This is an optimization exercise on Yosys and OpenROAD, whose aim is small area and a short achievable clock period, not a production implementation.
Where RTL was checked, it was by simulation tests only, not by an equivalence proof against the original.
Some runs may be left out. An edit can pass the tests and still lose a function that they never use.
For runs 2 to 5, only the layout was checked, not whether the RTL still works.

==> design.v <==
module hdc1080_readings_to_ascii(
    i_clk, i_srst,
    i_display_temp, i_display_humid,
    i_hygro_op_mode, i_hygro_display_mode,
    o_txt_ascii_line1, o_txt_ascii_line2);
input wire i_clk;
input wire i_srst;
input wire [15:0] i_display_temp;
input wire [15:0] i_display_humid;
input wire [0:0] i_hygro_op_mode;
input wire [2:0] i_hygro_display_mode;
output reg [(16*8-1):0] o_txt_ascii_line1;
output reg [(16*8-1):0] o_txt_ascii_line2;
localparam [0:0] OP_NONE = 0;
localparam [0:0] OP_POLL_HYGRO = 1;
localparam [2:0] DISP_NONE = 0;
localparam [2:0] DISP_BOTH_CELCIUS = 1;
localparam [2:0] DISP_BOTH_FARH = 2;
localparam [2:0] DISP_ONLY_TEMP_C = 3;
localparam [2:0] DISP_ONLY_TEMP_F = 4;
localparam [2:0] DISP_ONLY_HUMID = 5;
localparam [2:0] DISP_UNKNOWN_A = 6;
localparam [2:0] DISP_UNKNOWN_B = 7;
function automatic [7:0] ascii_of_hdigit(input [3:0] bchex_val);
	begin
		if (bchex_val < 10) ascii_of_hdigit = 8'h30 + {4'h0, bchex_val};
		else ascii_of_hdigit = 8'h37 + {4'h0, bchex_val};
	end
endfunction
integer s_temperature_c;
integer s_temperature_f;
integer s_humidity_p;
wire [15:0] s_val_tempc_m2;
wire [15:0] s_val_tempc_m1;
wire [15:0] s_val_tempc_m0;
wire [15:0] s_val_tempc_f0;
wire [15:0] s_val_tempc_f1;
wire [15:0] s_val_tempf_m2;
wire [15:0] s_val_tempf_m1;
wire [15:0] s_val_tempf_m0;
wire [15:0] s_val_tempf_f0;
wire [15:0] s_val_tempf_f1;
wire [15:0] s_val_humidp_m2;
wire [15:0] s_val_humidp_m1;
wire [15:0] s_val_humidp_m0;
wire [15:0] s_val_humidp_f0;
wire [15:0] s_val_humidp_f1;
wire [(16*8-1):0] s_txt_ascii_line1_no_op;
wire [(16*8-1):0] s_txt_ascii_line1_no_display;
wire [(16*8-1):0] s_txt_ascii_line1_tempc;
wire [(16*8-1):0] s_txt_ascii_line1_tempf;
wire [(16*8-1):0] s_txt_ascii_line1_blank;
wire [(16*8-1):0] s_txt_ascii_line2_no_op;
wire [(16*8-1):0] s_txt_ascii_line2_no_display;
wire [(16*8-1):0] s_txt_ascii_line2_humidp;
wire [(16*8-1):0] s_txt_ascii_line2_blank;
always @(posedge i_clk)
begin: p_calc_temp_c
    s_temperature_c <= (((i_display_temp - 16384) * 125) >> 9);
end
assign s_val_tempc_m2 = (s_temperature_c / 10000) % 10;
assign s_val_tempc_m1 = (s_temperature_c / 1000) % 10;
assign s_val_tempc_m0 = (s_temperature_c / 100) % 10;
assign s_val_tempc_f0 = (s_temperature_c / 10) % 10;
assign s_val_tempc_f1 = (s_temperature_c / 1) % 10;
assign s_txt_ascii_line1_tempc = {
    8'h54, 8'h65, 8'h6D, 8'h70, 8'h20, 8'h3A, 8'h20,
    (s_val_tempc_m2[3-:4] == 4'h0) ? 8'h20 : ascii_of_hdigit(s_val_tempc_m2[3-:4]),
    ((s_val_tempc_m2[3-:4] == 4'h0) && (s_val_tempc_m1[3-:4] == 4'h0)) ? 8'h20 : ascii_of_hdigit(s_val_tempc_m1[3-:4]),
    ascii_of_hdigit(s_val_tempc_m0[3-:4]),
    8'h2E,
    ascii_of_hdigit(s_val_tempc_f0[3-:4]),
    ascii_of_hdigit(s_val_tempc_f1[3-:4]),
    8'h30, 8'h30, 8'h43
    };
always @(posedge i_clk)
begin: p_calc_temp_f
    s_temperature_f <= ((225 * i_display_temp) >> 9) - 4000;
end
assign s_val_tempf_m2 = (s_temperature_f / 10000) % 10;
assign s_val_tempf_m1 = (s_temperature_f / 1000) % 10;
assign s_val_tempf_m0 = (s_temperature_f / 100) % 10;
assign s_val_tempf_f0 = (s_temperature_f / 10) % 10;
assign s_val_tempf_f1 = (s_temperature_f / 1) % 10;
assign s_txt_ascii_line1_tempf = {
    8'h54, 8'h65, 8'h6D, 8'h70, 8'h20, 8'h3A, 8'h20,
    (s_val_tempf_m2[3-:4] == 4'h0) ? 8'h20 : ascii_of_hdigit(s_val_tempf_m2[3-:4]),
    ((s_val_tempf_m2[3-:4] == 4'h0) && (s_val_tempf_m1[3-:4] == 4'h0)) ? 8'h20 : ascii_of_hdigit(s_val_tempf_m1[3-:4]),
    ascii_of_hdigit(s_val_tempf_m0[3-:4]),
    8'h2E,
    ascii_of_hdigit(s_val_tempf_f0[3-:4]),
    ascii_of_hdigit(s_val_tempf_f1[3-:4]),
    8'h30, 8'h30, 8'h46
    };
assign s_txt_ascii_line1_blank = {
    8'h20, 8'h20, 8'h20, 8'h20, 8'h20, 8'h20, 8'h20, 8'h20,
    8'h20, 8'h20, 8'h20, 8'h20, 8'h20, 8'h20, 8'h20, 8'h20};
assign s_txt_ascii_line1_no_op = {
    8'h49, 8'h64, 8'h6C, 8'h65, 8'h2E,
    8'h20,
    8'h45, 8'h6E, 8'h61, 8'h62, 8'h6C, 8'h65,
    8'h20, 8'h20, 8'h20, 8'h20
};
assign s_txt_ascii_line1_no_display = {
    8'h49, 8'h64, 8'h6C, 8'h65, 8'h2E,
    8'h20,
    8'h50, 8'h72, 8'h65, 8'h73, 8'h73,
    8'h20, 8'h20, 8'h20, 8'h20, 8'h20
};
always @(posedge i_clk)
begin: p_choose_line1
    if (i_hygro_op_mode != OP_POLL_HYGRO)
        o_txt_ascii_line1 <= s_txt_ascii_line1_no_op;
    else
        case (i_hygro_display_mode)
            DISP_BOTH_CELCIUS: o_txt_ascii_line1 <= s_txt_ascii_line1_tempc;
            DISP_ONLY_TEMP_C: o_txt_ascii_line1 <= s_txt_ascii_line1_tempc;
            DISP_BOTH_FARH: o_txt_ascii_line1 <= s_txt_ascii_line1_tempf;
            DISP_ONLY_TEMP_F: o_txt_ascii_line1 <= s_txt_ascii_line1_tempf;
            DISP_ONLY_HUMID: o_txt_ascii_line1 <= s_txt_ascii_line1_blank;
            default: o_txt_ascii_line1 <= s_txt_ascii_line1_no_display;
        endcase
end
always @(posedge i_clk)
begin: p_calc_humidp
    s_humidity_p <= ((i_display_humid * 625) >> 12);
end
assign s_val_humidp_m2 = (s_humidity_p / 10000) % 10;
assign s_val_humidp_m1 = (s_humidity_p / 1000) % 10;
assign s_val_humidp_m0 = (s_humidity_p / 100) % 10;
assign s_val_humidp_f0 = (s_humidity_p / 10) % 10;
assign s_val_humidp_f1 = (s_humidity_p / 1) % 10;
assign s_txt_ascii_line2_humidp = {
    8'h48, 8'h75, 8'h6D, 8'h69, 8'h64, 8'h3A, 8'h20,
    (s_val_humidp_m2[3-:4] == 4'h0) ? 8'h20 : ascii_of_hdigit(s_val_humidp_m2[3-:4]),
    ((s_val_humidp_m2[3-:4] == 4'h0) && (s_val_humidp_m1[3-:4] == 4'h0)) ? 8'h20 : ascii_of_hdigit(s_val_humidp_m1[3-:4]),
    ascii_of_hdigit(s_val_humidp_m0[3-:4]),
    8'h2E,
    ascii_of_hdigit(s_val_humidp_f0[3-:4]),
    ascii_of_hdigit(s_val_humidp_f1[3-:4]),
    8'h30, 8'h30, 8'h25
    };
assign s_txt_ascii_line2_blank = {
    8'h20, 8'h20, 8'h20, 8'h20, 8'h20, 8'h20, 8'h20, 8'h20,
    8'h20, 8'h20, 8'h20, 8'h20, 8'h20, 8'h20, 8'h20, 8'h20};
assign s_txt_ascii_line2_no_op = {
    8'h73, 8'h77, 8'h69, 8'h74, 8'h63, 8'h68,
    8'h20,
    8'h7A, 8'h65, 8'h72, 8'h6F, 8'h2E,
    8'h20, 8'h20, 8'h20, 8'h20};
assign s_txt_ascii_line2_no_display = {
    8'h61,
    8'h20,
    8'h62, 8'h75, 8'h74, 8'h74, 8'h6F, 8'h6E, 8'h2E,
    8'h20, 8'h20, 8'h20, 8'h20, 8'h20, 8'h20, 8'h20};
always @(posedge i_clk)
begin: p_choose_line2
    if (i_hygro_op_mode != OP_POLL_HYGRO)
        o_txt_ascii_line2 <= s_txt_ascii_line2_no_op;
    else
        case (i_hygro_display_mode)
            DISP_BOTH_CELCIUS: o_txt_ascii_line2 <= s_txt_ascii_line2_humidp;
            DISP_ONLY_TEMP_C: o_txt_ascii_line2 <= s_txt_ascii_line2_blank;
            DISP_BOTH_FARH: o_txt_ascii_line2 <= s_txt_ascii_line2_humidp;
            DISP_ONLY_TEMP_F: o_txt_ascii_line2 <= s_txt_ascii_line2_blank;
            DISP_ONLY_HUMID: o_txt_ascii_line2 <= s_txt_ascii_line2_humidp;
            default: o_txt_ascii_line2 <= s_txt_ascii_line2_no_display;
        endcase
end
endmodule
==> run.sh <==
#!/bin/bash
# synth_recipe.tcl (not shown) runs the flow's synth.tcl, then flattens the netlist and writes it again
# the make line also repeats each setting of config.mk as NAME=value (left out here)
make -C /OpenROAD-flow-scripts/flow DESIGN_CONFIG=/design/flow/config.mk WORK_HOME=/design/flow/orfs CLKGATE_MAP_FILE= SYNTH_SCRIPT=/design/flow/synth_recipe.tcl finish
==> config.mk <==
export PLATFORM = sky130hd
export DESIGN_NAME = hdc1080_readings_to_ascii
export DESIGN_NICKNAME = hdc1080_readings_to_ascii
export VERILOG_FILES = /design/flow/design.v
export SDC_FILE = /design/flow/constraint.sdc
export NUM_CORES = 4
export LEC_CHECK = 0
export CAP_MARGIN = 20
export CORE_MARGIN = 2
export CORE_UTILIZATION = 40
export SLEW_MARGIN = 20
==> constraint.sdc <==
create_clock -name core_clock -period 17.0 [get_ports {i_clk}]
set_input_delay 3.4000 -clock core_clock [delete_from_list [all_inputs] [get_ports {i_clk}]]
set_output_delay 3.4000 -clock core_clock [all_outputs]
set_load 0.01 [all_outputs]
### Layout detail, run 1

Region (122, 179) to (162, 219) um. Cells in gray, sequential cells in the stronger gray; small squares are vias.
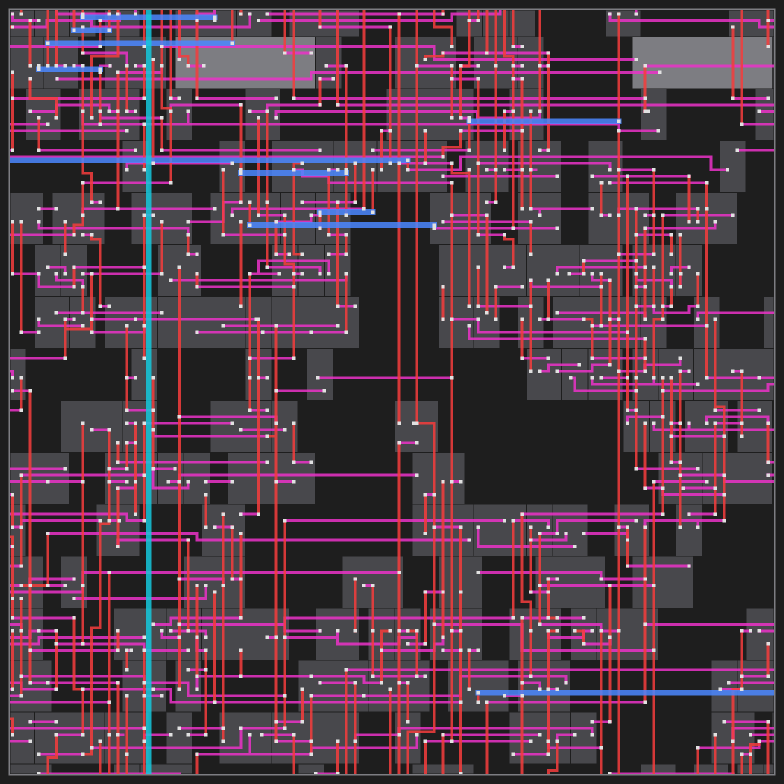
Red is met2. Cyan is met4. Magenta is met1. Blue is met3.
Netlist names of flops here include o_txt_ascii_line1 (2). Sequential cells in the window: 2. Most frequent: nand2_1 (19), nor2_1 (15), o21ai_0 (12). 139 logic cells have their middle in the window.

### Metal 2, run 1

Drawn at 1.5 px/um.
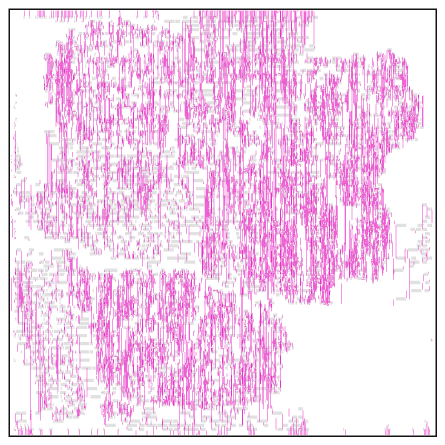
The wires run mostly vertical. 3832 nets have wire on it.
met2 Usage GRT: 0.348
final wirelength: 89.6 mm
via count: 31245

### Wires at chosen ports, followed through buffers, run 1

Drawn at 1.5 px/um.
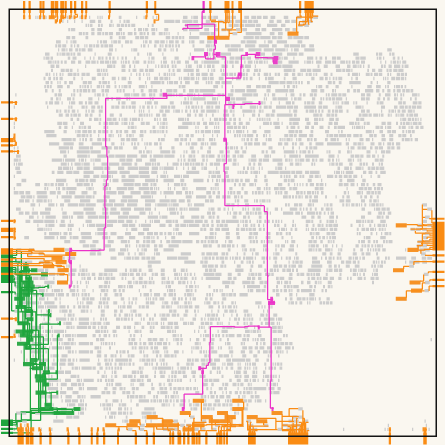
Green is i_display_humid, bits 16, direction input, edge left, end cells 44, wire 1320 um. Magenta is i_hygro_op_mode, bits 1, direction input, edge top, end cells 26, wire 819 um. Orange is o_txt_ascii_line2, bits 128, direction output, edge 57 bottom, 32 top, 20 right, 19 left, end cells 87, wire 1590 um.
I/O pin count: 294
port buffer count: 191

==> run 1: final cells by class <==
| class | instances | area (um2) |
|---|---|---|
| Tap cell | 1040 | 1300 |
| Inverter | 287 | 1080 |
| Multi-Input combinational cell | 3604 | 25600 |
| Fill cell | 8030 | 43900 |
| Clock buffer | 17 | 425 |
| Sequential cell | 130 | 2600 |
| Clock inverter | 14 | 204 |
| Timing Repair Buffer | 250 | 2350 |
| Antenna cell | 1 | 2.50 |
==> run 1: routing by layer <==
layer,vias to the layer above,global-route usage
li1,15516,-
met1,14699,0.301
met2,921,0.348
met3,109,0.0264
met4,0,0.0571
met5,-,0
==> run 1: cell families after synthesis <==
family                   after synthesis  share of synthesized area
AO/OA/AOI/OAI                       1381                      0.309
AND/OR/NAND/NOR                     1380                      0.214
buffers and inverters                687                      0.112
adder cells (fa/ha/maj)              372                      0.171
XOR/XNOR                             282                     0.0804
flip-flops                           130                     0.0832
multiplexers                          88                     0.0299
other                                  2                   0.000240
==> run 1: worst max-delay path, delay by kind of cell (launching register included) <==
| family | cells | cell delay, ns |
|---|---|---|
| xor+xnor | 1 | 0.69 |
| flops | 1 | 0.41 |
| compound gates | 24 | 6.48 |
| buf+inv | 4 | 0.81 |
| mux | 4 | 1.22 |
| fa+ha+maj | 5 | 1.35 |
| simple gates | 11 | 4.33 |
==> run 1: synth_stat cells (49+ instances only) <==
| cell | number | area (um2) |
|---|---|---|
| ha_1 | 241 | 3020 |
| o21ai_0 | 290 | 1450 |
| nor3_1 | 140 | 701 |
| a31oi_1 | 63 | 394 |
| inv_1 | 279 | 1050 |
| xnor2_1 | 201 | 1760 |
| dfxtp_1 | 130 | 2600 |
| buf_4 | 193 | 1450 |
| o211ai_1 | 58 | 435 |
| a21oi_1 | 252 | 1260 |
| fa_1 | 103 | 2060 |
| nand3_1 | 108 | 541 |
| a211oi_1 | 63 | 473 |
| nor2_1 | 406 | 1520 |
| o21a_1 | 76 | 571 |
| mux2i_1 | 62 | 621 |
| clkbuf_1 | 153 | 574 |
| and2_1 | 49 | 307 |
| xor2_1 | 75 | 657 |
| nand2_1 | 346 | 1300 |
==> run 1: state kept, by name, summed over array words and instances, names as in the netlist <==
register,flops
o_txt_ascii_line1,47
o_txt_ascii_line2,37
s_humidity_p,14
s_temperature_c,16
s_temperature_f,16
==> run 1: per-stage QoR <==
| step | utilization | setup WS, ns | instances |
|---|---|---|---|
| detailed placement | 0.425 | 1.86 | 5311 |
| global placement | 0.425 | 1.82 | 5311 |
| finish | 0.434 | 1.57 | 5343 |
| floorplan | - | 4.93 | 4421 |
| global route | 0.434 | 0.326 | 5342 |
| CTS | 0.433 | 1.80 | 5342 |
==> run 1: layout by cell type (no fill, tap or decap), types with 42 or more instances in the layout <==
cell type	count
o21ai_0	290
fa_1	103
clkdlybuf4s50_1	191
xnor2_1	200
and2_1	49
xor2_1	73
nand2b_1	42
nor3_1	139
o211ai_1	58
a31oi_1	63
nand2_1	346
o21a_1	76
a211oi_1	61
mux2i_1	62
a21o_1	45
dfxtp_1	129
conb_1	101
buf_4	59
nand3_1	108
inv_1	279
nor2_1	406
a21oi_1	251
ha_1	241
==> run 1: path summary, 6_finish.rpt <==
check	start	end	slack, ns
max	s_temperature_f[0]	o_txt_ascii_line1[36]	1.57
min	s_humidity_p[0]	o_txt_ascii_line2[24]	0.67
max reg2reg	s_temperature_f[0]	o_txt_ascii_line1[36]	1.57
min reg2reg	s_humidity_p[0]	o_txt_ascii_line2[24]	0.67
==> impl_metrics.csv, run 1 <==
group,metric,value,unit
outcome,status,"no timing/DRC/antenna violations",
min_path,hold_class,"reg2reg",
clock_network,cts_tree,"built",
route,ant_nets,0,
placed_design,gp_congestion,0.913,
global_routing,grt.overflow.total,0,
clock_network,insertion_delay,0.49,ns
clock_network,ctsHoldBuffers,0,
setup_path,cp_max_fo,21,
sta,max_slew.worst_pin.slew,1.07,ns
setup_path,worstPathArrival,15.82,ns
die,std_cell_rows,102,
setup_path,crit_type,"reg2reg",
clock_network,numCtsBuffers,17,
logic_synthesis,dominantRegCellSynth,"dfxtp_1",
sta,hold_viol,0,
finish,final_cell_area,33600,um2
logic_synthesis,synth_cells,4322,
clock_network,cts_sinks,130,
logic_synthesis,yosysWarnings,1,
sta,finalCritPeriodShare,0.908,
sta,skew,0.0147,ns
logic_synthesis,syn_avg_cell_area,7.24,um2
die,core_area,77500,um2
sta,grt_setup_unrepaired,"false",
sta,relSlewSlack,0.283,
route,wl_met1,42.4,mm
setup_path,critPathLaunchType,"flip-flop",
logic_synthesis,synthesis.area,31300,um2
route,routed_via_density,5.85,
logic_synthesis,synth_edf_count,0,
setup_path,crit_top_cell,"ha_1",
min_path,hold_path_depth,2,
sta,finalMaxSlewViolations,0,
clock_network,htree_levels,4,
### Cell outlines without signal wires, run 1

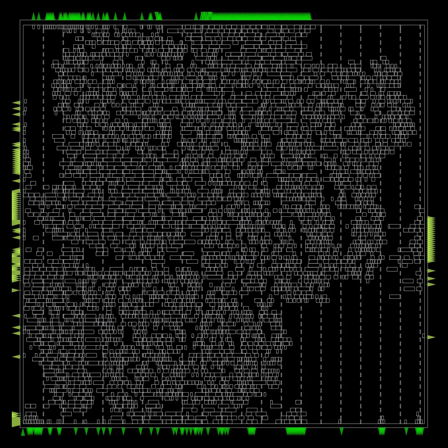

## Run 2: files that changed since run 1, shown whole
==> design.v <==
module hdc1080_readings_to_ascii(
    i_clk, i_srst,
    i_display_temp, i_display_humid,
    i_hygro_op_mode, i_hygro_display_mode,
    o_txt_ascii_line1, o_txt_ascii_line2);
input wire i_clk;
input wire i_srst;
input wire [15:0] i_display_temp;
input wire [15:0] i_display_humid;
input wire [0:0] i_hygro_op_mode;
input wire [2:0] i_hygro_display_mode;
output reg [(16*8-1):0] o_txt_ascii_line1;
output reg [(16*8-1):0] o_txt_ascii_line2;
localparam [0:0] OP_POLL_HYGRO = 1;
localparam [2:0] DISP_BOTH_CELCIUS = 1;
localparam [2:0] DISP_BOTH_FARH = 2;
localparam [2:0] DISP_ONLY_TEMP_C = 3;
localparam [2:0] DISP_ONLY_TEMP_F = 4;
localparam [2:0] DISP_ONLY_HUMID = 5;
function automatic [7:0] ascii_of_hdigit(input [3:0] v);
    ascii_of_hdigit = (v < 4'd10) ? {4'h3, v} : (8'h37 + {4'h0, v});
endfunction
function automatic [3:0] dig(input [3:0] a, input [2:0] b);
    dig = a - {b, 1'b0} - {b[0], 3'b000};
endfunction
function automatic [11:0] bcd_9x(input [4:0] x);
    case (x)
        5'd0: bcd_9x = 12'h000;
        5'd1: bcd_9x = 12'h009;
        5'd2: bcd_9x = 12'h018;
        5'd3: bcd_9x = 12'h027;
        5'd4: bcd_9x = 12'h036;
        5'd5: bcd_9x = 12'h045;
        5'd6: bcd_9x = 12'h054;
        5'd7: bcd_9x = 12'h063;
        5'd8: bcd_9x = 12'h072;
        5'd9: bcd_9x = 12'h081;
        5'd10: bcd_9x = 12'h090;
        5'd11: bcd_9x = 12'h099;
        5'd12: bcd_9x = 12'h108;
        5'd13: bcd_9x = 12'h117;
        5'd14: bcd_9x = 12'h126;
        5'd15: bcd_9x = 12'h135;
        5'd16: bcd_9x = 12'h144;
        5'd17: bcd_9x = 12'h153;
        5'd18: bcd_9x = 12'h162;
        5'd19: bcd_9x = 12'h171;
        5'd20: bcd_9x = 12'h180;
        5'd21: bcd_9x = 12'h189;
        5'd22: bcd_9x = 12'h198;
        5'd23: bcd_9x = 12'h207;
        5'd24: bcd_9x = 12'h216;
        5'd25: bcd_9x = 12'h225;
        5'd26: bcd_9x = 12'h234;
        5'd27: bcd_9x = 12'h243;
        5'd28: bcd_9x = 12'h252;
        5'd29: bcd_9x = 12'h261;
        5'd30: bcd_9x = 12'h270;
        5'd31: bcd_9x = 12'h279;
        default: bcd_9x = 12'h000;
    endcase
endfunction
function automatic [3:0] neg_code(input [4:0] x);
    neg_code = (x == 5'd0 || x == 5'd10) ? 4'd0 : x[3:0] + 4'd6;
endfunction
function automatic [127:0] temp_line(input [3:0] d4, input [3:0] d3, input [3:0] d2,
                                     input [3:0] d1, input [3:0] d0, input [7:0] unit);
    temp_line = {
        8'h54, 8'h65, 8'h6D, 8'h70, 8'h20, 8'h3A, 8'h20,
        (d4 == 4'h0) ? 8'h20 : ascii_of_hdigit(d4),
        ((d4 == 4'h0) && (d3 == 4'h0)) ? 8'h20 : ascii_of_hdigit(d3),
        ascii_of_hdigit(d2), 8'h2E, ascii_of_hdigit(d1), ascii_of_hdigit(d0),
        8'h30, 8'h30, unit};
endfunction
reg [15:0] r_t;
reg [15:0] r_h;
always @(posedge i_clk) begin
    r_t <= i_display_temp;
    r_h <= i_display_humid;
end
wire [11:0] c_y    = r_t[11:0];
wire [14:0] c_p1   = {c_y, 2'b00} + c_y;                   
wire [13:0] c_p2   = {c_y, 4'h0} + {c_y, 3'b000} + c_y;     
wire [12:0] c_p3   = {c_y, 7'h00} - {c_y, 2'b00} + c_y;     
wire [3:0]  c_w2   = c_p1[14:11];
wire [3:0]  c_w1   = dig(c_p2[13:10], c_p1[13:11]);
wire [3:0]  c_w0   = dig(c_p3[12:9],  c_p2[12:10]);
wire        c_pos  = r_t[15] | r_t[14];
wire [3:0]  c_th   = r_t[15:12] - 4'd4;
wire        c_ge10 = (c_th >= 4'd10);
wire        c_k0 = (c_w0 >= 4'd2);
wire [3:0]  c_n0 = c_k0 ? c_w0 - 4'd2 : c_w0 + 4'd8;
wire        c_k1 = c_k0 && (c_w1 == 4'd9);
wire [3:0]  c_n1 = c_k1 ? 4'd0 : c_w1 + {3'b000, c_k0};
wire [4:0]  c_s2 = c_w2 + 5'd6 + c_k1;
wire        c_k2 = (c_s2 >= 5'd10);
wire [3:0]  c_n2 = c_k2 ? c_s2 - 5'd10 : c_s2[3:0];
wire [3:0]  c_d4 = c_pos ? {3'b000, c_ge10} : 4'd8;
wire [3:0]  c_d3 = c_pos ? (c_ge10 ? c_th - 4'd10 : c_th)
                         : (4'd4 + {2'b00, r_t[13:12]} + {3'b000, c_k2});
wire [3:0]  c_d2 = c_pos ? c_w2 : c_n2;
wire [3:0]  c_d1 = c_pos ? c_w1 : c_n1;
wire [3:0]  c_d0 = c_pos ? c_w0 : c_n0;
wire [14:0] f_p1 = {r_t[10:0], 3'b000} + r_t[10:0];            
wire [13:0] f_p2 = {r_t, 5'h00} + {r_t, 3'b000} + {r_t, 2'b00} + r_t;  
wire [12:0] f_p3 = {r_t, 8'h00} - {r_t, 5'h00} + r_t;          
wire [3:0]  f_k  = f_p1[14:11];
wire [2:0]  f_a  = r_t[13:11] + f_k[2:0];                     
wire [11:0] f_u  = bcd_9x(r_t[15:11]);
wire [4:0]  f_s2 = f_u[3:0] + f_k;
wire        f_c2 = (f_s2 >= 5'd10);
wire        f_c3 = f_c2 && (f_u[7:4] == 4'd9);
wire [3:0]  f_v4 = f_u[11:8] + {3'b000, f_c3};
wire [3:0]  f_v3 = f_c3 ? 4'd0 : f_u[7:4] + {3'b000, f_c2};
wire [3:0]  f_v2 = f_c2 ? f_s2 - 5'd10 : f_s2[3:0];
wire [3:0]  f_v1 = dig(f_p2[13:10], f_a);
wire [3:0]  f_v0 = dig(f_p3[12:9],  f_p2[12:10]);
wire        f_neg = (f_v4 == 4'd0) && (f_v3 < 4'd4);
wire        f_ge4 = (f_v3 >= 4'd4);
wire [3:0]  f_p4 = f_ge4 ? f_v4 : f_v4 - 4'd1;
wire [3:0]  f_p3d = f_ge4 ? f_v3 - 4'd4 : f_v3 + 4'd6;
wire        f_b0 = (f_v0 != 4'd0);
wire        f_b1 = f_b0 || (f_v1 != 4'd0);
wire        f_b2 = f_b1 || (f_v2 != 4'd0);
wire [3:0]  f_n3 = f_v3 + {3'b000, f_b2} - 4'd4;
wire [3:0]  f_d4 = f_neg ? 4'd0 : f_p4;
wire [3:0]  f_d3 = f_neg ? f_n3 : f_p3d;
wire [3:0]  f_d2 = f_neg ? neg_code(f_v2 + f_b1) : f_v2;
wire [3:0]  f_d1 = f_neg ? neg_code(f_v1 + f_b0) : f_v1;
wire [3:0]  f_d0 = f_neg ? neg_code({1'b0, f_v0}) : f_v0;
wire [18:0] h_p1 = {r_h, 2'b00} + r_h;                                
wire [17:0] h_p2 = {r_h, 4'h0} + {r_h, 3'b000} + r_h;                 
wire [16:0] h_p3 = {r_h, 7'h00} - {r_h, 2'b00} + r_h;                 
wire [15:0] h_p4 = {r_h, 9'h000} + {r_h, 7'h00} - {r_h, 4'h0} + r_h;  
wire [3:0]  h_d3 = h_p1[18:15];
wire [3:0]  h_d2 = dig(h_p2[17:14], h_p1[17:15]);
wire [3:0]  h_d1 = dig(h_p3[16:13], h_p2[16:14]);
wire [3:0]  h_d0 = dig(h_p4[15:12], h_p3[15:13]);
wire [(16*8-1):0] s_txt_ascii_line1_tempc = temp_line(c_d4, c_d3, c_d2, c_d1, c_d0, 8'h43);
wire [(16*8-1):0] s_txt_ascii_line1_tempf = temp_line(f_d4, f_d3, f_d2, f_d1, f_d0, 8'h46);
wire [(16*8-1):0] s_txt_ascii_line2_humidp = {
    8'h48, 8'h75, 8'h6D, 8'h69, 8'h64, 8'h3A, 8'h20, 8'h20,
    (h_d3 == 4'h0) ? 8'h20 : ascii_of_hdigit(h_d3),
    ascii_of_hdigit(h_d2), 8'h2E, ascii_of_hdigit(h_d1), ascii_of_hdigit(h_d0),
    8'h30, 8'h30, 8'h25};
localparam [(16*8-1):0] s_txt_ascii_line1_no_op      = "Idle. Enable    ";
localparam [(16*8-1):0] s_txt_ascii_line1_no_display = "Idle. Press     ";
localparam [(16*8-1):0] s_txt_ascii_line2_no_op      = "switch zero.    ";
localparam [(16*8-1):0] s_txt_ascii_line2_no_display = "a button.       ";
localparam [(16*8-1):0] s_txt_ascii_blank            = "                ";
always @(posedge i_clk)
begin: p_choose_line1
    if (i_hygro_op_mode != OP_POLL_HYGRO)
        o_txt_ascii_line1 <= s_txt_ascii_line1_no_op;
    else
        case (i_hygro_display_mode)
            DISP_BOTH_CELCIUS: o_txt_ascii_line1 <= s_txt_ascii_line1_tempc;
            DISP_ONLY_TEMP_C: o_txt_ascii_line1 <= s_txt_ascii_line1_tempc;
            DISP_BOTH_FARH: o_txt_ascii_line1 <= s_txt_ascii_line1_tempf;
            DISP_ONLY_TEMP_F: o_txt_ascii_line1 <= s_txt_ascii_line1_tempf;
            DISP_ONLY_HUMID: o_txt_ascii_line1 <= s_txt_ascii_blank;
            default: o_txt_ascii_line1 <= s_txt_ascii_line1_no_display;
        endcase
end
always @(posedge i_clk)
begin: p_choose_line2
    if (i_hygro_op_mode != OP_POLL_HYGRO)
        o_txt_ascii_line2 <= s_txt_ascii_line2_no_op;
    else
        case (i_hygro_display_mode)
            DISP_BOTH_CELCIUS: o_txt_ascii_line2 <= s_txt_ascii_line2_humidp;
            DISP_ONLY_TEMP_C: o_txt_ascii_line2 <= s_txt_ascii_blank;
            DISP_BOTH_FARH: o_txt_ascii_line2 <= s_txt_ascii_line2_humidp;
            DISP_ONLY_TEMP_F: o_txt_ascii_line2 <= s_txt_ascii_blank;
            DISP_ONLY_HUMID: o_txt_ascii_line2 <= s_txt_ascii_line2_humidp;
            default: o_txt_ascii_line2 <= s_txt_ascii_line2_no_display;
        endcase
end
endmodule
### Cell outlines without signal wires, run 2

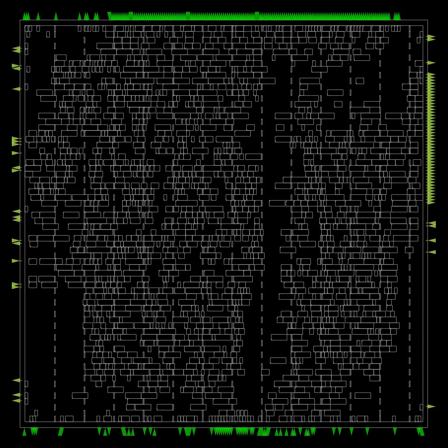
row count: 68
Fillers: 3351
Seq/total area: 0.154
Finished Layout Cells: 2157

### Metal 2, run 2

Drawn at 2 px/um.
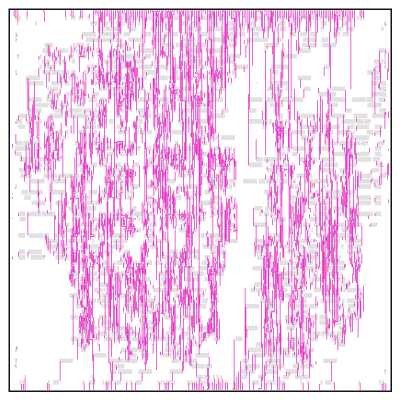
The layer carries 16600 um of wire. The wires run mostly vertical. 1690 nets have wire on it. The longest straight run is 69.4 um. The layer holds 51% of the routed length.
via count: 10714
final wirelength: 32.9 mm
met2 Usage GRT: 0.326

==> impl_metrics.csv, run 2 <==
group,metric,value,unit
placed_design,gp_congestion,0.863,
finish,diodes,0,
setup_path,startpoint,"r_t[3]",
global_routing,grt_max_degree,36,
sta,skew,0.00765,ns
logic_synthesis,synth_area_leader_cell,"ha_1",
setup_path,cp_max_fo,11,
global_routing,grt.overflow.total,0,
logic_synthesis,syn_avg_cell_area,8.80,um2
sta,hold_viol,0,
outcome,status,"no timing/DRC/antenna violations",
setup_path,worstReg2RegStart,"r_t[3]",
placed_design,portBuffers,190,
finish,largest_reg_flops,46,
finish,final_common_cell,"ha_1",
logic_synthesis,synthesis.area,13900,um2
finish,postLayoutCoreUtil,0.465,
finish,final_cell_mix,"ha_1 (214), clkdlybuf4s50_1 (190), inv_1 (171)",
clock_network,numCtsBuffers,17,
sta,grt_setup_unrepaired,"false",
logic_synthesis,synth_cells,1578,
sta,relSlewSlack,0.446,
route,wl_per_cell,15.2,um
clock_network,cts_tree,"built",
route,ant_nets,0,
logic_synthesis,yosysWarnings,1,
min_path,hold_class,"reg2reg",
die,core_area,34400,um2
global_routing,track_usage,0.184,
sta,finalCritPeriodShare,0.509,
setup_path,crit_top_cell,"ha_1",
logic_synthesis,dominantRegCellSynth,"dfxtp_1",
logic_synthesis,yosys-top-cells-area,"ha_1 (19%), dfxtp_1 (18%), fa_1 (10%)",
clock_network,ctsHoldBuffers,0,
logic_synthesis,synth_top_cells_by_count,"ha_1 (214), buf_4 (174), inv_1 (171)",
logic_synthesis,synth_edf_count,0,
min_path,hold_path.startpoint,"r_h[15]",
finish,regMostFlops,"o_txt_ascii_line1",
logic_synthesis,synth_seq_area_share,0.177,
clock_network,insertion_delay,0.44,ns
finish,top_regs,"o_txt_ascii_line1: 46 flops, o_txt_ascii_line2: 36 flops",
sta,max_slew.worst_pin.slew,0.830,ns
clock_network,htree_levels,4,
setup_path,crit_type,"reg2reg",
route,drc,0,
route,routed_via_density,4.97,
setup_path,slowest_stage,"dfxtp_1",
setup_path,worstPathArrival,8.97,ns
finish,area_growth_syn_to_layout,15.1,%
sta,finalMaxSlewViolations,0,
logic_synthesis,yosys.cell_count.top_type,"ha_1",
### Layout detail, run 2

Region (75, 113) to (115, 153) um. Cells in gray, sequential cells in the stronger gray; small squares are vias.
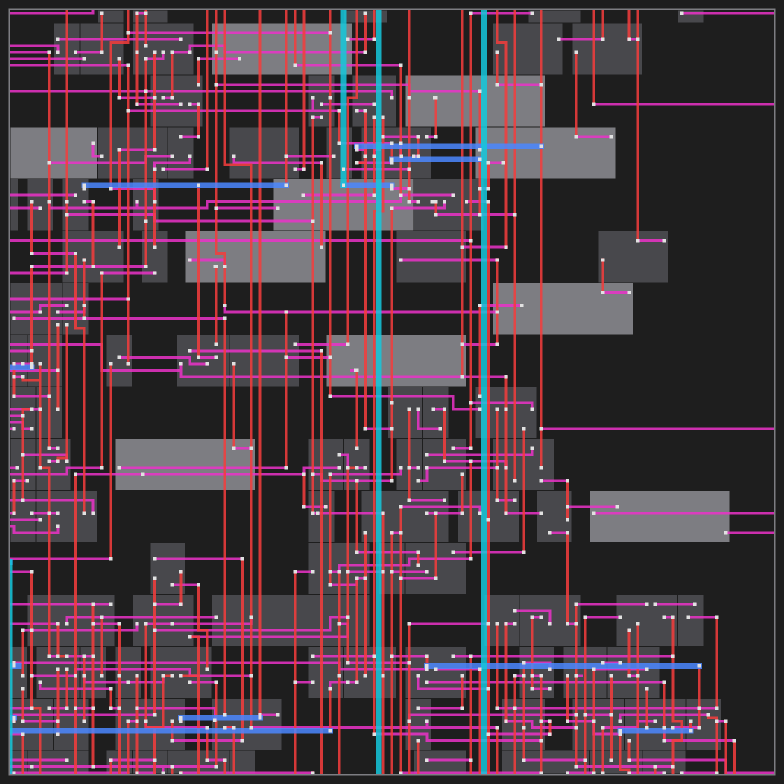
Cyan is met4. Blue is met3. Red is met2. Magenta is met1.
Netlist names of flops here include o_txt_ascii_line1 (10). 85 logic cells have their middle in the window. Most frequent: nand2_1 (12), dfxtp_1 (10), clkdlybuf4s50_1 (7). Sequential cells in the window: 10.

run 2: cell count changes in the layout (fill, tap and decap cells not counted), moves of 54 or more:
cell / change
nand2_1: -245
inv_1: -108
xnor2_1: -128
nor2_1: -325
buf_4: -54
o21ai_0: -216
nand3_1: -78
a21oi_1: -177
nor3_1: -124
o21a_1: -62
run 2: area by class of cell:
cell class	instances	area (um2)	share of cell area
Sequential cell	123	2460	0.154
Tap cell	455	569	0.0356
Timing Repair Buffer	195	1940	0.121
Clock inverter	13	190	0.0119
Clock buffer	19	443	0.0277
Inverter	176	661	0.0414
Multi-Input combinational cell	1176	9710	0.608
run 2: worst paths after layout:
check        slack [ns]                    end  cells after the start
max reg2reg        8.35  o_txt_ascii_line1[52]                     31
min reg2reg        0.76  o_txt_ascii_line2[59]                      2
min                0.76  o_txt_ascii_line2[59]                      2
max                8.35  o_txt_ascii_line1[52]                     31
run 2: logic make-up after synthesis:
kind of cell,count (synthesis),share of synthesized area
other cells,2,0.000541
simple gates,329,0.117
xor+xnor,107,0.0791
mux,29,0.0223
fa+ha+maj,286,0.297
compound gates,322,0.157
flops,123,0.177
buf+inv,380,0.150
run 2: critical path, delay by kind of cell (launching register included):
kind	cells	cell delay (ns)
and+or+nand+nor	11	2.35
adders and majority gates	7	2.34
AOI/OAI and AO/OA	6	1.59
xor gates and xnor gates	4	0.78
DFF	1	0.71
buffers and inverters	2	0.51
muxes	1	0.24
run 2: metal layers:
layer,wire [um],track usage
met1,14500,0.228
met2,16600,0.326
met3,1230,0.0348
met4,505,0.0474
met5,0,0
run 2: stage by stage:
step                worst slack [ns]  instances  instance area (um2)
detailed placement              8.42       2125                15300
finish                          8.35       2157                16000
global route                    7.85       2157                16000
floorplan                       9.46       1679                14300
CTS                             8.40       2157                16000
global placement                8.57       2125                15300
### Wires at chosen ports, followed through buffers, run 2

Drawn at 2 px/um.
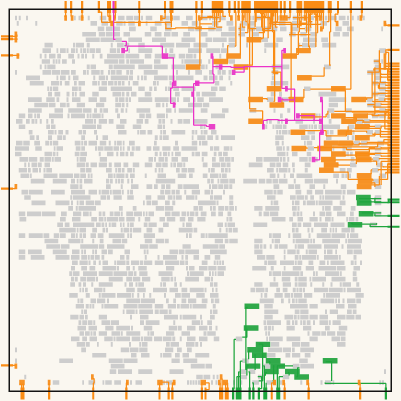

==> run 2 -> run 3 <==
==> flow/run.sh (new file) <==
#!/bin/bash
# Standard layout, with synthesis leaving adders to ABC (no full/half adder
# cell extraction).
set -euo pipefail
bash standard.sh ADDER_MAP_FILE= finish > standard_flow.log 2>&1
==> standard.sh (new file) <==
#!/bin/bash
# synth_recipe.tcl (not shown) runs the flow's synth.tcl, then flattens the netlist and writes it again
# the make line also repeats each setting of config.mk as NAME=value (left out here)
make -C /OpenROAD-flow-scripts/flow DESIGN_CONFIG=/design/flow/config.mk WORK_HOME=/design/flow/orfs CLKGATE_MAP_FILE= SYNTH_SCRIPT=/design/flow/synth_recipe.tcl "${@:-finish}"
removed: run.sh
### Wires at chosen ports, followed through buffers, run 3

Drawn at 2 px/um.
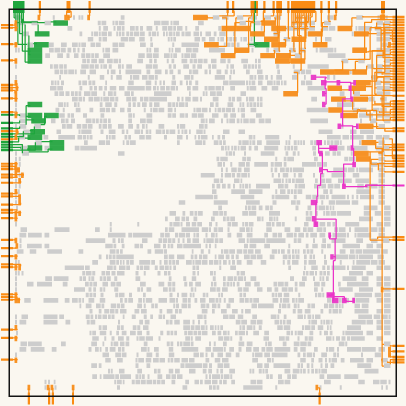
Orange is o_txt_ascii_line2, bits 128, direction output, edge 56 right, 34 left, 33 top, 5 bottom, end cells 86, wire 1480 um. Green is i_display_humid, bits 16, direction input, edge 9 left, 7 top, end cells 16, wire 284 um. Magenta is i_hygro_op_mode, bits 1, direction input, edge right, end cells 29, wire 280 um.
port buffer count: 190

### Pin map, run 3

Drawn at 2 px/um. Pins as bars across the die edge, other pins in gray.
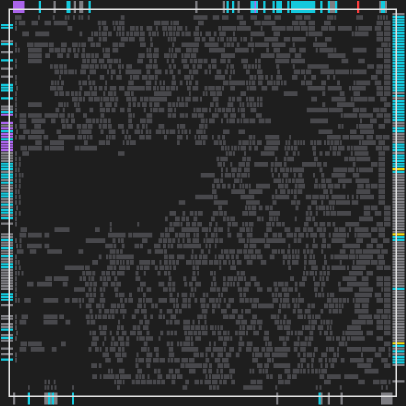
Yellow is i_hygro_display_mode, pins 3, direction input, edge right. Red is i_clk, pins 1, direction input, edge top. Purple is i_display_humid, pins 16, direction input, edge 9 left, 7 top. Cyan is o_txt_ascii_line2, pins 128, direction output, edge 56 right, 34 left, 33 top, 5 bottom.
Die Span X: 193 um
Die Height: 193 um

==> impl_metrics.csv, run 3 <==
group,metric,value,unit
setup_path,crit_type,"reg2reg",
setup_path,r2r-end,"o_txt_ascii_line1[33]",
setup_path,critPathLaunchType,"flip-flop",
clock_network,cts_sinks,123,
logic_synthesis,yosysWarnings,1,
setup_path,rr_worst_depth,16,
clock_network,htree_levels,4,
finish,postLayoutCoreUtil,0.453,
die,ios,294,
outcome,status,"no timing/DRC/antenna violations",
setup_path,crit_top_cell,"nor2_1",
logic_synthesis,synth_seq_area_share,0.173,
finish,regMostFlops,"o_txt_ascii_line1",
sta,setup_slack,10.66,ns
finish,top_regs,"o_txt_ascii_line1: 46 flops, o_txt_ascii_line2: 36 flops",
setup_path,worstPathArrival,6.72,ns
route,ant_nets,0,
logic_synthesis,yosys-top-cells-area,"dfxtp_1 (17%), buf_4 (9.5%), xnor2_1 (8.5%)",
placed_design,pre_cts_ws,10.82,ns
sta,relSlewSlack,0.395,
route,drt_wl_total,40.8,mm
route,routed_via_density,5.68,
finish,largest_reg_flops,46,
finish,final_cell_mix,"clkdlybuf4s50_1 (190), o21ai_0 (163), nor2_1 (160)",
route,wl_per_cell,16.4,um
global_routing,grt.overflow.total,0,
route,drc,0,
clock_network,ctsHoldBuffers,0,
sta,grt_setup_unrepaired,"false",
clock_network,cts_tree,"built",
min_path,hold_end,"o_txt_ascii_line1[65]",
global_routing,track_usage,0.212,
sta,max_slew.worst_pin.slew,0.906,ns
min_path,hold_path_depth,2,
setup_path,r2r_slack,10.66,ns
logic_synthesis,yosysTopAreaCellShare,0.173,
logic_synthesis,synth_edf_count,0,
global_routing,grt_max_degree,71,
### Layout detail, run 3

Region (76, 115) to (116, 155) um. Cells in gray, sequential cells in the stronger gray; small squares are vias.
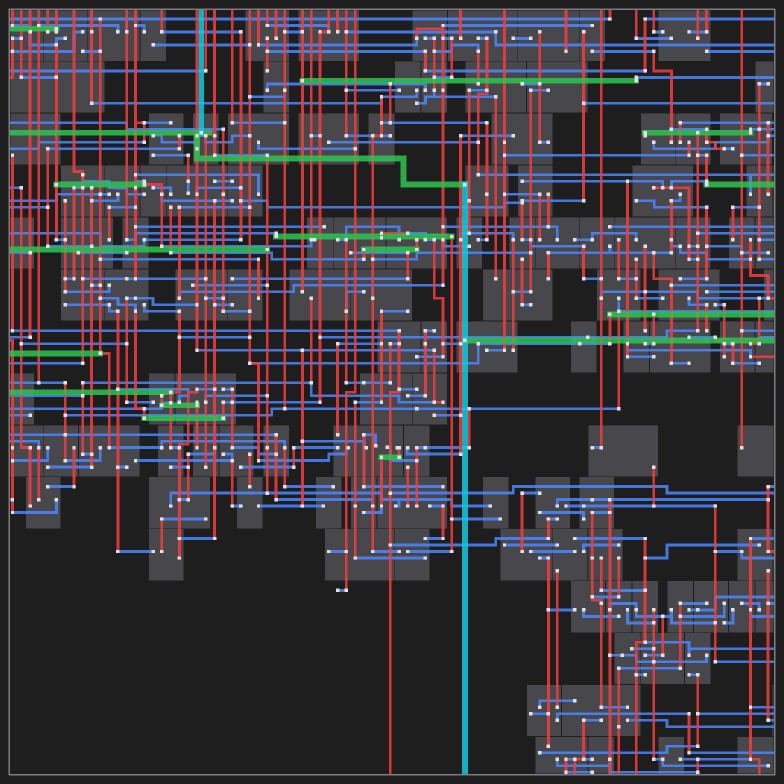
Green is met3. Cyan is met4. Blue is met1. Red is met2.
Most frequent: nand2_1 (16), o21ai_0 (14), nor2_1 (13). Sequential cells in the window: 0. 110 logic cells have their middle in the window.

-- run 3: cell count changes in the layout (fill, tap and decap cells not counted), sizes merged, moves of 21 or more --
| cell | before | now |
|---|---|---|
| buf | 5 | 26 |
| nor2 | 82 | 162 |
| o21ai | 80 | 172 |
| inv | 174 | 63 |
| nand2 | 102 | 153 |
| xnor2 | 75 | 144 |
| ha | 214 | 0 |
| nand3 | 30 | 56 |
| o22ai | 3 | 33 |
| a21oi | 77 | 135 |
| nor3 | 15 | 47 |
| maj3 | 0 | 26 |
| fa | 72 | 0 |
-- run 3: kinds of logic after synthesis --
family	share of synthesized area
other cells	0.000527
compound gates	0.293
fa+ha+maj	0.0183
xor+xnor	0.140
simple gates	0.210
mux	0.0108
flops	0.173
buf+inv	0.154
-- run 3: layout make-up --
type                    count  area (um2)  share of cell area
repair buffers            216        2100               0.131
diodes                      2        5.00            0.000313
clock inverters            14         185              0.0116
flip-flops and latches    123        2470               0.155
clock buffers              18         429              0.0268
inverters                  62         233              0.0146
well taps                 461         577              0.0361
multi-input cells        1588        9990               0.625
-- run 3: stage by stage --
| step | cells | instance area [um2] |
|---|---|---|
| after global routing | 2484 | 16000 |
| after global placement | 2450 | 15400 |
| after detailed placement | 2450 | 15400 |
| after CTS | 2482 | 16000 |
| final | 2484 | 16000 |
| after floorplan | 2094 | 14700 |
-- run 3: per-layer routing --
layer	wire, um	vias to the layer above	global-route usage	share of wire
met3	3280	51	0.0362	0.080
met5	12	-	0	0.00029
met1	18700	6559	0.292	0.46
met2	17900	619	0.330	0.44
met4	869	2	0.0781	0.021
li1	-	6886	-	-
-- run 3: how the worst max path moves through the flow --
stage                                  to  depth (start not counted)               startpoint
floorplan           o_txt_ascii_line1[57]                          7  i_hygro_display_mode[2]
global placement    o_txt_ascii_line1[33]                         16                   r_t[5]
detailed placement  o_txt_ascii_line1[33]                         16                   r_t[5]
CTS                 o_txt_ascii_line1[33]                         16                   r_t[5]
global route        o_txt_ascii_line1[33]                         16                   r_t[5]
finish              o_txt_ascii_line1[33]                         16                   r_t[5]
-- run 3: worst max-delay path, delay by kind of cell, from the launching register on --
kind / cells / cell delay, ns
simple gates: 5 / 2.73
compound gates: 8 / 1.86
buf+inv: 2 / 1.14
flops: 1 / 0.31
xor+xnor: 1 / 0.21
### Cell outlines without signal wires, run 3

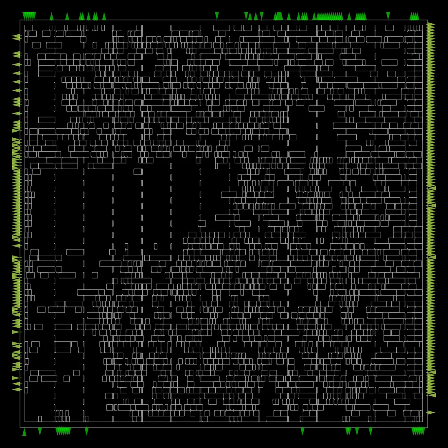

--- run 4 (changed files replaced; the others as in run 3) ---
==> design.v <==
module hdc1080_readings_to_ascii(
    i_clk, i_srst,
    i_display_temp, i_display_humid,
    i_hygro_op_mode, i_hygro_display_mode,
    o_txt_ascii_line1, o_txt_ascii_line2);
input wire i_clk;
input wire i_srst;
input wire [15:0] i_display_temp;
input wire [15:0] i_display_humid;
input wire [0:0] i_hygro_op_mode;
input wire [2:0] i_hygro_display_mode;
output wire [(16*8-1):0] o_txt_ascii_line1;
output wire [(16*8-1):0] o_txt_ascii_line2;
function automatic [7:0] ascii_of_hdigit(input [3:0] v);
    ascii_of_hdigit = (v < 4'd10) ? {4'h3, v} : (8'h37 + {4'h0, v});
endfunction
function automatic [3:0] dig(input [3:0] a, input [2:0] b);
    dig = a - {b, 1'b0} - {b[0], 3'b000};
endfunction
function automatic [11:0] bcd_9x(input [4:0] x);
    case (x)
        5'd0: bcd_9x = 12'h000;
        5'd1: bcd_9x = 12'h009;
        5'd2: bcd_9x = 12'h018;
        5'd3: bcd_9x = 12'h027;
        5'd4: bcd_9x = 12'h036;
        5'd5: bcd_9x = 12'h045;
        5'd6: bcd_9x = 12'h054;
        5'd7: bcd_9x = 12'h063;
        5'd8: bcd_9x = 12'h072;
        5'd9: bcd_9x = 12'h081;
        5'd10: bcd_9x = 12'h090;
        5'd11: bcd_9x = 12'h099;
        5'd12: bcd_9x = 12'h108;
        5'd13: bcd_9x = 12'h117;
        5'd14: bcd_9x = 12'h126;
        5'd15: bcd_9x = 12'h135;
        5'd16: bcd_9x = 12'h144;
        5'd17: bcd_9x = 12'h153;
        5'd18: bcd_9x = 12'h162;
        5'd19: bcd_9x = 12'h171;
        5'd20: bcd_9x = 12'h180;
        5'd21: bcd_9x = 12'h189;
        5'd22: bcd_9x = 12'h198;
        5'd23: bcd_9x = 12'h207;
        5'd24: bcd_9x = 12'h216;
        5'd25: bcd_9x = 12'h225;
        5'd26: bcd_9x = 12'h234;
        5'd27: bcd_9x = 12'h243;
        5'd28: bcd_9x = 12'h252;
        5'd29: bcd_9x = 12'h261;
        5'd30: bcd_9x = 12'h270;
        5'd31: bcd_9x = 12'h279;
        default: bcd_9x = 12'h000;
    endcase
endfunction
function automatic [3:0] neg_code(input [4:0] x);
    neg_code = (x == 5'd0 || x == 5'd10) ? 4'd0 : x[3:0] + 4'd6;
endfunction
reg [15:0] r_t;
reg [15:0] r_h;
always @(posedge i_clk) begin
    r_t <= i_display_temp;
    r_h <= i_display_humid;
end
wire [11:0] c_y    = r_t[11:0];
wire [14:0] c_p1   = {c_y, 2'b00} + c_y;                   
wire [13:0] c_p2   = {c_y, 4'h0} + {c_y, 3'b000} + c_y;     
wire [12:0] c_p3   = {c_y, 7'h00} - {c_y, 2'b00} + c_y;     
wire [3:0]  c_w2   = c_p1[14:11];
wire [3:0]  c_w1   = dig(c_p2[13:10], c_p1[13:11]);
wire [3:0]  c_w0   = dig(c_p3[12:9],  c_p2[12:10]);
wire        c_pos  = r_t[15] | r_t[14];
wire [3:0]  c_th   = r_t[15:12] - 4'd4;
wire        c_ge10 = (c_th >= 4'd10);
wire        c_k0 = (c_w0 >= 4'd2);
wire [3:0]  c_n0 = c_k0 ? c_w0 - 4'd2 : c_w0 + 4'd8;
wire        c_k1 = c_k0 && (c_w1 == 4'd9);
wire [3:0]  c_n1 = c_k1 ? 4'd0 : c_w1 + {3'b000, c_k0};
wire [4:0]  c_s2 = c_w2 + 5'd6 + c_k1;
wire        c_k2 = (c_s2 >= 5'd10);
wire [3:0]  c_n2 = c_k2 ? c_s2 - 5'd10 : c_s2[3:0];
wire [3:0]  c_d4 = c_pos ? {3'b000, c_ge10} : 4'd8;
wire [3:0]  c_d3 = c_pos ? (c_ge10 ? c_th - 4'd10 : c_th)
                         : (4'd4 + {2'b00, r_t[13:12]} + {3'b000, c_k2});
wire [3:0]  c_d2 = c_pos ? c_w2 : c_n2;
wire [3:0]  c_d1 = c_pos ? c_w1 : c_n1;
wire [3:0]  c_d0 = c_pos ? c_w0 : c_n0;
wire [14:0] f_p1 = {r_t[10:0], 3'b000} + r_t[10:0];            
wire [13:0] f_p2 = {r_t, 5'h00} + {r_t, 3'b000} + {r_t, 2'b00} + r_t;  
wire [12:0] f_p3 = {r_t, 8'h00} - {r_t, 5'h00} + r_t;          
wire [3:0]  f_k  = f_p1[14:11];
wire [2:0]  f_a  = r_t[13:11] + f_k[2:0];                     
wire [11:0] f_u  = bcd_9x(r_t[15:11]);
wire [4:0]  f_s2 = f_u[3:0] + f_k;
wire        f_c2 = (f_s2 >= 5'd10);
wire        f_c3 = f_c2 && (f_u[7:4] == 4'd9);
wire [3:0]  f_v4 = f_u[11:8] + {3'b000, f_c3};
wire [3:0]  f_v3 = f_c3 ? 4'd0 : f_u[7:4] + {3'b000, f_c2};
wire [3:0]  f_v2 = f_c2 ? f_s2 - 5'd10 : f_s2[3:0];
wire [3:0]  f_v1 = dig(f_p2[13:10], f_a);
wire [3:0]  f_v0 = dig(f_p3[12:9],  f_p2[12:10]);
wire        f_neg = (f_v4 == 4'd0) && (f_v3 < 4'd4);
wire        f_ge4 = (f_v3 >= 4'd4);
wire [3:0]  f_p4 = f_ge4 ? f_v4 : f_v4 - 4'd1;
wire [3:0]  f_p3d = f_ge4 ? f_v3 - 4'd4 : f_v3 + 4'd6;
wire        f_b0 = (f_v0 != 4'd0);
wire        f_b1 = f_b0 || (f_v1 != 4'd0);
wire        f_b2 = f_b1 || (f_v2 != 4'd0);
wire [3:0]  f_n3 = f_v3 + {3'b000, f_b2} - 4'd4;
wire [3:0]  f_d4 = f_neg ? 4'd0 : f_p4;
wire [3:0]  f_d3 = f_neg ? f_n3 : f_p3d;
wire [3:0]  f_d2 = f_neg ? neg_code(f_v2 + f_b1) : f_v2;
wire [3:0]  f_d1 = f_neg ? neg_code(f_v1 + f_b0) : f_v1;
wire [3:0]  f_d0 = f_neg ? neg_code({1'b0, f_v0}) : f_v0;
wire [18:0] h_p1 = {r_h, 2'b00} + r_h;                                
wire [17:0] h_p2 = {r_h, 4'h0} + {r_h, 3'b000} + r_h;                 
wire [16:0] h_p3 = {r_h, 7'h00} - {r_h, 2'b00} + r_h;                 
wire [15:0] h_p4 = {r_h, 9'h000} + {r_h, 7'h00} - {r_h, 4'h0} + r_h;  
wire [3:0]  h_d3 = h_p1[18:15];
wire [3:0]  h_d2 = dig(h_p2[17:14], h_p1[17:15]);
wire [3:0]  h_d1 = dig(h_p3[16:13], h_p2[16:14]);
wire [3:0]  h_d0 = dig(h_p4[15:12], h_p3[15:13]);
wire       s_op = i_hygro_op_mode[0];
wire [2:0] s_dm = i_hygro_display_mode;
wire k_noop = ~s_op;
wire k_nd   = s_op & ((s_dm == 3'd0) | (s_dm == 3'd6) | (s_dm == 3'd7));
wire k_m1   = s_op & (s_dm == 3'd1);
wire k_m2   = s_op & (s_dm == 3'd2);
wire k_m3   = s_op & (s_dm == 3'd3);
wire k_m4   = s_op & (s_dm == 3'd4);
wire k_m5   = s_op & (s_dm == 3'd5);
wire       s_sel_f = ~s_dm[0];
wire [3:0] s_td4 = s_sel_f ? f_d4 : c_d4;
wire [3:0] s_td3 = s_sel_f ? f_d3 : c_d3;
wire [3:0] s_td2 = s_sel_f ? f_d2 : c_d2;
wire [3:0] s_td1 = s_sel_f ? f_d1 : c_d1;
wire [3:0] s_td0 = s_sel_f ? f_d0 : c_d0;
wire [7:0] s_t7  = (s_td4 == 4'h0) ? 8'h20 : ascii_of_hdigit(s_td4);
wire [7:0] s_t8  = ((s_td4 == 4'h0) && (s_td3 == 4'h0)) ? 8'h20 : ascii_of_hdigit(s_td3);
wire [7:0] s_t9  = ascii_of_hdigit(s_td2);
wire [7:0] s_t11 = ascii_of_hdigit(s_td1);
wire [7:0] s_t12 = ascii_of_hdigit(s_td0);
wire [7:0] s_h8  = (h_d3 == 4'h0) ? 8'h20 : ascii_of_hdigit(h_d3);
wire [7:0] s_h9  = ascii_of_hdigit(h_d2);
wire [7:0] s_h11 = ascii_of_hdigit(h_d1);
wire [7:0] s_h12 = ascii_of_hdigit(h_d0);
reg [60:0] r_o;
always @(posedge i_clk) begin
    r_o[0] <= (k_m1 | k_m3);
    r_o[1] <= (k_m1 | k_m2 | k_m3 | k_m4);
    r_o[2] <= (k_m2 | k_m4);
    r_o[3] <= ((k_m1 | k_m2 | k_m3 | k_m4) & s_t12[0]);
    r_o[4] <= ((k_m1 | k_m2 | k_m3 | k_m4) & s_t12[1]);
    r_o[5] <= ((k_m1 | k_m2 | k_m3 | k_m4) & s_t12[2]);
    r_o[6] <= ((k_m1 | k_m2 | k_m3 | k_m4) & s_t12[3]);
    r_o[7] <= ((k_m1 | k_m2 | k_m3 | k_m4) & s_t12[4]);
    r_o[8] <= (k_noop | k_nd | k_m5) | ((k_m1 | k_m2 | k_m3 | k_m4) & s_t12[5]);
    r_o[9] <= k_noop | ((k_m1 | k_m2 | k_m3 | k_m4) & s_t11[0]);
    r_o[10] <= ((k_m1 | k_m2 | k_m3 | k_m4) & s_t11[1]);
    r_o[11] <= k_noop | ((k_m1 | k_m2 | k_m3 | k_m4) & s_t11[2]);
    r_o[12] <= ((k_m1 | k_m2 | k_m3 | k_m4) & s_t11[3]);
    r_o[13] <= ((k_m1 | k_m2 | k_m3 | k_m4) & s_t11[4]);
    r_o[14] <= (k_noop | k_nd | k_m5) | ((k_m1 | k_m2 | k_m3 | k_m4) & s_t11[5]);
    r_o[15] <= k_noop | ((k_m1 | k_m2 | k_m3 | k_m4) & s_t11[6]);
    r_o[16] <= k_nd;
    r_o[17] <= (k_nd | k_m1 | k_m2 | k_m3 | k_m4);
    r_o[18] <= (k_noop | k_m1 | k_m2 | k_m3 | k_m4);
    r_o[19] <= (k_noop | k_nd);
    r_o[20] <= k_nd | ((k_m1 | k_m2 | k_m3 | k_m4) & s_t9[0]);
    r_o[21] <= (k_noop | k_nd) | ((k_m1 | k_m2 | k_m3 | k_m4) & s_t9[1]);
    r_o[22] <= ((k_m1 | k_m2 | k_m3 | k_m4) & s_t9[2]);
    r_o[23] <= ((k_m1 | k_m2 | k_m3 | k_m4) & s_t9[3]);
    r_o[24] <= k_nd | ((k_m1 | k_m2 | k_m3 | k_m4) & s_t9[4]);
    r_o[25] <= (k_noop | k_nd | k_m5) | ((k_m1 | k_m2 | k_m3 | k_m4) & s_t9[5]);
    r_o[26] <= (k_noop | k_nd) | ((k_m1 | k_m2 | k_m3 | k_m4) & s_t9[6]);
    r_o[27] <= (k_noop | k_nd) | ((k_m1 | k_m2 | k_m3 | k_m4) & s_t8[0]);
    r_o[28] <= ((k_m1 | k_m2 | k_m3 | k_m4) & s_t8[1]);
    r_o[29] <= k_nd | ((k_m1 | k_m2 | k_m3 | k_m4) & s_t8[2]);
    r_o[30] <= ((k_m1 | k_m2 | k_m3 | k_m4) & s_t8[3]);
    r_o[31] <= ((k_m1 | k_m2 | k_m3 | k_m4) & s_t8[4]);
    r_o[32] <= (k_noop | k_nd | k_m5) | ((k_m1 | k_m2 | k_m3 | k_m4) & s_t8[5]);
    r_o[33] <= (k_noop | k_nd) | ((k_m1 | k_m2 | k_m3 | k_m4) & s_t8[6]);
    r_o[34] <= ((k_m1 | k_m2 | k_m3 | k_m4) & s_t7[0]);
    r_o[35] <= (k_noop | k_nd) | ((k_m1 | k_m2 | k_m3 | k_m4) & s_t7[1]);
    r_o[36] <= k_noop;
    r_o[37] <= k_noop | ((k_m1 | k_m2 | k_m3 | k_m4) & s_t7[3]);
    r_o[38] <= k_nd | ((k_m1 | k_m2 | k_m3 | k_m4) & s_t7[4]);
    r_o[39] <= (k_noop | k_nd | k_m1 | k_m2 | k_m3 | k_m4);
    r_o[40] <= (k_m1 | k_m2 | k_m5);
    r_o[41] <= ((k_m1 | k_m2 | k_m5) & s_h12[0]);
    r_o[42] <= ((k_m1 | k_m2 | k_m5) & s_h12[1]);
    r_o[43] <= ((k_m1 | k_m2 | k_m5) & s_h12[2]);
    r_o[44] <= ((k_m1 | k_m2 | k_m5) & s_h12[3]);
    r_o[45] <= ((k_m1 | k_m2 | k_m5) & s_h11[0]);
    r_o[46] <= k_noop | ((k_m1 | k_m2 | k_m5) & s_h11[1]);
    r_o[47] <= k_noop | ((k_m1 | k_m2 | k_m5) & s_h11[2]);
    r_o[48] <= k_noop | ((k_m1 | k_m2 | k_m5) & s_h11[3]);
    r_o[49] <= (k_noop | k_m1 | k_m2 | k_m5);
    r_o[50] <= ((k_m1 | k_m2 | k_m5) & s_h9[0]);
    r_o[51] <= k_noop | ((k_m1 | k_m2 | k_m5) & s_h9[1]);
    r_o[52] <= ((k_m1 | k_m2 | k_m5) & s_h9[2]);
    r_o[53] <= ((k_m1 | k_m2 | k_m5) & s_h9[3]);
    r_o[54] <= k_noop | ((k_m1 | k_m2 | k_m5) & s_h8[0]);
    r_o[55] <= k_nd | ((k_m1 | k_m2 | k_m5) & s_h8[1]);
    r_o[56] <= (k_noop | k_nd) | ((k_m1 | k_m2 | k_m5) & s_h8[2]);
    r_o[57] <= k_nd | ((k_m1 | k_m2 | k_m5) & s_h8[3]);
    r_o[58] <= ((k_m1 | k_m2 | k_m5) & s_h8[4]);
    r_o[59] <= (k_nd | k_m1 | k_m2 | k_m5);
    r_o[60] <= (k_noop | k_nd | k_m1 | k_m2 | k_m5);
end
assign o_txt_ascii_line1 = {
    1'b0, r_o[39], ~r_o[39], r_o[1], r_o[19], r_o[1], 1'b0, r_o[19],
    1'b0, r_o[39], 1'b1, 1'b0, 1'b0, r_o[39], 1'b0, r_o[1],
    1'b0, r_o[39], 1'b1, 1'b0, r_o[39], r_o[39], 1'b0, r_o[1],
    1'b0, r_o[39], 1'b1, r_o[1], 1'b0, r_o[19], 1'b0, r_o[19],
    1'b0, 1'b0, 1'b1, 1'b0, r_o[19], r_o[19], r_o[19], 1'b0,
    1'b0, 1'b0, 1'b1, r_o[1], r_o[1], 1'b0, r_o[1], 1'b0,
    1'b0, r_o[19], ~r_o[19], r_o[16], 1'b0, r_o[36], 1'b0, r_o[36],
    1'b0, r_o[19], 1'b1, r_o[38], r_o[37], r_o[36], r_o[35], r_o[34],
    1'b0, r_o[33], r_o[32], r_o[31], r_o[30], r_o[29], r_o[28], r_o[27],
    1'b0, r_o[26], r_o[25], r_o[24], r_o[23], r_o[22], r_o[21], r_o[20],
    1'b0, r_o[19], 1'b1, r_o[16], r_o[18], r_o[18], r_o[17], r_o[16],
    1'b0, r_o[15], r_o[14], r_o[13], r_o[12], r_o[11], r_o[10], r_o[9],
    1'b0, ~r_o[8], r_o[8], r_o[7], r_o[6], r_o[5], r_o[4], r_o[3],
    1'b0, 1'b0, 1'b1, r_o[1], 1'b0, 1'b0, 1'b0, 1'b0,
    1'b0, 1'b0, 1'b1, r_o[1], 1'b0, 1'b0, 1'b0, 1'b0,
    1'b0, r_o[1], ~r_o[1], 1'b0, 1'b0, r_o[2], r_o[1], r_o[0]
};
assign o_txt_ascii_line2 = {
    1'b0, r_o[60], ~r_o[40], r_o[36], r_o[40], 1'b0, r_o[36], r_o[19],
    1'b0, r_o[49], 1'b1, r_o[49], 1'b0, r_o[49], r_o[36], r_o[49],
    1'b0, r_o[60], 1'b1, 1'b0, r_o[49], r_o[40], r_o[16], r_o[49],
    1'b0, r_o[60], 1'b1, r_o[19], r_o[40], r_o[19], 1'b0, r_o[59],
    1'b0, r_o[60], 1'b1, r_o[16], 1'b0, r_o[59], r_o[36], r_o[36],
    1'b0, r_o[19], 1'b1, r_o[59], r_o[49], r_o[16], r_o[40], 1'b0,
    1'b0, r_o[16], 1'b1, 1'b0, r_o[16], r_o[16], r_o[16], r_o[16],
    1'b0, r_o[19], 1'b1, r_o[36], r_o[19], r_o[16], r_o[19], 1'b0,
    1'b0, r_o[36], 1'b1, r_o[58], r_o[57], r_o[56], r_o[55], r_o[54],
    1'b0, r_o[36], 1'b1, r_o[49], r_o[53], r_o[52], r_o[51], r_o[50],
    1'b0, r_o[36], 1'b1, 1'b0, r_o[49], r_o[49], r_o[49], r_o[36],
    1'b0, 1'b0, 1'b1, r_o[40], r_o[48], r_o[47], r_o[46], r_o[45],
    1'b0, 1'b0, 1'b1, r_o[40], r_o[44], r_o[43], r_o[42], r_o[41],
    1'b0, 1'b0, 1'b1, r_o[40], 1'b0, 1'b0, 1'b0, 1'b0,
    1'b0, 1'b0, 1'b1, r_o[40], 1'b0, 1'b0, 1'b0, 1'b0,
    1'b0, 1'b0, 1'b1, 1'b0, 1'b0, r_o[40], 1'b0, r_o[40]
};
endmodule
==> flow/run.sh <==
#!/bin/bash
# Standard layout (standard.sh) with these changes:
#  - synthesis leaves adders to ABC (no full/half adder cell extraction),
#  - ports are buffered with sky130_fd_sc_hd__buf_1.
set -euo pipefail
bash standard.sh ADDER_MAP_FILE= 'BUFFER_PORTS_ARGS=-buffer_cell sky130_fd_sc_hd__buf_1' finish > standard_flow.log 2>&1
### Cell outlines without signal wires, run 4

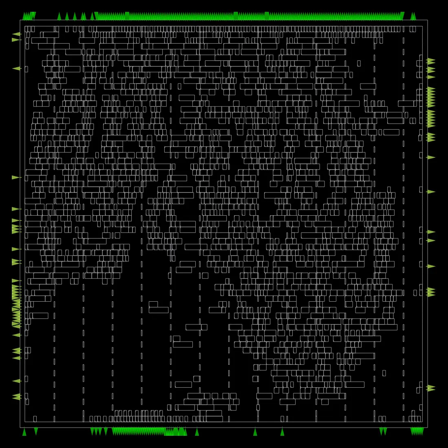
FF+latch count: 102
Seq/total area: 0.143
row count: 69
post-layout util: 0.404
Fillers: 3733

### Layout detail, run 4

Region (77, 115) to (117, 155) um. Cells in gray, sequential cells in the stronger gray; small squares are vias.
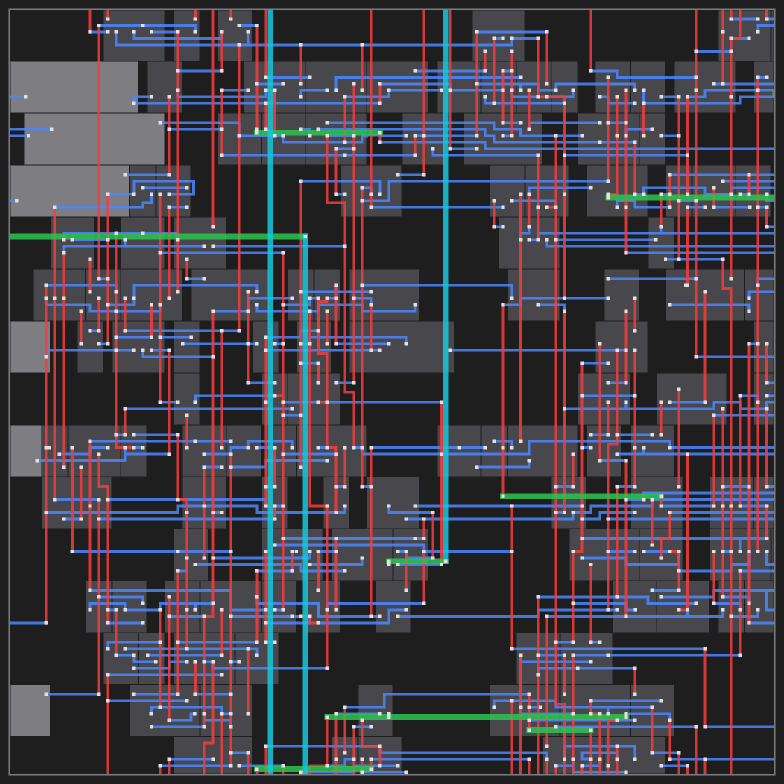
Green is met3. Cyan is met4. Red is met2. Blue is met1.
Netlist names of flops here include r_t (3). Sequential cells in the window: 3. Most frequent: nor2_1 (12), nand2_1 (9), nand3_1 (9). 121 logic cells have their middle in the window.

### Metal 2, run 4

Drawn at 2 px/um.
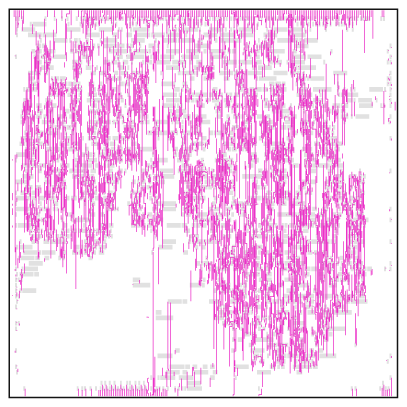
1693 nets have wire on it. The wires run mostly vertical.
met2 Usage GRT: 0.361
final wirelength: 39.4 mm
via count: 13766

==> impl_metrics.csv, run 4 <==
group,metric,value,unit
sta,max_slew.worst_pin.slew,1.07,ns
setup_path,crit_buf_inv,4,
clock_network,insertion_delay,0.38,ns
die,die_x,193,um
sta,setup_slack,11.04,ns
setup_path,cp_max_fo,39,
die,ios,294,
sta,finalCritPeriodShare,0.350,
finish,final_common_cell,"buf_1",
setup_path,slowest_stage,"clkinv_1",
clock_network,cts_tree,"built",
finish,largest_reg_flops,61,
logic_synthesis,synthesis.area,14300,um2
setup_path,worstPathArrival,6.27,ns
sta,skew,0.00937,ns
logic_synthesis,dominantRegCellSynth,"dfxtp_1",
global_routing,grt_max_degree,60,
outcome,status,"no timing/DRC/antenna violations",
sta,relSlewSlack,0.284,
logic_synthesis,yosysTopAreaCellShare,0.142,
placed_design,portBuffers,183,
logic_synthesis,yosysWarnings,1,
logic_synthesis,yosys-top-cells-area,"dfxtp_1 (14%), buf_4 (10%), xnor2_1 (7.2%)",
sta,grt_setup_unrepaired,"false",
clock_network,htree_levels,3,
logic_synthesis,synth_edf_count,0,
finish,regMostFlops,"r_o",
setup_path,critPathLaunchType,"input port",
route,wl_per_cell,16.3,um
placed_design,pre_cts_ws,10.60,ns
finish,multiInputGateArea,10300,um2
logic_synthesis,synth_cells,1959,
finish,top_regs,"r_o: 61 flops, r_h: 16 flops, r_t: 16 flops",
logic_synthesis,yosys.cell_count.top_type,"buf_4",
route,drc,0,
placed_design,gp_congestion,0.870,
min_path,hold_class,"reg2reg",
sta,finalMaxSlewViolations,0,
clock_network,cts_sinks,102,
finish,diodes,0,
setup_path,crit_type,"in2reg",
sta,hold_viol,0,
global_routing,grt.overflow.total,0,
run 4: cell count changes in the layout (fill, tap and decap cells not counted), moves of 9 or more:
| cell | before | now |
|---|---|---|
| dfxtp_1 | 117 | 96 |
| inv_1 | 56 | 39 |
| xnor2_1 | 138 | 118 |
| nand2_1 | 153 | 173 |
| a21o_1 | 14 | 24 |
| o21ai_0 | 163 | 104 |
| o22ai_1 | 32 | 19 |
| a21oi_1 | 134 | 118 |
| a22oi_1 | 18 | 6 |
| nor2_1 | 160 | 145 |
| mux2i_1 | 12 | 31 |
| clkdlybuf4s50_1 | 190 | 0 |
| nor4_1 | 19 | 10 |
| buf_1 | 0 | 182 |
run 4: final timing paths:
check,from,cells after the start,end
worst min-delay path,f_u[9],2,r_o[35]
worst max register to register,r_t[10],16,r_o[27]
worst min register to register,f_u[9],2,r_o[35]
worst max-delay path,i_hygro_display_mode[0],8,r_o[26]
run 4: worst reg2reg max path, delay by kind of cell (launching register included):
| family | cells | cell delay [ns] |
|---|---|---|
| simple gates | 4 | 1.33 |
| compound gates | 7 | 1.93 |
| mux | 1 | 0.24 |
| buf+inv | 2 | 1.19 |
| flops | 1 | 0.31 |
| xor+xnor | 2 | 0.50 |
run 4: area by class of cell:
type | instances | share of cell area
clock inverter | 7 | 0.00438
timing repair buffer | 205 | 0.0597
clock buffer | 9 | 0.0158
multi-input combinational | 1582 | 0.723
tap | 461 | 0.0404
sequential | 102 | 0.143
inverter | 51 | 0.0136
run 4: cell families (layout without fill, tap and decap cells):
family | after synthesis | after routing | share of synthesized area
simple gates | 634 | 634 | 0.221
compound gates | 593 | 593 | 0.296
buf+inv | 382 | 272 | 0.166
xor+xnor | 180 | 180 | 0.127
flops | 102 | 102 | 0.142
mux | 42 | 42 | 0.0310
fa+ha+maj | 24 | 24 | 0.0169
other cells | 2 | 109 | 0.000524
run 4: through the flow:
stage,cell area (um2),cells,util,hold WS (ns)
2_1_floorplan,14700,2066,-,0.528
3_3_place_gp,14000,2401,0.395,0.604
3_5_place_dp,14000,2401,0.395,0.594
4_1_cts,14300,2417,0.404,0.611
5_1_grt,14300,2417,0.404,0.650
6_report,14300,2417,0.404,0.612
run 4: layer usage:
metal / global-route usage / up-vias / part of all wire
met2: 0.361 / 409 / 0.50
met1: 0.244 / 6509 / 0.43
met4: 0.0704 / 6 / 0.024
met3: 0.0270 / 70 / 0.045
met5: 0 / - / 0.0010
li1: - / 6772 / -
### Wires at chosen ports, followed through buffers, run 4

Drawn at 2 px/um.
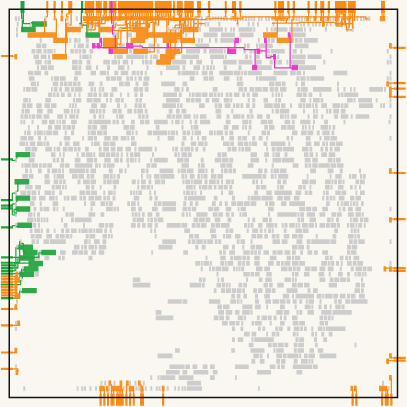

==> run 4 -> run 5 <==
==> flow/run.sh (replaced) <==
#!/bin/bash
# Standard layout (standard.sh) with these changes:
#  - synthesis leaves adders to ABC (no full/half adder cell extraction),
#  - ports are buffered with sky130_fd_sc_hd__buf_1,
#  - repair_timing aims for 11 ns of setup slack.
set -euo pipefail
bash standard.sh ADDER_MAP_FILE= 'BUFFER_PORTS_ARGS=-buffer_cell sky130_fd_sc_hd__buf_1' SETUP_SLACK_MARGIN=11 finish > standard_flow.log 2>&1
### Wires at chosen ports, followed through buffers, run 5

Drawn at 2 px/um.
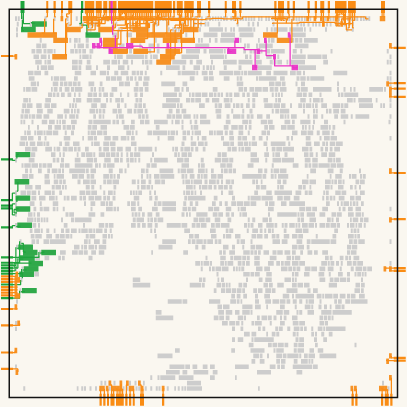
Orange is o_txt_ascii_line2, bits 128, direction output, edge 85 top, 21 bottom, 12 left, 10 right, end cells 81, wire 1330 um. Green is i_display_humid, bits 16, direction input, edge 13 left, 3 top, end cells 16, wire 184 um. Magenta is i_hygro_op_mode, bits 1, direction input, edge top, end cells 17, wire 177 um.
port buffer count: 183

### Layout detail, run 5

Region (77, 115) to (117, 155) um. Cells in gray, sequential cells in the stronger gray; small squares are vias.
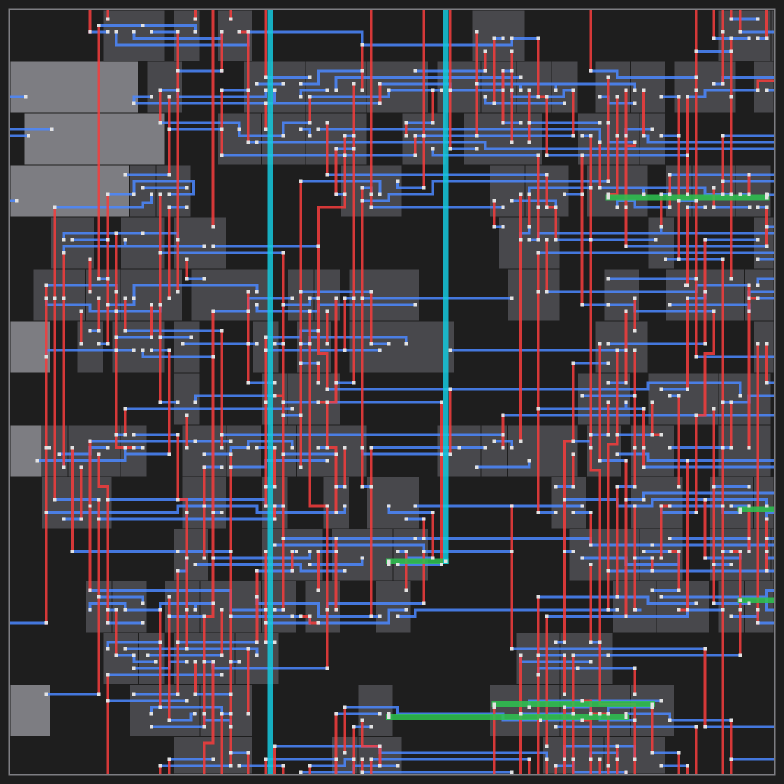
Red is met2. Blue is met1. Green is met3. Cyan is met4.
123 logic cells have their middle in the window. Netlist names of flops here include r_t (3). Sequential cells in the window: 3. Most frequent: nor2_1 (12), nand2_1 (9), nand3_1 (9).

==> impl_metrics.csv, run 5 <==
group,metric,value,unit
sta,grt_setup_unrepaired,"false",
route,wl_per_cell,16.2,um
logic_synthesis,yosys-top-cells-area,"dfxtp_1 (14%), buf_4 (10%), xnor2_1 (7.2%)",
finish,final_cell_mix,"buf_1 (182), nand2_1 (173), nor2_1 (145)",
finish,area_growth_syn_to_layout,-0.105,%
route,ant_nets,0,
setup_path,slowest_stage,"clkinv_1",
setup_path,worstPathArrival,5.83,ns
logic_synthesis,synth_cells,1959,
die,die-height,193,um
logic_synthesis,dominantRegCellSynth,"dfxtp_1",
logic_synthesis,yosysWarnings,1,
setup_path,cp_max_fo,39,
logic_synthesis,synth_edf_count,0,
route,routed_via_density,5.69,
die,ios,294,
clock_network,htree_levels,3,
finish,diodes,0,
setup_path,critPathLaunchType,"flip-flop",
sta,hold_viol,0,
die,die_x,193,um
global_routing,grt_max_degree,60,
logic_synthesis,synthesis.area,14300,um2
outcome,status,"no timing/DRC/antenna violations",
sta,setup_slack,11.42,ns
sta,finalCritPeriodShare,0.328,
### Cell outlines without signal wires, run 5

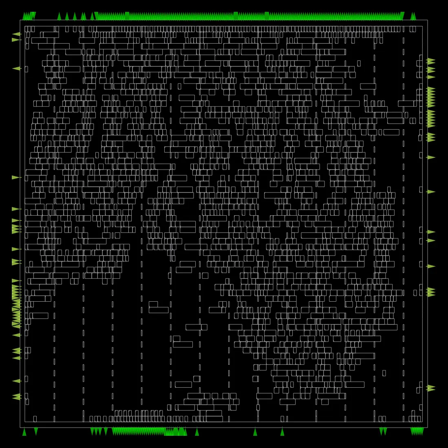
Fillers: 3731
post-layout util: 0.405

run 5: path summary, 6_finish.rpt:
kind,start,to,depth (start not counted)
setup / recovery,r_t[10],r_o[27],16
hold / removal,f_u[9],r_o[35],2
setup reg to reg,r_t[10],r_o[27],16
hold reg to reg,f_u[9],r_o[35],2
run 5: area by class of cell:
class / instances / area (um2)
flip-flops and latches: 102 / 2050
repair buffers: 210 / 891
multi-input cells: 1582 / 10300
clock inverters: 7 / 62.6
well taps: 461 / 577
clock buffers: 9 / 225
inverters: 51 / 198
fillers: 3731 / 21100
run 5: critical path: cells and delay by family, from the launching register on:
family / cells / cell delay [ns]
simple gates: 4 / 1.34
xor+xnor: 2 / 0.49
flops: 1 / 0.31
mux: 1 / 0.24
buf+inv: 2 / 1.16
compound gates: 7 / 1.89
run 5: kinds of logic after synthesis:
family / after synthesis / share of synthesized area
fa+ha+maj: 24 / 0.0169
xor+xnor: 180 / 0.127
compound gates: 593 / 0.296
other cells: 2 / 0.000524
flops: 102 / 0.142
buf+inv: 382 / 0.166
simple gates: 634 / 0.221
mux: 42 / 0.0310
run 5: layer usage:
layer,vias to the layer above,GRT usage
met3,68,0.0270
met1,6537,0.244
met4,6,0.0704
met5,-,0
li1,6773,-
met2,396,0.361
run 5: metrics by stage:
stage | hold slack, ns | std cells
detailed placement | 0.594 | 2401
CTS | 0.611 | 2417
global route | 0.650 | 2422
global placement | 0.604 | 2401
floorplan | 0.528 | 2066
finish | 0.608 | 2422
run 5: timing repair:
action	4_1_cts	5_1_grt
buffers inserted	0	5
resized for setup	0	1
endpoints found under the setup margin	0	22
### Pin map, run 5

Drawn at 2 px/um. Pins as bars across the die edge, other pins in gray.
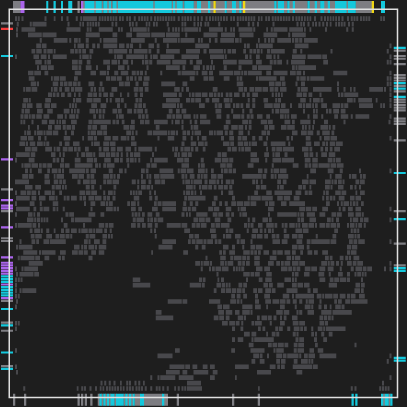

## Run 6: files that changed since run 5, shown whole
==> design.v <==
module hdc1080_readings_to_ascii(
    i_clk, i_srst,
    i_display_temp, i_display_humid,
    i_hygro_op_mode, i_hygro_display_mode,
    o_txt_ascii_line1, o_txt_ascii_line2);
input wire i_clk;
input wire i_srst;
input wire [15:0] i_display_temp;
input wire [15:0] i_display_humid;
input wire [0:0] i_hygro_op_mode;
input wire [2:0] i_hygro_display_mode;
output wire [(16*8-1):0] o_txt_ascii_line1;
output wire [(16*8-1):0] o_txt_ascii_line2;
function automatic [7:0] ascii_of_hdigit(input [3:0] v);
    ascii_of_hdigit = (v < 4'd10) ? {4'h3, v} : (8'h37 + {4'h0, v});
endfunction
function automatic [3:0] dig(input [3:0] a, input [2:0] b);
    dig = a - {b, 1'b0} - {b[0], 3'b000};
endfunction
function automatic [11:0] bcd_9x(input [4:0] x);
    case (x)
        5'd0: bcd_9x = 12'h000;
        5'd1: bcd_9x = 12'h009;
        5'd2: bcd_9x = 12'h018;
        5'd3: bcd_9x = 12'h027;
        5'd4: bcd_9x = 12'h036;
        5'd5: bcd_9x = 12'h045;
        5'd6: bcd_9x = 12'h054;
        5'd7: bcd_9x = 12'h063;
        5'd8: bcd_9x = 12'h072;
        5'd9: bcd_9x = 12'h081;
        5'd10: bcd_9x = 12'h090;
        5'd11: bcd_9x = 12'h099;
        5'd12: bcd_9x = 12'h108;
        5'd13: bcd_9x = 12'h117;
        5'd14: bcd_9x = 12'h126;
        5'd15: bcd_9x = 12'h135;
        5'd16: bcd_9x = 12'h144;
        5'd17: bcd_9x = 12'h153;
        5'd18: bcd_9x = 12'h162;
        5'd19: bcd_9x = 12'h171;
        5'd20: bcd_9x = 12'h180;
        5'd21: bcd_9x = 12'h189;
        5'd22: bcd_9x = 12'h198;
        5'd23: bcd_9x = 12'h207;
        5'd24: bcd_9x = 12'h216;
        5'd25: bcd_9x = 12'h225;
        5'd26: bcd_9x = 12'h234;
        5'd27: bcd_9x = 12'h243;
        5'd28: bcd_9x = 12'h252;
        5'd29: bcd_9x = 12'h261;
        5'd30: bcd_9x = 12'h270;
        5'd31: bcd_9x = 12'h279;
        default: bcd_9x = 12'h000;
    endcase
endfunction
function automatic [3:0] neg_code(input [4:0] x);
    neg_code = (x == 5'd0 || x == 5'd10) ? 4'd0 : x[3:0] + 4'd6;
endfunction
reg [15:0] r_t;
reg [15:0] r_h;
always @(posedge i_clk) begin
    r_t <= i_display_temp;
    r_h <= i_display_humid;
end
wire [11:0] c_y    = r_t[11:0];
wire [14:0] c_q2   = {c_y, 2'b00} + c_y;                       
wire [13:0] c_q1   = {c_q2[10:0], 2'b00} + c_q2[10:0];         
wire [12:0] c_q0   = {c_q1[9:0], 2'b00} + c_q1[9:0];           
wire [3:0]  c_w2   = c_q2[14:11];
wire [3:0]  c_w1   = c_q1[13:10];
wire [3:0]  c_w0   = c_q0[12:9];
wire        c_pos  = r_t[15] | r_t[14];
wire [3:0]  c_th   = r_t[15:12] - 4'd4;
wire        c_ge10 = (c_th >= 4'd10);
wire        c_k0 = (c_w0 >= 4'd2);
wire [3:0]  c_n0 = c_k0 ? c_w0 - 4'd2 : c_w0 + 4'd8;
wire        c_k1 = c_k0 && (c_w1 == 4'd9);
wire [3:0]  c_n1 = c_k1 ? 4'd0 : c_w1 + {3'b000, c_k0};
wire [4:0]  c_s2 = c_w2 + 5'd6 + c_k1;
wire        c_k2 = (c_s2 >= 5'd10);
wire [3:0]  c_n2 = c_k2 ? c_s2 - 5'd10 : c_s2[3:0];
wire [3:0]  c_d4 = c_pos ? {3'b000, c_ge10} : 4'd8;
wire [3:0]  c_d3 = c_pos ? (c_ge10 ? c_th - 4'd10 : c_th)
                         : (4'd4 + {2'b00, r_t[13:12]} + {3'b000, c_k2});
wire [3:0]  c_d2 = c_pos ? c_w2 : c_n2;
wire [3:0]  c_d1 = c_pos ? c_w1 : c_n1;
wire [3:0]  c_d0 = c_pos ? c_w0 : c_n0;
wire [14:0] f_p1 = {r_t[10:0], 3'b000} + r_t[10:0];            
wire [13:0] f_q1 = {f_p1[10:0], 2'b00} + f_p1[10:0];         
wire [12:0] f_q0 = {f_q1[9:0], 2'b00} + f_q1[9:0];           
wire [3:0]  f_k  = f_p1[14:11];
wire [11:0] f_u  = bcd_9x(r_t[15:11]);
wire [4:0]  f_s2 = f_u[3:0] + f_k;
wire        f_c2 = (f_s2 >= 5'd10);
wire        f_c3 = f_c2 && (f_u[7:4] == 4'd9);
wire [3:0]  f_v4 = f_u[11:8] + {3'b000, f_c3};
wire [3:0]  f_v3 = f_c3 ? 4'd0 : f_u[7:4] + {3'b000, f_c2};
wire [3:0]  f_v2 = f_c2 ? f_s2 - 5'd10 : f_s2[3:0];
wire [3:0]  f_v1 = f_q1[13:10];
wire [3:0]  f_v0 = f_q0[12:9];
wire        f_neg = (f_v4 == 4'd0) && (f_v3 < 4'd4);
wire        f_ge4 = (f_v3 >= 4'd4);
wire [3:0]  f_p4 = f_ge4 ? f_v4 : f_v4 - 4'd1;
wire [3:0]  f_p3d = f_ge4 ? f_v3 - 4'd4 : f_v3 + 4'd6;
wire        f_b0 = (f_v0 != 4'd0);
wire        f_b1 = f_b0 || (f_v1 != 4'd0);
wire        f_b2 = f_b1 || (f_v2 != 4'd0);
wire [3:0]  f_n3 = f_v3 + {3'b000, f_b2} - 4'd4;
wire [3:0]  f_d4 = f_neg ? 4'd0 : f_p4;
wire [3:0]  f_d3 = f_neg ? f_n3 : f_p3d;
wire [3:0]  f_d2 = f_neg ? neg_code(f_v2 + f_b1) : f_v2;
wire [3:0]  f_d1 = f_neg ? neg_code(f_v1 + f_b0) : f_v1;
wire [3:0]  f_d0 = f_neg ? neg_code({1'b0, f_v0}) : f_v0;
wire [18:0] h_q3 = {r_h, 2'b00} + r_h;                       
wire [17:0] h_q2 = {h_q3[14:0], 2'b00} + h_q3[14:0];         
wire [16:0] h_q1 = {h_q2[13:0], 2'b00} + h_q2[13:0];         
wire [15:0] h_q0 = {h_q1[12:0], 2'b00} + h_q1[12:0];         
wire [3:0]  h_d3 = h_q3[18:15];
wire [3:0]  h_d2 = h_q2[17:14];
wire [3:0]  h_d1 = h_q1[16:13];
wire [3:0]  h_d0 = h_q0[15:12];
wire       s_op = i_hygro_op_mode[0];
wire [2:0] s_dm = i_hygro_display_mode;
wire k_noop = ~s_op;
wire k_nd   = s_op & ((s_dm == 3'd0) | (s_dm == 3'd6) | (s_dm == 3'd7));
wire k_m1   = s_op & (s_dm == 3'd1);
wire k_m2   = s_op & (s_dm == 3'd2);
wire k_m3   = s_op & (s_dm == 3'd3);
wire k_m4   = s_op & (s_dm == 3'd4);
wire k_m5   = s_op & (s_dm == 3'd5);
wire [7:0] s_c7  = (c_d4 == 4'h0) ? 8'h20 : ascii_of_hdigit(c_d4);
wire [7:0] s_c8  = ((c_d4 == 4'h0) && (c_d3 == 4'h0)) ? 8'h20 : ascii_of_hdigit(c_d3);
wire [7:0] s_c9  = ascii_of_hdigit(c_d2);
wire [7:0] s_c11 = ascii_of_hdigit(c_d1);
wire [7:0] s_c12 = ascii_of_hdigit(c_d0);
wire [7:0] s_f7  = (f_d4 == 4'h0) ? 8'h20 : ascii_of_hdigit(f_d4);
wire [7:0] s_f8  = ((f_d4 == 4'h0) && (f_d3 == 4'h0)) ? 8'h20 : ascii_of_hdigit(f_d3);
wire [7:0] s_f9  = ascii_of_hdigit(f_d2);
wire [7:0] s_f11 = ascii_of_hdigit(f_d1);
wire [7:0] s_f12 = ascii_of_hdigit(f_d0);
wire [7:0] s_h8  = (h_d3 == 4'h0) ? 8'h20 : ascii_of_hdigit(h_d3);
wire [7:0] s_h9  = ascii_of_hdigit(h_d2);
wire [7:0] s_h11 = ascii_of_hdigit(h_d1);
wire [7:0] s_h12 = ascii_of_hdigit(h_d0);
reg [60:0] r_o;
always @(posedge i_clk) begin
    r_o[0] <= (k_m1 | k_m3);
    r_o[1] <= (k_m1 | k_m2 | k_m3 | k_m4);
    r_o[2] <= (k_m2 | k_m4);
    r_o[3] <= ((k_m1 | k_m3) & s_c12[0]) | ((k_m2 | k_m4) & s_f12[0]);
    r_o[4] <= ((k_m1 | k_m3) & s_c12[1]) | ((k_m2 | k_m4) & s_f12[1]);
    r_o[5] <= ((k_m1 | k_m3) & s_c12[2]) | ((k_m2 | k_m4) & s_f12[2]);
    r_o[6] <= ((k_m1 | k_m3) & s_c12[3]) | ((k_m2 | k_m4) & s_f12[3]);
    r_o[7] <= ((k_m1 | k_m3) & s_c12[4]) | ((k_m2 | k_m4) & s_f12[4]);
    r_o[8] <= (k_noop | k_nd | k_m5) | ((k_m1 | k_m3) & s_c12[5]) | ((k_m2 | k_m4) & s_f12[5]);
    r_o[9] <= k_noop | ((k_m1 | k_m3) & s_c11[0]) | ((k_m2 | k_m4) & s_f11[0]);
    r_o[10] <= ((k_m1 | k_m3) & s_c11[1]) | ((k_m2 | k_m4) & s_f11[1]);
    r_o[11] <= k_noop | ((k_m1 | k_m3) & s_c11[2]) | ((k_m2 | k_m4) & s_f11[2]);
    r_o[12] <= ((k_m1 | k_m3) & s_c11[3]) | ((k_m2 | k_m4) & s_f11[3]);
    r_o[13] <= ((k_m1 | k_m3) & s_c11[4]) | ((k_m2 | k_m4) & s_f11[4]);
    r_o[14] <= (k_noop | k_nd | k_m5) | ((k_m1 | k_m3) & s_c11[5]) | ((k_m2 | k_m4) & s_f11[5]);
    r_o[15] <= k_noop | ((k_m1 | k_m3) & s_c11[6]) | ((k_m2 | k_m4) & s_f11[6]);
    r_o[16] <= k_nd;
    r_o[17] <= (k_nd | k_m1 | k_m2 | k_m3 | k_m4);
    r_o[18] <= (k_noop | k_m1 | k_m2 | k_m3 | k_m4);
    r_o[19] <= (k_noop | k_nd);
    r_o[20] <= k_nd | ((k_m1 | k_m3) & s_c9[0]) | ((k_m2 | k_m4) & s_f9[0]);
    r_o[21] <= (k_noop | k_nd) | ((k_m1 | k_m3) & s_c9[1]) | ((k_m2 | k_m4) & s_f9[1]);
    r_o[22] <= ((k_m1 | k_m3) & s_c9[2]) | ((k_m2 | k_m4) & s_f9[2]);
    r_o[23] <= ((k_m1 | k_m3) & s_c9[3]) | ((k_m2 | k_m4) & s_f9[3]);
    r_o[24] <= k_nd | ((k_m1 | k_m3) & s_c9[4]) | ((k_m2 | k_m4) & s_f9[4]);
    r_o[25] <= (k_noop | k_nd | k_m5) | ((k_m1 | k_m3) & s_c9[5]) | ((k_m2 | k_m4) & s_f9[5]);
    r_o[26] <= (k_noop | k_nd) | ((k_m1 | k_m3) & s_c9[6]) | ((k_m2 | k_m4) & s_f9[6]);
    r_o[27] <= (k_noop | k_nd) | ((k_m1 | k_m3) & s_c8[0]) | ((k_m2 | k_m4) & s_f8[0]);
    r_o[28] <= ((k_m1 | k_m3) & s_c8[1]) | ((k_m2 | k_m4) & s_f8[1]);
    r_o[29] <= k_nd | ((k_m1 | k_m3) & s_c8[2]) | ((k_m2 | k_m4) & s_f8[2]);
    r_o[30] <= ((k_m1 | k_m3) & s_c8[3]) | ((k_m2 | k_m4) & s_f8[3]);
    r_o[31] <= ((k_m1 | k_m3) & s_c8[4]) | ((k_m2 | k_m4) & s_f8[4]);
    r_o[32] <= (k_noop | k_nd | k_m5) | ((k_m1 | k_m3) & s_c8[5]) | ((k_m2 | k_m4) & s_f8[5]);
    r_o[33] <= (k_noop | k_nd) | ((k_m1 | k_m3) & s_c8[6]) | ((k_m2 | k_m4) & s_f8[6]);
    r_o[34] <= ((k_m1 | k_m3) & s_c7[0]) | ((k_m2 | k_m4) & s_f7[0]);
    r_o[35] <= (k_noop | k_nd) | ((k_m1 | k_m3) & s_c7[1]) | ((k_m2 | k_m4) & s_f7[1]);
    r_o[36] <= k_noop;
    r_o[37] <= k_noop | ((k_m1 | k_m3) & s_c7[3]) | ((k_m2 | k_m4) & s_f7[3]);
    r_o[38] <= k_nd | ((k_m1 | k_m3) & s_c7[4]) | ((k_m2 | k_m4) & s_f7[4]);
    r_o[39] <= (k_noop | k_nd | k_m1 | k_m2 | k_m3 | k_m4);
    r_o[40] <= (k_m1 | k_m2 | k_m5);
    r_o[41] <= ((k_m1 | k_m2 | k_m5) & s_h12[0]);
    r_o[42] <= ((k_m1 | k_m2 | k_m5) & s_h12[1]);
    r_o[43] <= ((k_m1 | k_m2 | k_m5) & s_h12[2]);
    r_o[44] <= ((k_m1 | k_m2 | k_m5) & s_h12[3]);
    r_o[45] <= ((k_m1 | k_m2 | k_m5) & s_h11[0]);
    r_o[46] <= k_noop | ((k_m1 | k_m2 | k_m5) & s_h11[1]);
    r_o[47] <= k_noop | ((k_m1 | k_m2 | k_m5) & s_h11[2]);
    r_o[48] <= k_noop | ((k_m1 | k_m2 | k_m5) & s_h11[3]);
    r_o[49] <= (k_noop | k_m1 | k_m2 | k_m5);
    r_o[50] <= ((k_m1 | k_m2 | k_m5) & s_h9[0]);
    r_o[51] <= k_noop | ((k_m1 | k_m2 | k_m5) & s_h9[1]);
    r_o[52] <= ((k_m1 | k_m2 | k_m5) & s_h9[2]);
    r_o[53] <= ((k_m1 | k_m2 | k_m5) & s_h9[3]);
    r_o[54] <= k_noop | ((k_m1 | k_m2 | k_m5) & s_h8[0]);
    r_o[55] <= k_nd | ((k_m1 | k_m2 | k_m5) & s_h8[1]);
    r_o[56] <= (k_noop | k_nd) | ((k_m1 | k_m2 | k_m5) & s_h8[2]);
    r_o[57] <= k_nd | ((k_m1 | k_m2 | k_m5) & s_h8[3]);
    r_o[58] <= ((k_m1 | k_m2 | k_m5) & s_h8[4]);
    r_o[59] <= (k_nd | k_m1 | k_m2 | k_m5);
    r_o[60] <= (k_noop | k_nd | k_m1 | k_m2 | k_m5);
end
assign o_txt_ascii_line1 = {
    1'b0, r_o[39], ~r_o[39], r_o[1], r_o[19], r_o[1], 1'b0, r_o[19],
    1'b0, r_o[39], 1'b1, 1'b0, 1'b0, r_o[39], 1'b0, r_o[1],
    1'b0, r_o[39], 1'b1, 1'b0, r_o[39], r_o[39], 1'b0, r_o[1],
    1'b0, r_o[39], 1'b1, r_o[1], 1'b0, r_o[19], 1'b0, r_o[19],
    1'b0, 1'b0, 1'b1, 1'b0, r_o[19], r_o[19], r_o[19], 1'b0,
    1'b0, 1'b0, 1'b1, r_o[1], r_o[1], 1'b0, r_o[1], 1'b0,
    1'b0, r_o[19], ~r_o[19], r_o[16], 1'b0, r_o[36], 1'b0, r_o[36],
    1'b0, r_o[19], 1'b1, r_o[38], r_o[37], r_o[36], r_o[35], r_o[34],
    1'b0, r_o[33], r_o[32], r_o[31], r_o[30], r_o[29], r_o[28], r_o[27],
    1'b0, r_o[26], r_o[25], r_o[24], r_o[23], r_o[22], r_o[21], r_o[20],
    1'b0, r_o[19], 1'b1, r_o[16], r_o[18], r_o[18], r_o[17], r_o[16],
    1'b0, r_o[15], r_o[14], r_o[13], r_o[12], r_o[11], r_o[10], r_o[9],
    1'b0, ~r_o[8], r_o[8], r_o[7], r_o[6], r_o[5], r_o[4], r_o[3],
    1'b0, 1'b0, 1'b1, r_o[1], 1'b0, 1'b0, 1'b0, 1'b0,
    1'b0, 1'b0, 1'b1, r_o[1], 1'b0, 1'b0, 1'b0, 1'b0,
    1'b0, r_o[1], ~r_o[1], 1'b0, 1'b0, r_o[2], r_o[1], r_o[0]
};
assign o_txt_ascii_line2 = {
    1'b0, r_o[60], ~r_o[40], r_o[36], r_o[40], 1'b0, r_o[36], r_o[19],
    1'b0, r_o[49], 1'b1, r_o[49], 1'b0, r_o[49], r_o[36], r_o[49],
    1'b0, r_o[60], 1'b1, 1'b0, r_o[49], r_o[40], r_o[16], r_o[49],
    1'b0, r_o[60], 1'b1, r_o[19], r_o[40], r_o[19], 1'b0, r_o[59],
    1'b0, r_o[60], 1'b1, r_o[16], 1'b0, r_o[59], r_o[36], r_o[36],
    1'b0, r_o[19], 1'b1, r_o[59], r_o[49], r_o[16], r_o[40], 1'b0,
    1'b0, r_o[16], 1'b1, 1'b0, r_o[16], r_o[16], r_o[16], r_o[16],
    1'b0, r_o[19], 1'b1, r_o[36], r_o[19], r_o[16], r_o[19], 1'b0,
    1'b0, r_o[36], 1'b1, r_o[58], r_o[57], r_o[56], r_o[55], r_o[54],
    1'b0, r_o[36], 1'b1, r_o[49], r_o[53], r_o[52], r_o[51], r_o[50],
    1'b0, r_o[36], 1'b1, 1'b0, r_o[49], r_o[49], r_o[49], r_o[36],
    1'b0, 1'b0, 1'b1, r_o[40], r_o[48], r_o[47], r_o[46], r_o[45],
    1'b0, 1'b0, 1'b1, r_o[40], r_o[44], r_o[43], r_o[42], r_o[41],
    1'b0, 1'b0, 1'b1, r_o[40], 1'b0, 1'b0, 1'b0, 1'b0,
    1'b0, 1'b0, 1'b1, r_o[40], 1'b0, 1'b0, 1'b0, 1'b0,
    1'b0, 1'b0, 1'b1, 1'b0, 1'b0, r_o[40], 1'b0, r_o[40]
};
endmodule
==> flow/run.sh <==
#!/bin/bash
# Standard layout (standard.sh) with these changes:
#  - synthesis leaves adders to ABC (no full/half adder cell extraction) and
#    uses ABC's area script,
#  - ports are buffered with sky130_fd_sc_hd__buf_1,
#  - repair_timing aims for 13 ns of setup slack.
set -euo pipefail
bash standard.sh ADDER_MAP_FILE= ABC_AREA=1 'BUFFER_PORTS_ARGS=-buffer_cell sky130_fd_sc_hd__buf_1' SETUP_SLACK_MARGIN=13 finish > standard_flow.log 2>&1
### Pin map, run 6

Drawn at 3 px/um. Pins as bars across the die edge, other pins in gray.
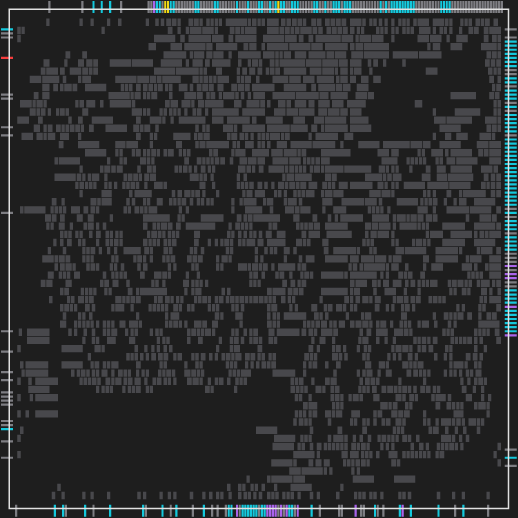
Red is i_clk, pins 1, direction input, edge left. Purple is i_display_humid, pins 16, direction input, edge 10 bottom, 5 right, 1 top. Yellow is i_hygro_display_mode, pins 3, direction input, edge top. Cyan is o_txt_ascii_line2, pins 128, direction output, edge 54 right, 46 top, 26 bottom, 2 left.
All pins by edge: 135 top, 78 right, 59 bottom, 22 left.
Die Span X: 166 um
Die Height: 166 um

### Cell outlines without signal wires, run 6

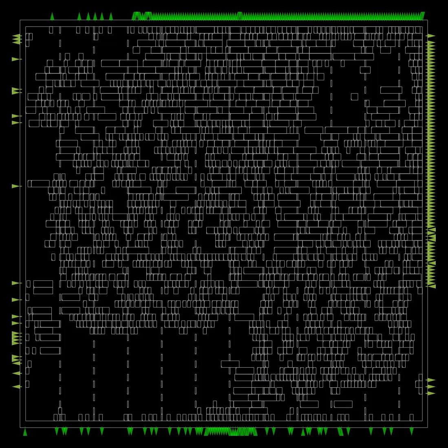
TAP cells: 335
row count: 59
post-layout util: 0.478
Fillers: 2663
core area: 25900 um2

==> impl_metrics.csv, run 6 <==
group,metric,value,unit
logic_synthesis,synth_area_leader_cell,"nand2_1",
placed_design,portBuffers,183,
sta,finalCritPeriodShare,0.257,
finish,area_growth_syn_to_layout,18.2,%
placed_design,gp_congestion,0.854,
setup_path,rr_worst_depth,25,
setup_path,startpoint,"r_o[19]",
setup_path,worstReg2RegStart,"r_t[8]",
setup_path,r2r_slack,13.29,ns
finish,regMostFlops,"r_o",
route,routed_via_density,4.69,
min_path,hold_path.startpoint,"r_h[15]",
sta,skew,0.00976,ns
setup_path,crit_buf_inv,1,
finish,diodes,0,
setup_path,crit_type,"reg2out",
setup_path,critPathLaunchType,"flip-flop",
setup_path,worstPathCellList,"buf_1",
logic_synthesis,syn_avg_cell_area,5.78,um2
finish,final_common_cell,"nand2_1",
global_routing,track_usage,0.193,
clock_network,cts_tree,"built",
setup_path,worstPathArrival,0.97,ns
logic_synthesis,synth_seq_area_share,0.195,
sta,grt_setup_unrepaired,"true",
logic_synthesis,yosysTopAreaCellShare,0.209,
sta,whs,0.576,ns
finish,largest_reg_flops,61,
min_path,hold_end,"r_o[57]",
clock_network,insertion_delay,0.36,ns
min_path,hold_class,"reg2reg",
logic_synthesis,dominantRegCellSynth,"dfxtp_1",
logic_synthesis,yosys.cell_count.top_type,"nand2_1",
min_path,hold_path_depth,4,
clock_network,cts_sinks,102,
logic_synthesis,synth_edf_count,0,
sta,max_slew.worst_pin.slew,0.634,ns
setup_path,critical-path-top-delay-family,"flip-flops",
finish,final_cell_area,12400,um2
route,drc,0,
die,ios,294,
logic_synthesis,yosysWarnings,1,
clock_network,htree_levels,3,
setup_path,slowest_stage,"dfxtp_4",
route,wl_per_cell,11.9,um
clock_network,numCtsBuffers,9,
global_routing,grt_max_degree,22,
placed_design,place_area,10600,um2
sta,hold_viol,0,
outcome,status,"no timing/DRC/antenna violations",
sta,finalMaxSlewViolations,0,
setup_path,cp_max_fo,18,
route,drt_wl_total,27.4,mm
### Layout detail, run 6

Region (63, 96) to (103, 136) um. Cells in gray, sequential cells in the stronger gray; small squares are vias.
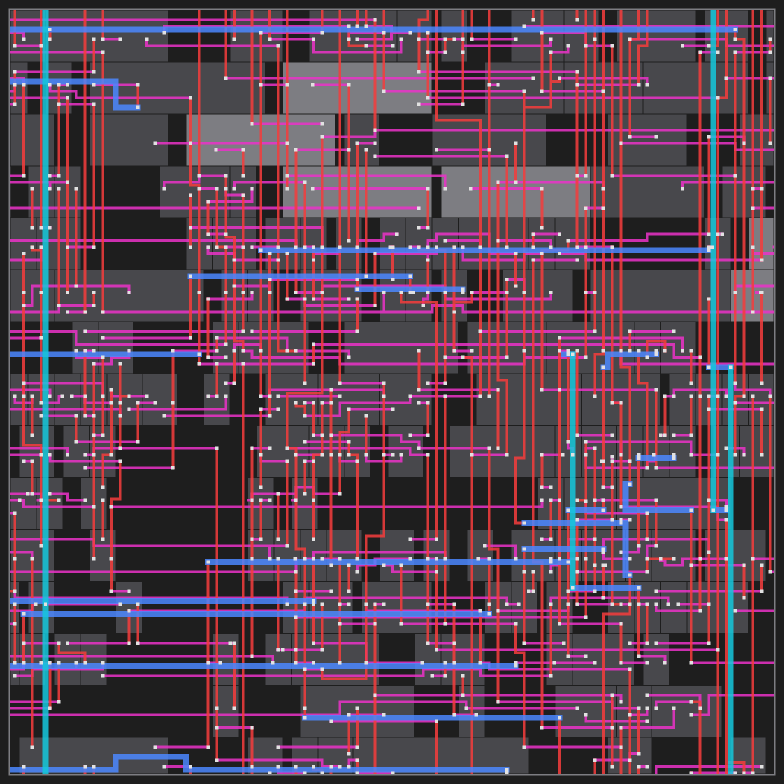
Magenta is met1. Cyan is met4. Blue is met3. Red is met2.
153 logic cells have their middle in the window. Netlist names of flops here include r_o (4). Sequential cells in the window: 4. Most frequent: nand2_1 (45), nand3_1 (17), inv_1 (16).

-- run 6: worst max path at each step --
stage | end | cells past startpoint
after floorplan | r_o[21] | 10
after global placement | r_o[3] | 6
after detailed placement | r_o[3] | 6
after CTS | o_txt_ascii_line1[77] | 2
after global routing | o_txt_ascii_line1[5] | 2
final | o_txt_ascii_line1[46] | 1
-- run 6: area by class of cell --
class	count	area (um2)
Clock inverter	7	81.3
Sequential cell	102	2130
Timing Repair Buffer	224	1710
Clock buffer	9	225
Tap cell	335	419
Multi-Input combinational cell	1356	6710
Inverter	257	1070
Fill cell	2663	13500
Timing Repair inverter	3	40.0
-- run 6: metrics by stage --
step / setup WS, ns / instances / util
after global placement: 11.66 / 2235 / 0.410
final: 12.63 / 2293 / 0.478
after global routing: 12.54 / 2293 / 0.478
after floorplan: 12.64 / 1922 / -
after CTS: 12.61 / 2284 / 0.463
after detailed placement: 11.68 / 2235 / 0.410
-- run 6: timing repair --
item,CTS,global route
setup buffers,29,8
setup endpoints to repair,213,206
hold buffers,0,0
pin swaps,21,19
resized for setup,298,91
gates cloned,4,1
-- run 6: cells by family after synthesis --
group	after synthesis	synth area share
simple gates	1082	0.463
buf+inv	464	0.239
compound gates	144	0.0809
flops	102	0.195
xor+xnor	20	0.0206
other cells	2	0.000716
fa+ha+maj	1	0.000955
-- run 6: per-layer routing --
layer | global-route usage | wire length [um]
met4 | 0.0446 | 472
met3 | 0.0193 | 1100
met5 | 0 | 0
met2 | 0.343 | 13200
met1 | 0.251 | 12600
### Wires at chosen ports, followed through buffers, run 6

Drawn at 2 px/um.
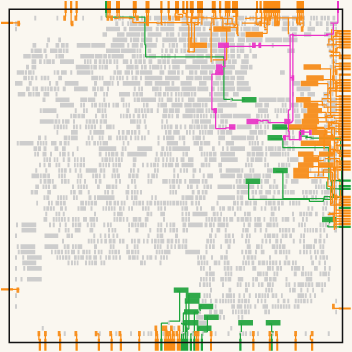

==> run 6 -> run 7 <==
==> flow/run.sh (replaced) <==
#!/bin/bash
# Standard layout (standard.sh) with these changes:
#  - synthesis leaves adders to ABC (no full/half adder cell extraction) and
#    uses ABC's area script,
#  - ports are buffered with sky130_fd_sc_hd__buf_1,
#  - repair_timing aims for 12.5 ns of setup slack.
set -euo pipefail
bash standard.sh ADDER_MAP_FILE= ABC_AREA=1 'BUFFER_PORTS_ARGS=-buffer_cell sky130_fd_sc_hd__buf_1' SETUP_SLACK_MARGIN=12.5 finish > standard_flow.log 2>&1
### Wires at chosen ports, followed through buffers, run 7

Drawn at 2 px/um.
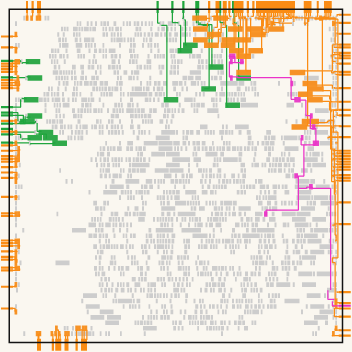
Orange is o_txt_ascii_line2, bits 128, direction output, edge 47 top, 36 right, 33 left, 12 bottom, end cells 81, wire 1250 um. Green is i_display_humid, bits 16, direction input, edge 9 left, 7 top, end cells 16, wire 380 um. Magenta is i_hygro_op_mode, bits 1, direction input, edge right, end cells 14, wire 246 um.

### Layout detail, run 7

Region (63, 96) to (103, 136) um. Cells in gray, sequential cells in the stronger gray; small squares are vias.
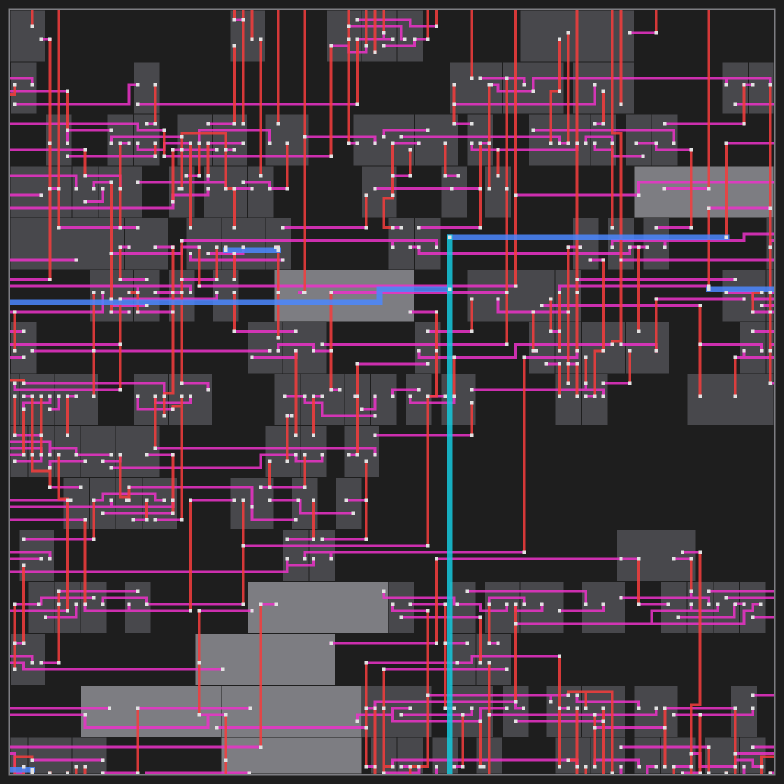
Magenta is met1. Cyan is met4. Blue is met3. Red is met2.
Most frequent: nand2_1 (32), nand3_1 (19), nor2_1 (18). 136 logic cells have their middle in the window. Netlist names of flops here include f_u (5), r_h (2). Sequential cells in the window: 7.

==> impl_metrics.csv, run 7 <==
group,metric,value,unit
clock_network,numCtsBuffers,9,
setup_path,cp_max_fo,5,
placed_design,gp_congestion,0.870,
sta,max_slew.worst_pin.slew,0.573,ns
die,ios,294,
setup_path,r2r-end,"r_o[24]",
route,wl_per_cell,11.5,um
clock_network,htree_levels,3,
logic_synthesis,yosysWarnings,1,
finish,area_growth_syn_to_layout,3.62,%
sta,grt_setup_unrepaired,"true",
logic_synthesis,synth_cells,1815,
logic_synthesis,dominantRegCellSynth,"dfxtp_1",
die,die_x,166,um
route,drc,0,
setup_path,crit_type,"in2reg",
logic_synthesis,synthesis.area,10500,um2
placed_design,pre_cts_ws,11.47,ns
finish,diodes,0,
finish,fin_cells,2257,
setup_path,worstReg2RegStart,"r_t[8]",
min_path,hold_path.startpoint,"r_h[15]",
die,core_area,25900,um2
logic_synthesis,yosys-top-cells-area,"nand2_1 (21%), dfxtp_1 (19%), buf_4 (14%)",
outcome,status,"no timing/DRC/antenna violations",
setup_path,r2r_slack,13.04,ns
logic_synthesis,synth_top_cells_by_count,"nand2_1 (583), inv_1 (225), buf_4 (196)",
route,vias,10563,
sta,skew,0.0113,ns
logic_synthesis,synth_seq_area_share,0.195,
logic_synthesis,yosysTopAreaCellShare,0.209,
route,routed_via_density,4.68,
sta,setup_slack,12.58,ns
sta,finalCritPeriodShare,0.260,
logic_synthesis,yosys.cell_count.top_type,"nand2_1",
finish,regArea,2050,um2
placed_design,place_inst,2236,
clock_network,insertion_delay,0.36,ns
min_path,hold_end,"r_o[57]",
route,drt_wl_total,25.9,mm
logic_synthesis,synth_edf_count,0,
die,std_cell_rows,59,
finish,multiInputGateArea,6360,um2
global_routing,track_usage,0.188,
finish,final_cell_mix,"nand2_1 (583), inv_1 (222), nand3_1 (194)",
route,ant_nets,0,
setup_path,critPathLaunchType,"input port",
### Pin map, run 7

Drawn at 3 px/um. Pins as bars across the die edge, other pins in gray.
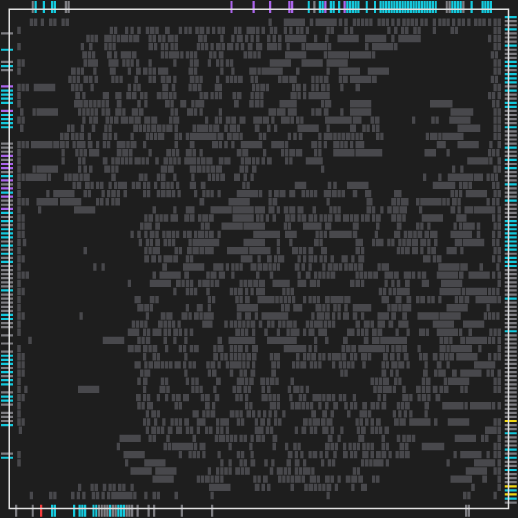
Cyan is o_txt_ascii_line2, pins 128, direction output, edge 47 top, 36 right, 33 left, 12 bottom. Red is i_clk, pins 1, direction input, edge bottom. Yellow is i_hygro_display_mode, pins 3, direction input, edge right. Purple is i_display_humid, pins 16, direction input, edge 9 left, 7 top.

[run 7: worst max-delay path: stages]
cell and delay [ns]:
buf_1 0.15, inv_1 0.10, nand3_1 0.11, nor2_1 0.08, nor2_4 0.23, clkinvlp_4 0.19, nand3_1 0.11, nor2_1 0.05
nor2_1 0.18, nand2_1 0.07
[run 7: cell type report]
class / count / area share
Multi-Input combinational cell: 1356 / 0.586
Sequential cell: 102 / 0.189
Inverter: 257 / 0.0902
Timing Repair Buffer: 190 / 0.0685
Tap cell: 335 / 0.0386
Clock buffer: 9 / 0.0207
Clock inverter: 7 / 0.00691
Timing Repair inverter: 1 / 0.000691
[run 7: worst max-delay path by stage]
stage               cells past startpoint       to                    start  slack (ns)
floorplan                               4   r_o[3]       i_hygro_op_mode[0]       12.52
global placement                        7  r_o[32]       i_hygro_op_mode[0]       11.48
detailed placement                      7  r_o[32]       i_hygro_op_mode[0]       11.47
CTS                                     9  r_o[45]  i_hygro_display_mode[0]       12.54
global route                           10  r_o[26]       i_hygro_op_mode[0]       12.49
finish                                 10  r_o[21]  i_hygro_display_mode[0]       12.58
[run 7: kinds of logic after synthesis]
group | synth area share
fa+ha+maj | 0.000955
compound gates | 0.0809
xor+xnor | 0.0206
flops | 0.195
buf+inv | 0.239
simple gates | 0.463
other cells | 0.000716
[run 7: timing repair]
item                       in CTS  in global routing
hold buffers                    0                  0
setup endpoints to repair     102                 15
resized for setup              14                  4
setup buffers                   4                  0
pin swaps                       1                  1
cloned                          1                  0
[run 7: per-stage QoR]
stage	cell area, um2	util	hold slack, ns
finish	10900	0.419	0.585
global placement	10500	0.405	0.570
global route	10900	0.419	0.635
floorplan	10900	-	0.503
CTS	10900	0.419	0.589
detailed placement	10500	0.405	0.576
[run 7: per-layer routing]
layer,vias up,global-route usage,routed length [um]
met5,-,0,0
met4,0,0.0476,485
met3,21,0.0312,1500
met2,357,0.304,11100
met1,4557,0.260,12800
li1,5628,-,-
### Metal 2, run 7

Drawn at 3 px/um.
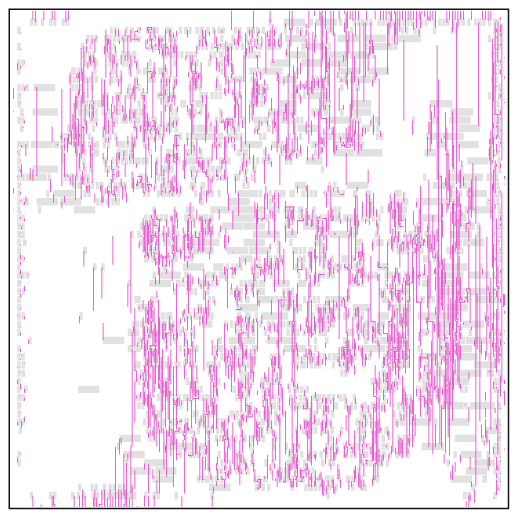

==> run 7 -> run 8 <==
==> flow/run.sh (replaced) <==
#!/bin/bash
# Standard layout (standard.sh) with these changes:
#  - synthesis leaves adders to ABC (no full/half adder cell extraction) and
#    uses ABC's area script,
#  - ports are buffered with sky130_fd_sc_hd__buf_1,
#  - repair_timing aims for 12 ns of setup slack.
set -euo pipefail
bash standard.sh ADDER_MAP_FILE= ABC_AREA=1 'BUFFER_PORTS_ARGS=-buffer_cell sky130_fd_sc_hd__buf_1' SETUP_SLACK_MARGIN=12 finish > standard_flow.log 2>&1
### Metal 2, run 8

Drawn at 3 px/um.
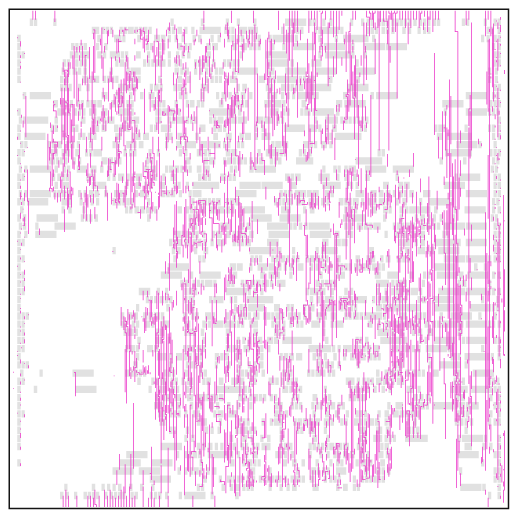
The wires run mostly vertical. The layer holds 43% of the routed length. The longest straight run is 116 um. The layer carries 11200 um of wire.
met2 Usage GRT: 0.304
via count: 10565
final wirelength: 26.0 mm

### Pin map, run 8

Drawn at 3 px/um. Pins as bars across the die edge, other pins in gray.
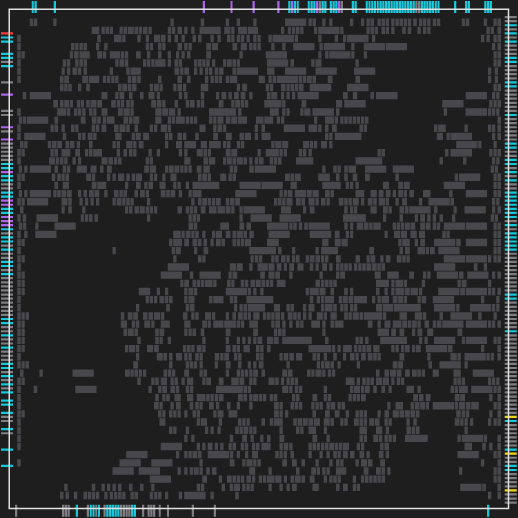
Red is i_clk, pins 1, direction input, edge left. Purple is i_display_humid, pins 16, direction input, edge 9 left, 7 top. Cyan is o_txt_ascii_line2, pins 128, direction output, edge 47 top, 35 left, 34 right, 12 bottom. Yellow is i_hygro_display_mode, pins 3, direction input, edge right.
All pins by edge: 120 right, 85 left, 58 top, 31 bottom.

==> impl_metrics.csv, run 8 <==
group,metric,value,unit
sta,skew,0.00891,ns
die,core_area,25900,um2
route,routed_via_density,4.69,
logic_synthesis,dominantRegCellSynth,"dfxtp_1",
setup_path,crit_buf_inv,5,
logic_synthesis,syn_avg_cell_area,5.78,um2
clock_network,cts_sinks,102,
die,die_x,166,um
route,wl_per_cell,11.5,um
logic_synthesis,synth_edf_count,0,
logic_synthesis,yosysWarnings,1,
sta,max_slew.worst_pin.slew,0.575,ns
sta,finalCritPeriodShare,0.283,
setup_path,slowest_stage,"o31ai_1",
sta,relSlewSlack,0.616,
global_routing,grt_max_degree,22,
finish,multiInputGateArea,6340,um2
clock_network,htree_levels,3,
finish,regArea,2040,um2
setup_path,crit_top_cell,"buf_4",
finish,area_growth_syn_to_layout,3.03,%
logic_synthesis,synth_top_cells_by_count,"nand2_1 (583), inv_1 (225), buf_4 (196)",
setup_path,critical-path-top-delay-family,"buffers and inverters",
setup_path,cpPeakStageDelay,0.33,ns
logic_synthesis,synth_seq_area_share,0.195,
clock_network,cts_tree,"built",
die,std_cell_rows,59,
placed_design,place_area,10500,um2
clock_network,ctsHoldBuffers,0,
placed_design,gp_congestion,0.883,
sta,grt_setup_unrepaired,"false",
setup_path,crit_type,"in2reg",
setup_path,critPathLaunchType,"input port",
placed_design,portBuffers,183,
clock_network,numCtsBuffers,9,
finish,final_cell_mix,"nand2_1 (583), inv_1 (224), nand3_1 (194)",
outcome,status,"no timing/DRC/antenna violations",
setup_path,worstPathArrival,5.07,ns
### Layout detail, run 8

Region (63, 96) to (103, 136) um. Cells in gray, sequential cells in the stronger gray; small squares are vias.
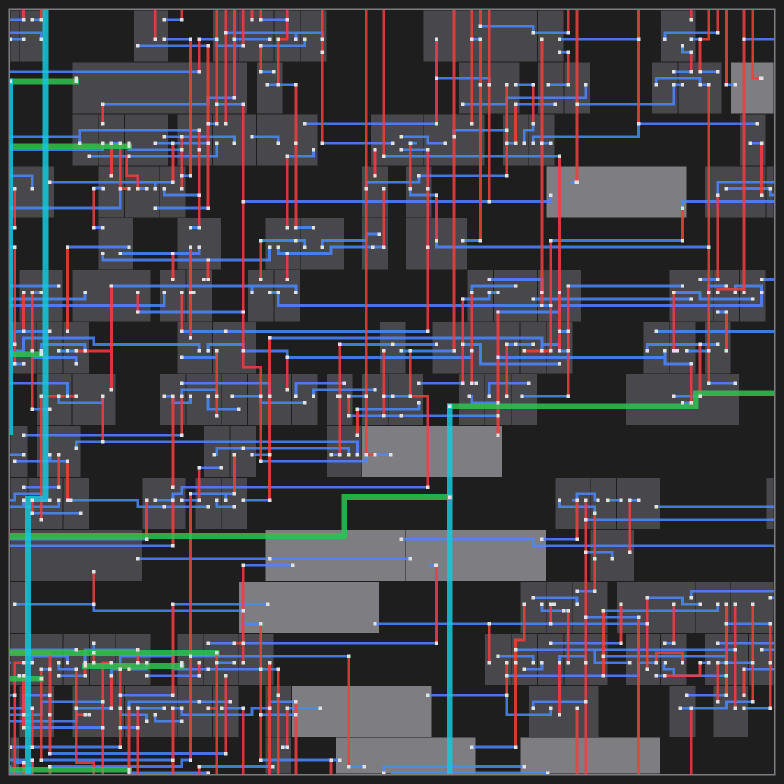
Cyan is met4. Red is met2. Blue is met1. Green is met3.
Sequential cells in the window: 8. Netlist names of flops here include f_u (5), r_h (2). Most frequent: nand2_1 (26), inv_1 (19), nor2_1 (18). 134 logic cells have their middle in the window.

[run 8: cell counts after synthesis]
No cell type changed its count.
[run 8: final timing paths]
kind | from | end | slack (ns) | cells past startpoint
max | i_hygro_op_mode[0] | r_o[34] | 12.19 | 7
min | r_h[15] | r_o[57] | 0.57 | 4
max reg2reg | r_t[8] | r_o[24] | 13.11 | 25
min reg2reg | r_h[15] | r_o[57] | 0.57 | 4
[run 8: per-layer routing]
layer  track usage  share of wire  vias up
li1              -              -     5623
met1         0.249           0.49     4564
met2         0.304           0.43      348
met3        0.0329          0.059       26
met4        0.0529          0.019        4
met5             0         0.0010        -
[run 8: cells by family (layout without fill, tap and decap cells)]
family,Yosys count,count (layout),share of synthesized area
AO/OA/AOI/OAI,144,144,0.0809
other,2,110,0.000716
adder cells (fa/ha/maj),1,1,0.000955
buffers and inverters,464,461,0.239
flip-flops,102,102,0.195
AND/OR/NAND/NOR,1082,1082,0.463
XOR/XNOR,20,20,0.0206
[run 8: per-stage QoR]
stage | hold slack, ns | setup slack, ns | std cells | util
4_1_cts | 0.582 | 12.13 | 2253 | 0.416
3_3_place_gp | 0.566 | 11.54 | 2237 | 0.405
3_5_place_dp | 0.565 | 11.51 | 2237 | 0.405
6_report | 0.575 | 12.19 | 2255 | 0.417
2_1_floorplan | 0.503 | 12.29 | 1922 | -
5_1_grt | 0.619 | 12.07 | 2254 | 0.417
[run 8: cell type report]
class	instances	area share
Clock buffer	9	0.0208
Inverter	257	0.0905
Timing Repair Buffer	187	0.0664
Timing Repair inverter	1	0.000463
Tap cell	335	0.0388
Multi-Input combinational cell	1356	0.587
Clock inverter	7	0.00730
Antenna cell	1	0.000232
Sequential cell	102	0.189

## Gallery

Metal 2.
(a)
Drawn at 2 px/um.
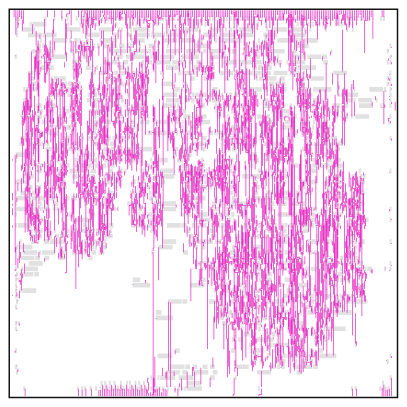
(b)
Drawn at 2 px/um.
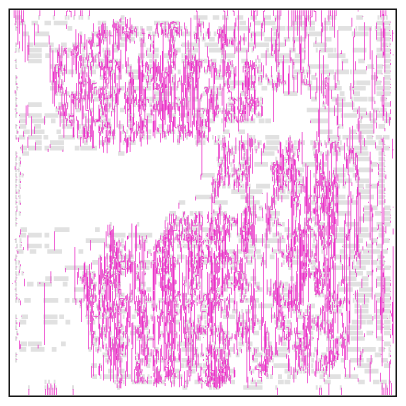
(c)
Drawn at 3 px/um.
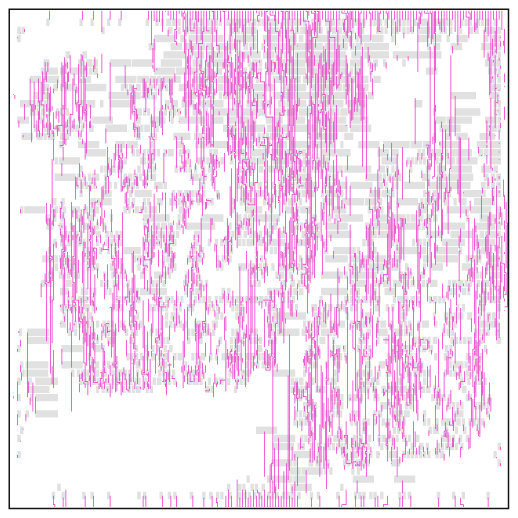
| from | picture |
|---|---|
| run 3 | (b) |
| run 6 | (c) |
| run 5 | (a) |
The one with the smallest die is (c).

Key to (b):
The wires run mostly vertical. 1672 nets have wire on it. The layer holds 44% of the routed length. The layer carries 17900 um of wire.


## Gallery

Pin map.
Plate I
Drawn at 1.5 px/um. Pins as bars across the die edge, other pins in gray.
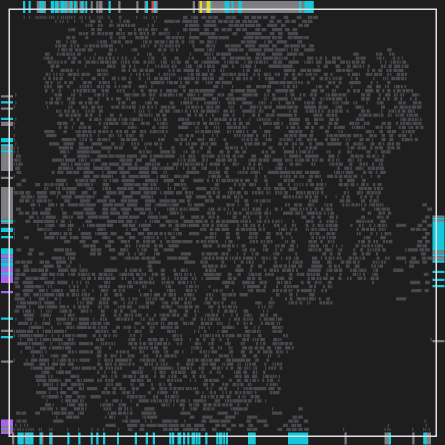
Plate II
Drawn at 2 px/um. Pins as bars across the die edge, other pins in gray.
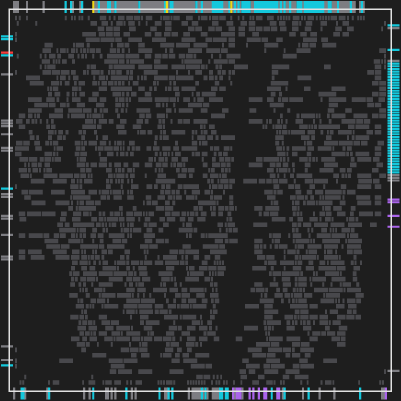
Plate III
Drawn at 2 px/um. Pins as bars across the die edge, other pins in gray.
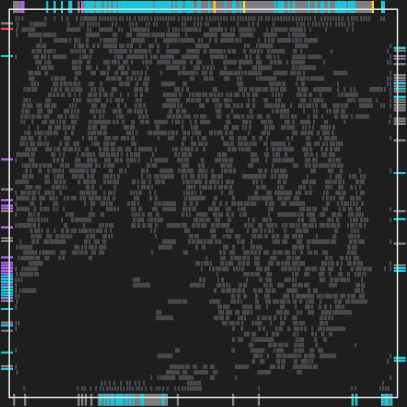
Run 2 is Plate II.
Run 1 is Plate I.
Run 4 is Plate III.
- largest die: Plate I

Key to Plate I:
Cyan is o_txt_ascii_line2, pins 128, direction output, edge 57 bottom, 32 top, 20 right, 19 left. Yellow is i_hygro_display_mode, pins 3, direction input, edge top. Red is i_clk, pins 1, direction input, edge top. Purple is i_display_humid, pins 16, direction input, edge left.
All pins by edge: 125 top, 72 left, 70 bottom, 27 right.

static timing again, ports no longer ideal:
The flow's constraints put no driver on any port. The routed layouts listed below were extracted and timed again, unchanged, in two steps. Step 1, drivers: a clkbuf_16 drives i_clk and a buf_2 each remaining input, both assumed. Step 2 times the ports against the registers' clock, not the clock port: input delays grow and output delays shrink by t, the midpoint of the rising clock arrivals with the driver on. Three values: ideal ports, drivers, drivers and shift; two values: the first two.
run | shift t [ns] | slack for setup (ns) | hold WS [ns] | worst setup path after step 2 | latest minus earliest clock arrival (ns)
run 1 | 0.541 | 1.565 / 1.565 / 1.565 | 0.672 / 0.672 / 0.672 | register to register | 0.014 / 0.014
run 2 | 0.489 | 8.352 / 8.352 / 8.352 | 0.761 / 0.761 / 0.761 | register to register | 0.009 / 0.009
run 3 | 0.496 | 10.663 / 10.663 / 10.663 | 0.505 / 0.505 / 0.505 | register to register | 0.018 / 0.018
run 4 | 0.425 | 11.043 / 11.070 / 10.645 | 0.612 / 0.612 / 0.612 | input to register | 0.011 / 0.011
run 5 | 0.423 | 11.418 / 11.418 / 11.217 | 0.608 / 0.608 / 0.608 | input to register | 0.011 / 0.012
run 6 | 0.401 | 12.631 / 12.583 / 12.352 | 0.576 / 0.576 / 0.576 | input to register | 0.011 / 0.011
run 7 | 0.401 | 12.578 / 12.552 / 12.151 | 0.585 / 0.585 / 0.585 | input to register | 0.014 / 0.013
run 8 | 0.410 | 12.186 / 12.207 / 11.796 | 0.575 / 0.575 / 0.575 | input to register | 0.014 / 0.015
After both steps setup and hold are still met in every run listed. For run 7, which loses most, drivers alone change the setup slack by -0.026 ns; drivers and shift together by -0.427 ns.
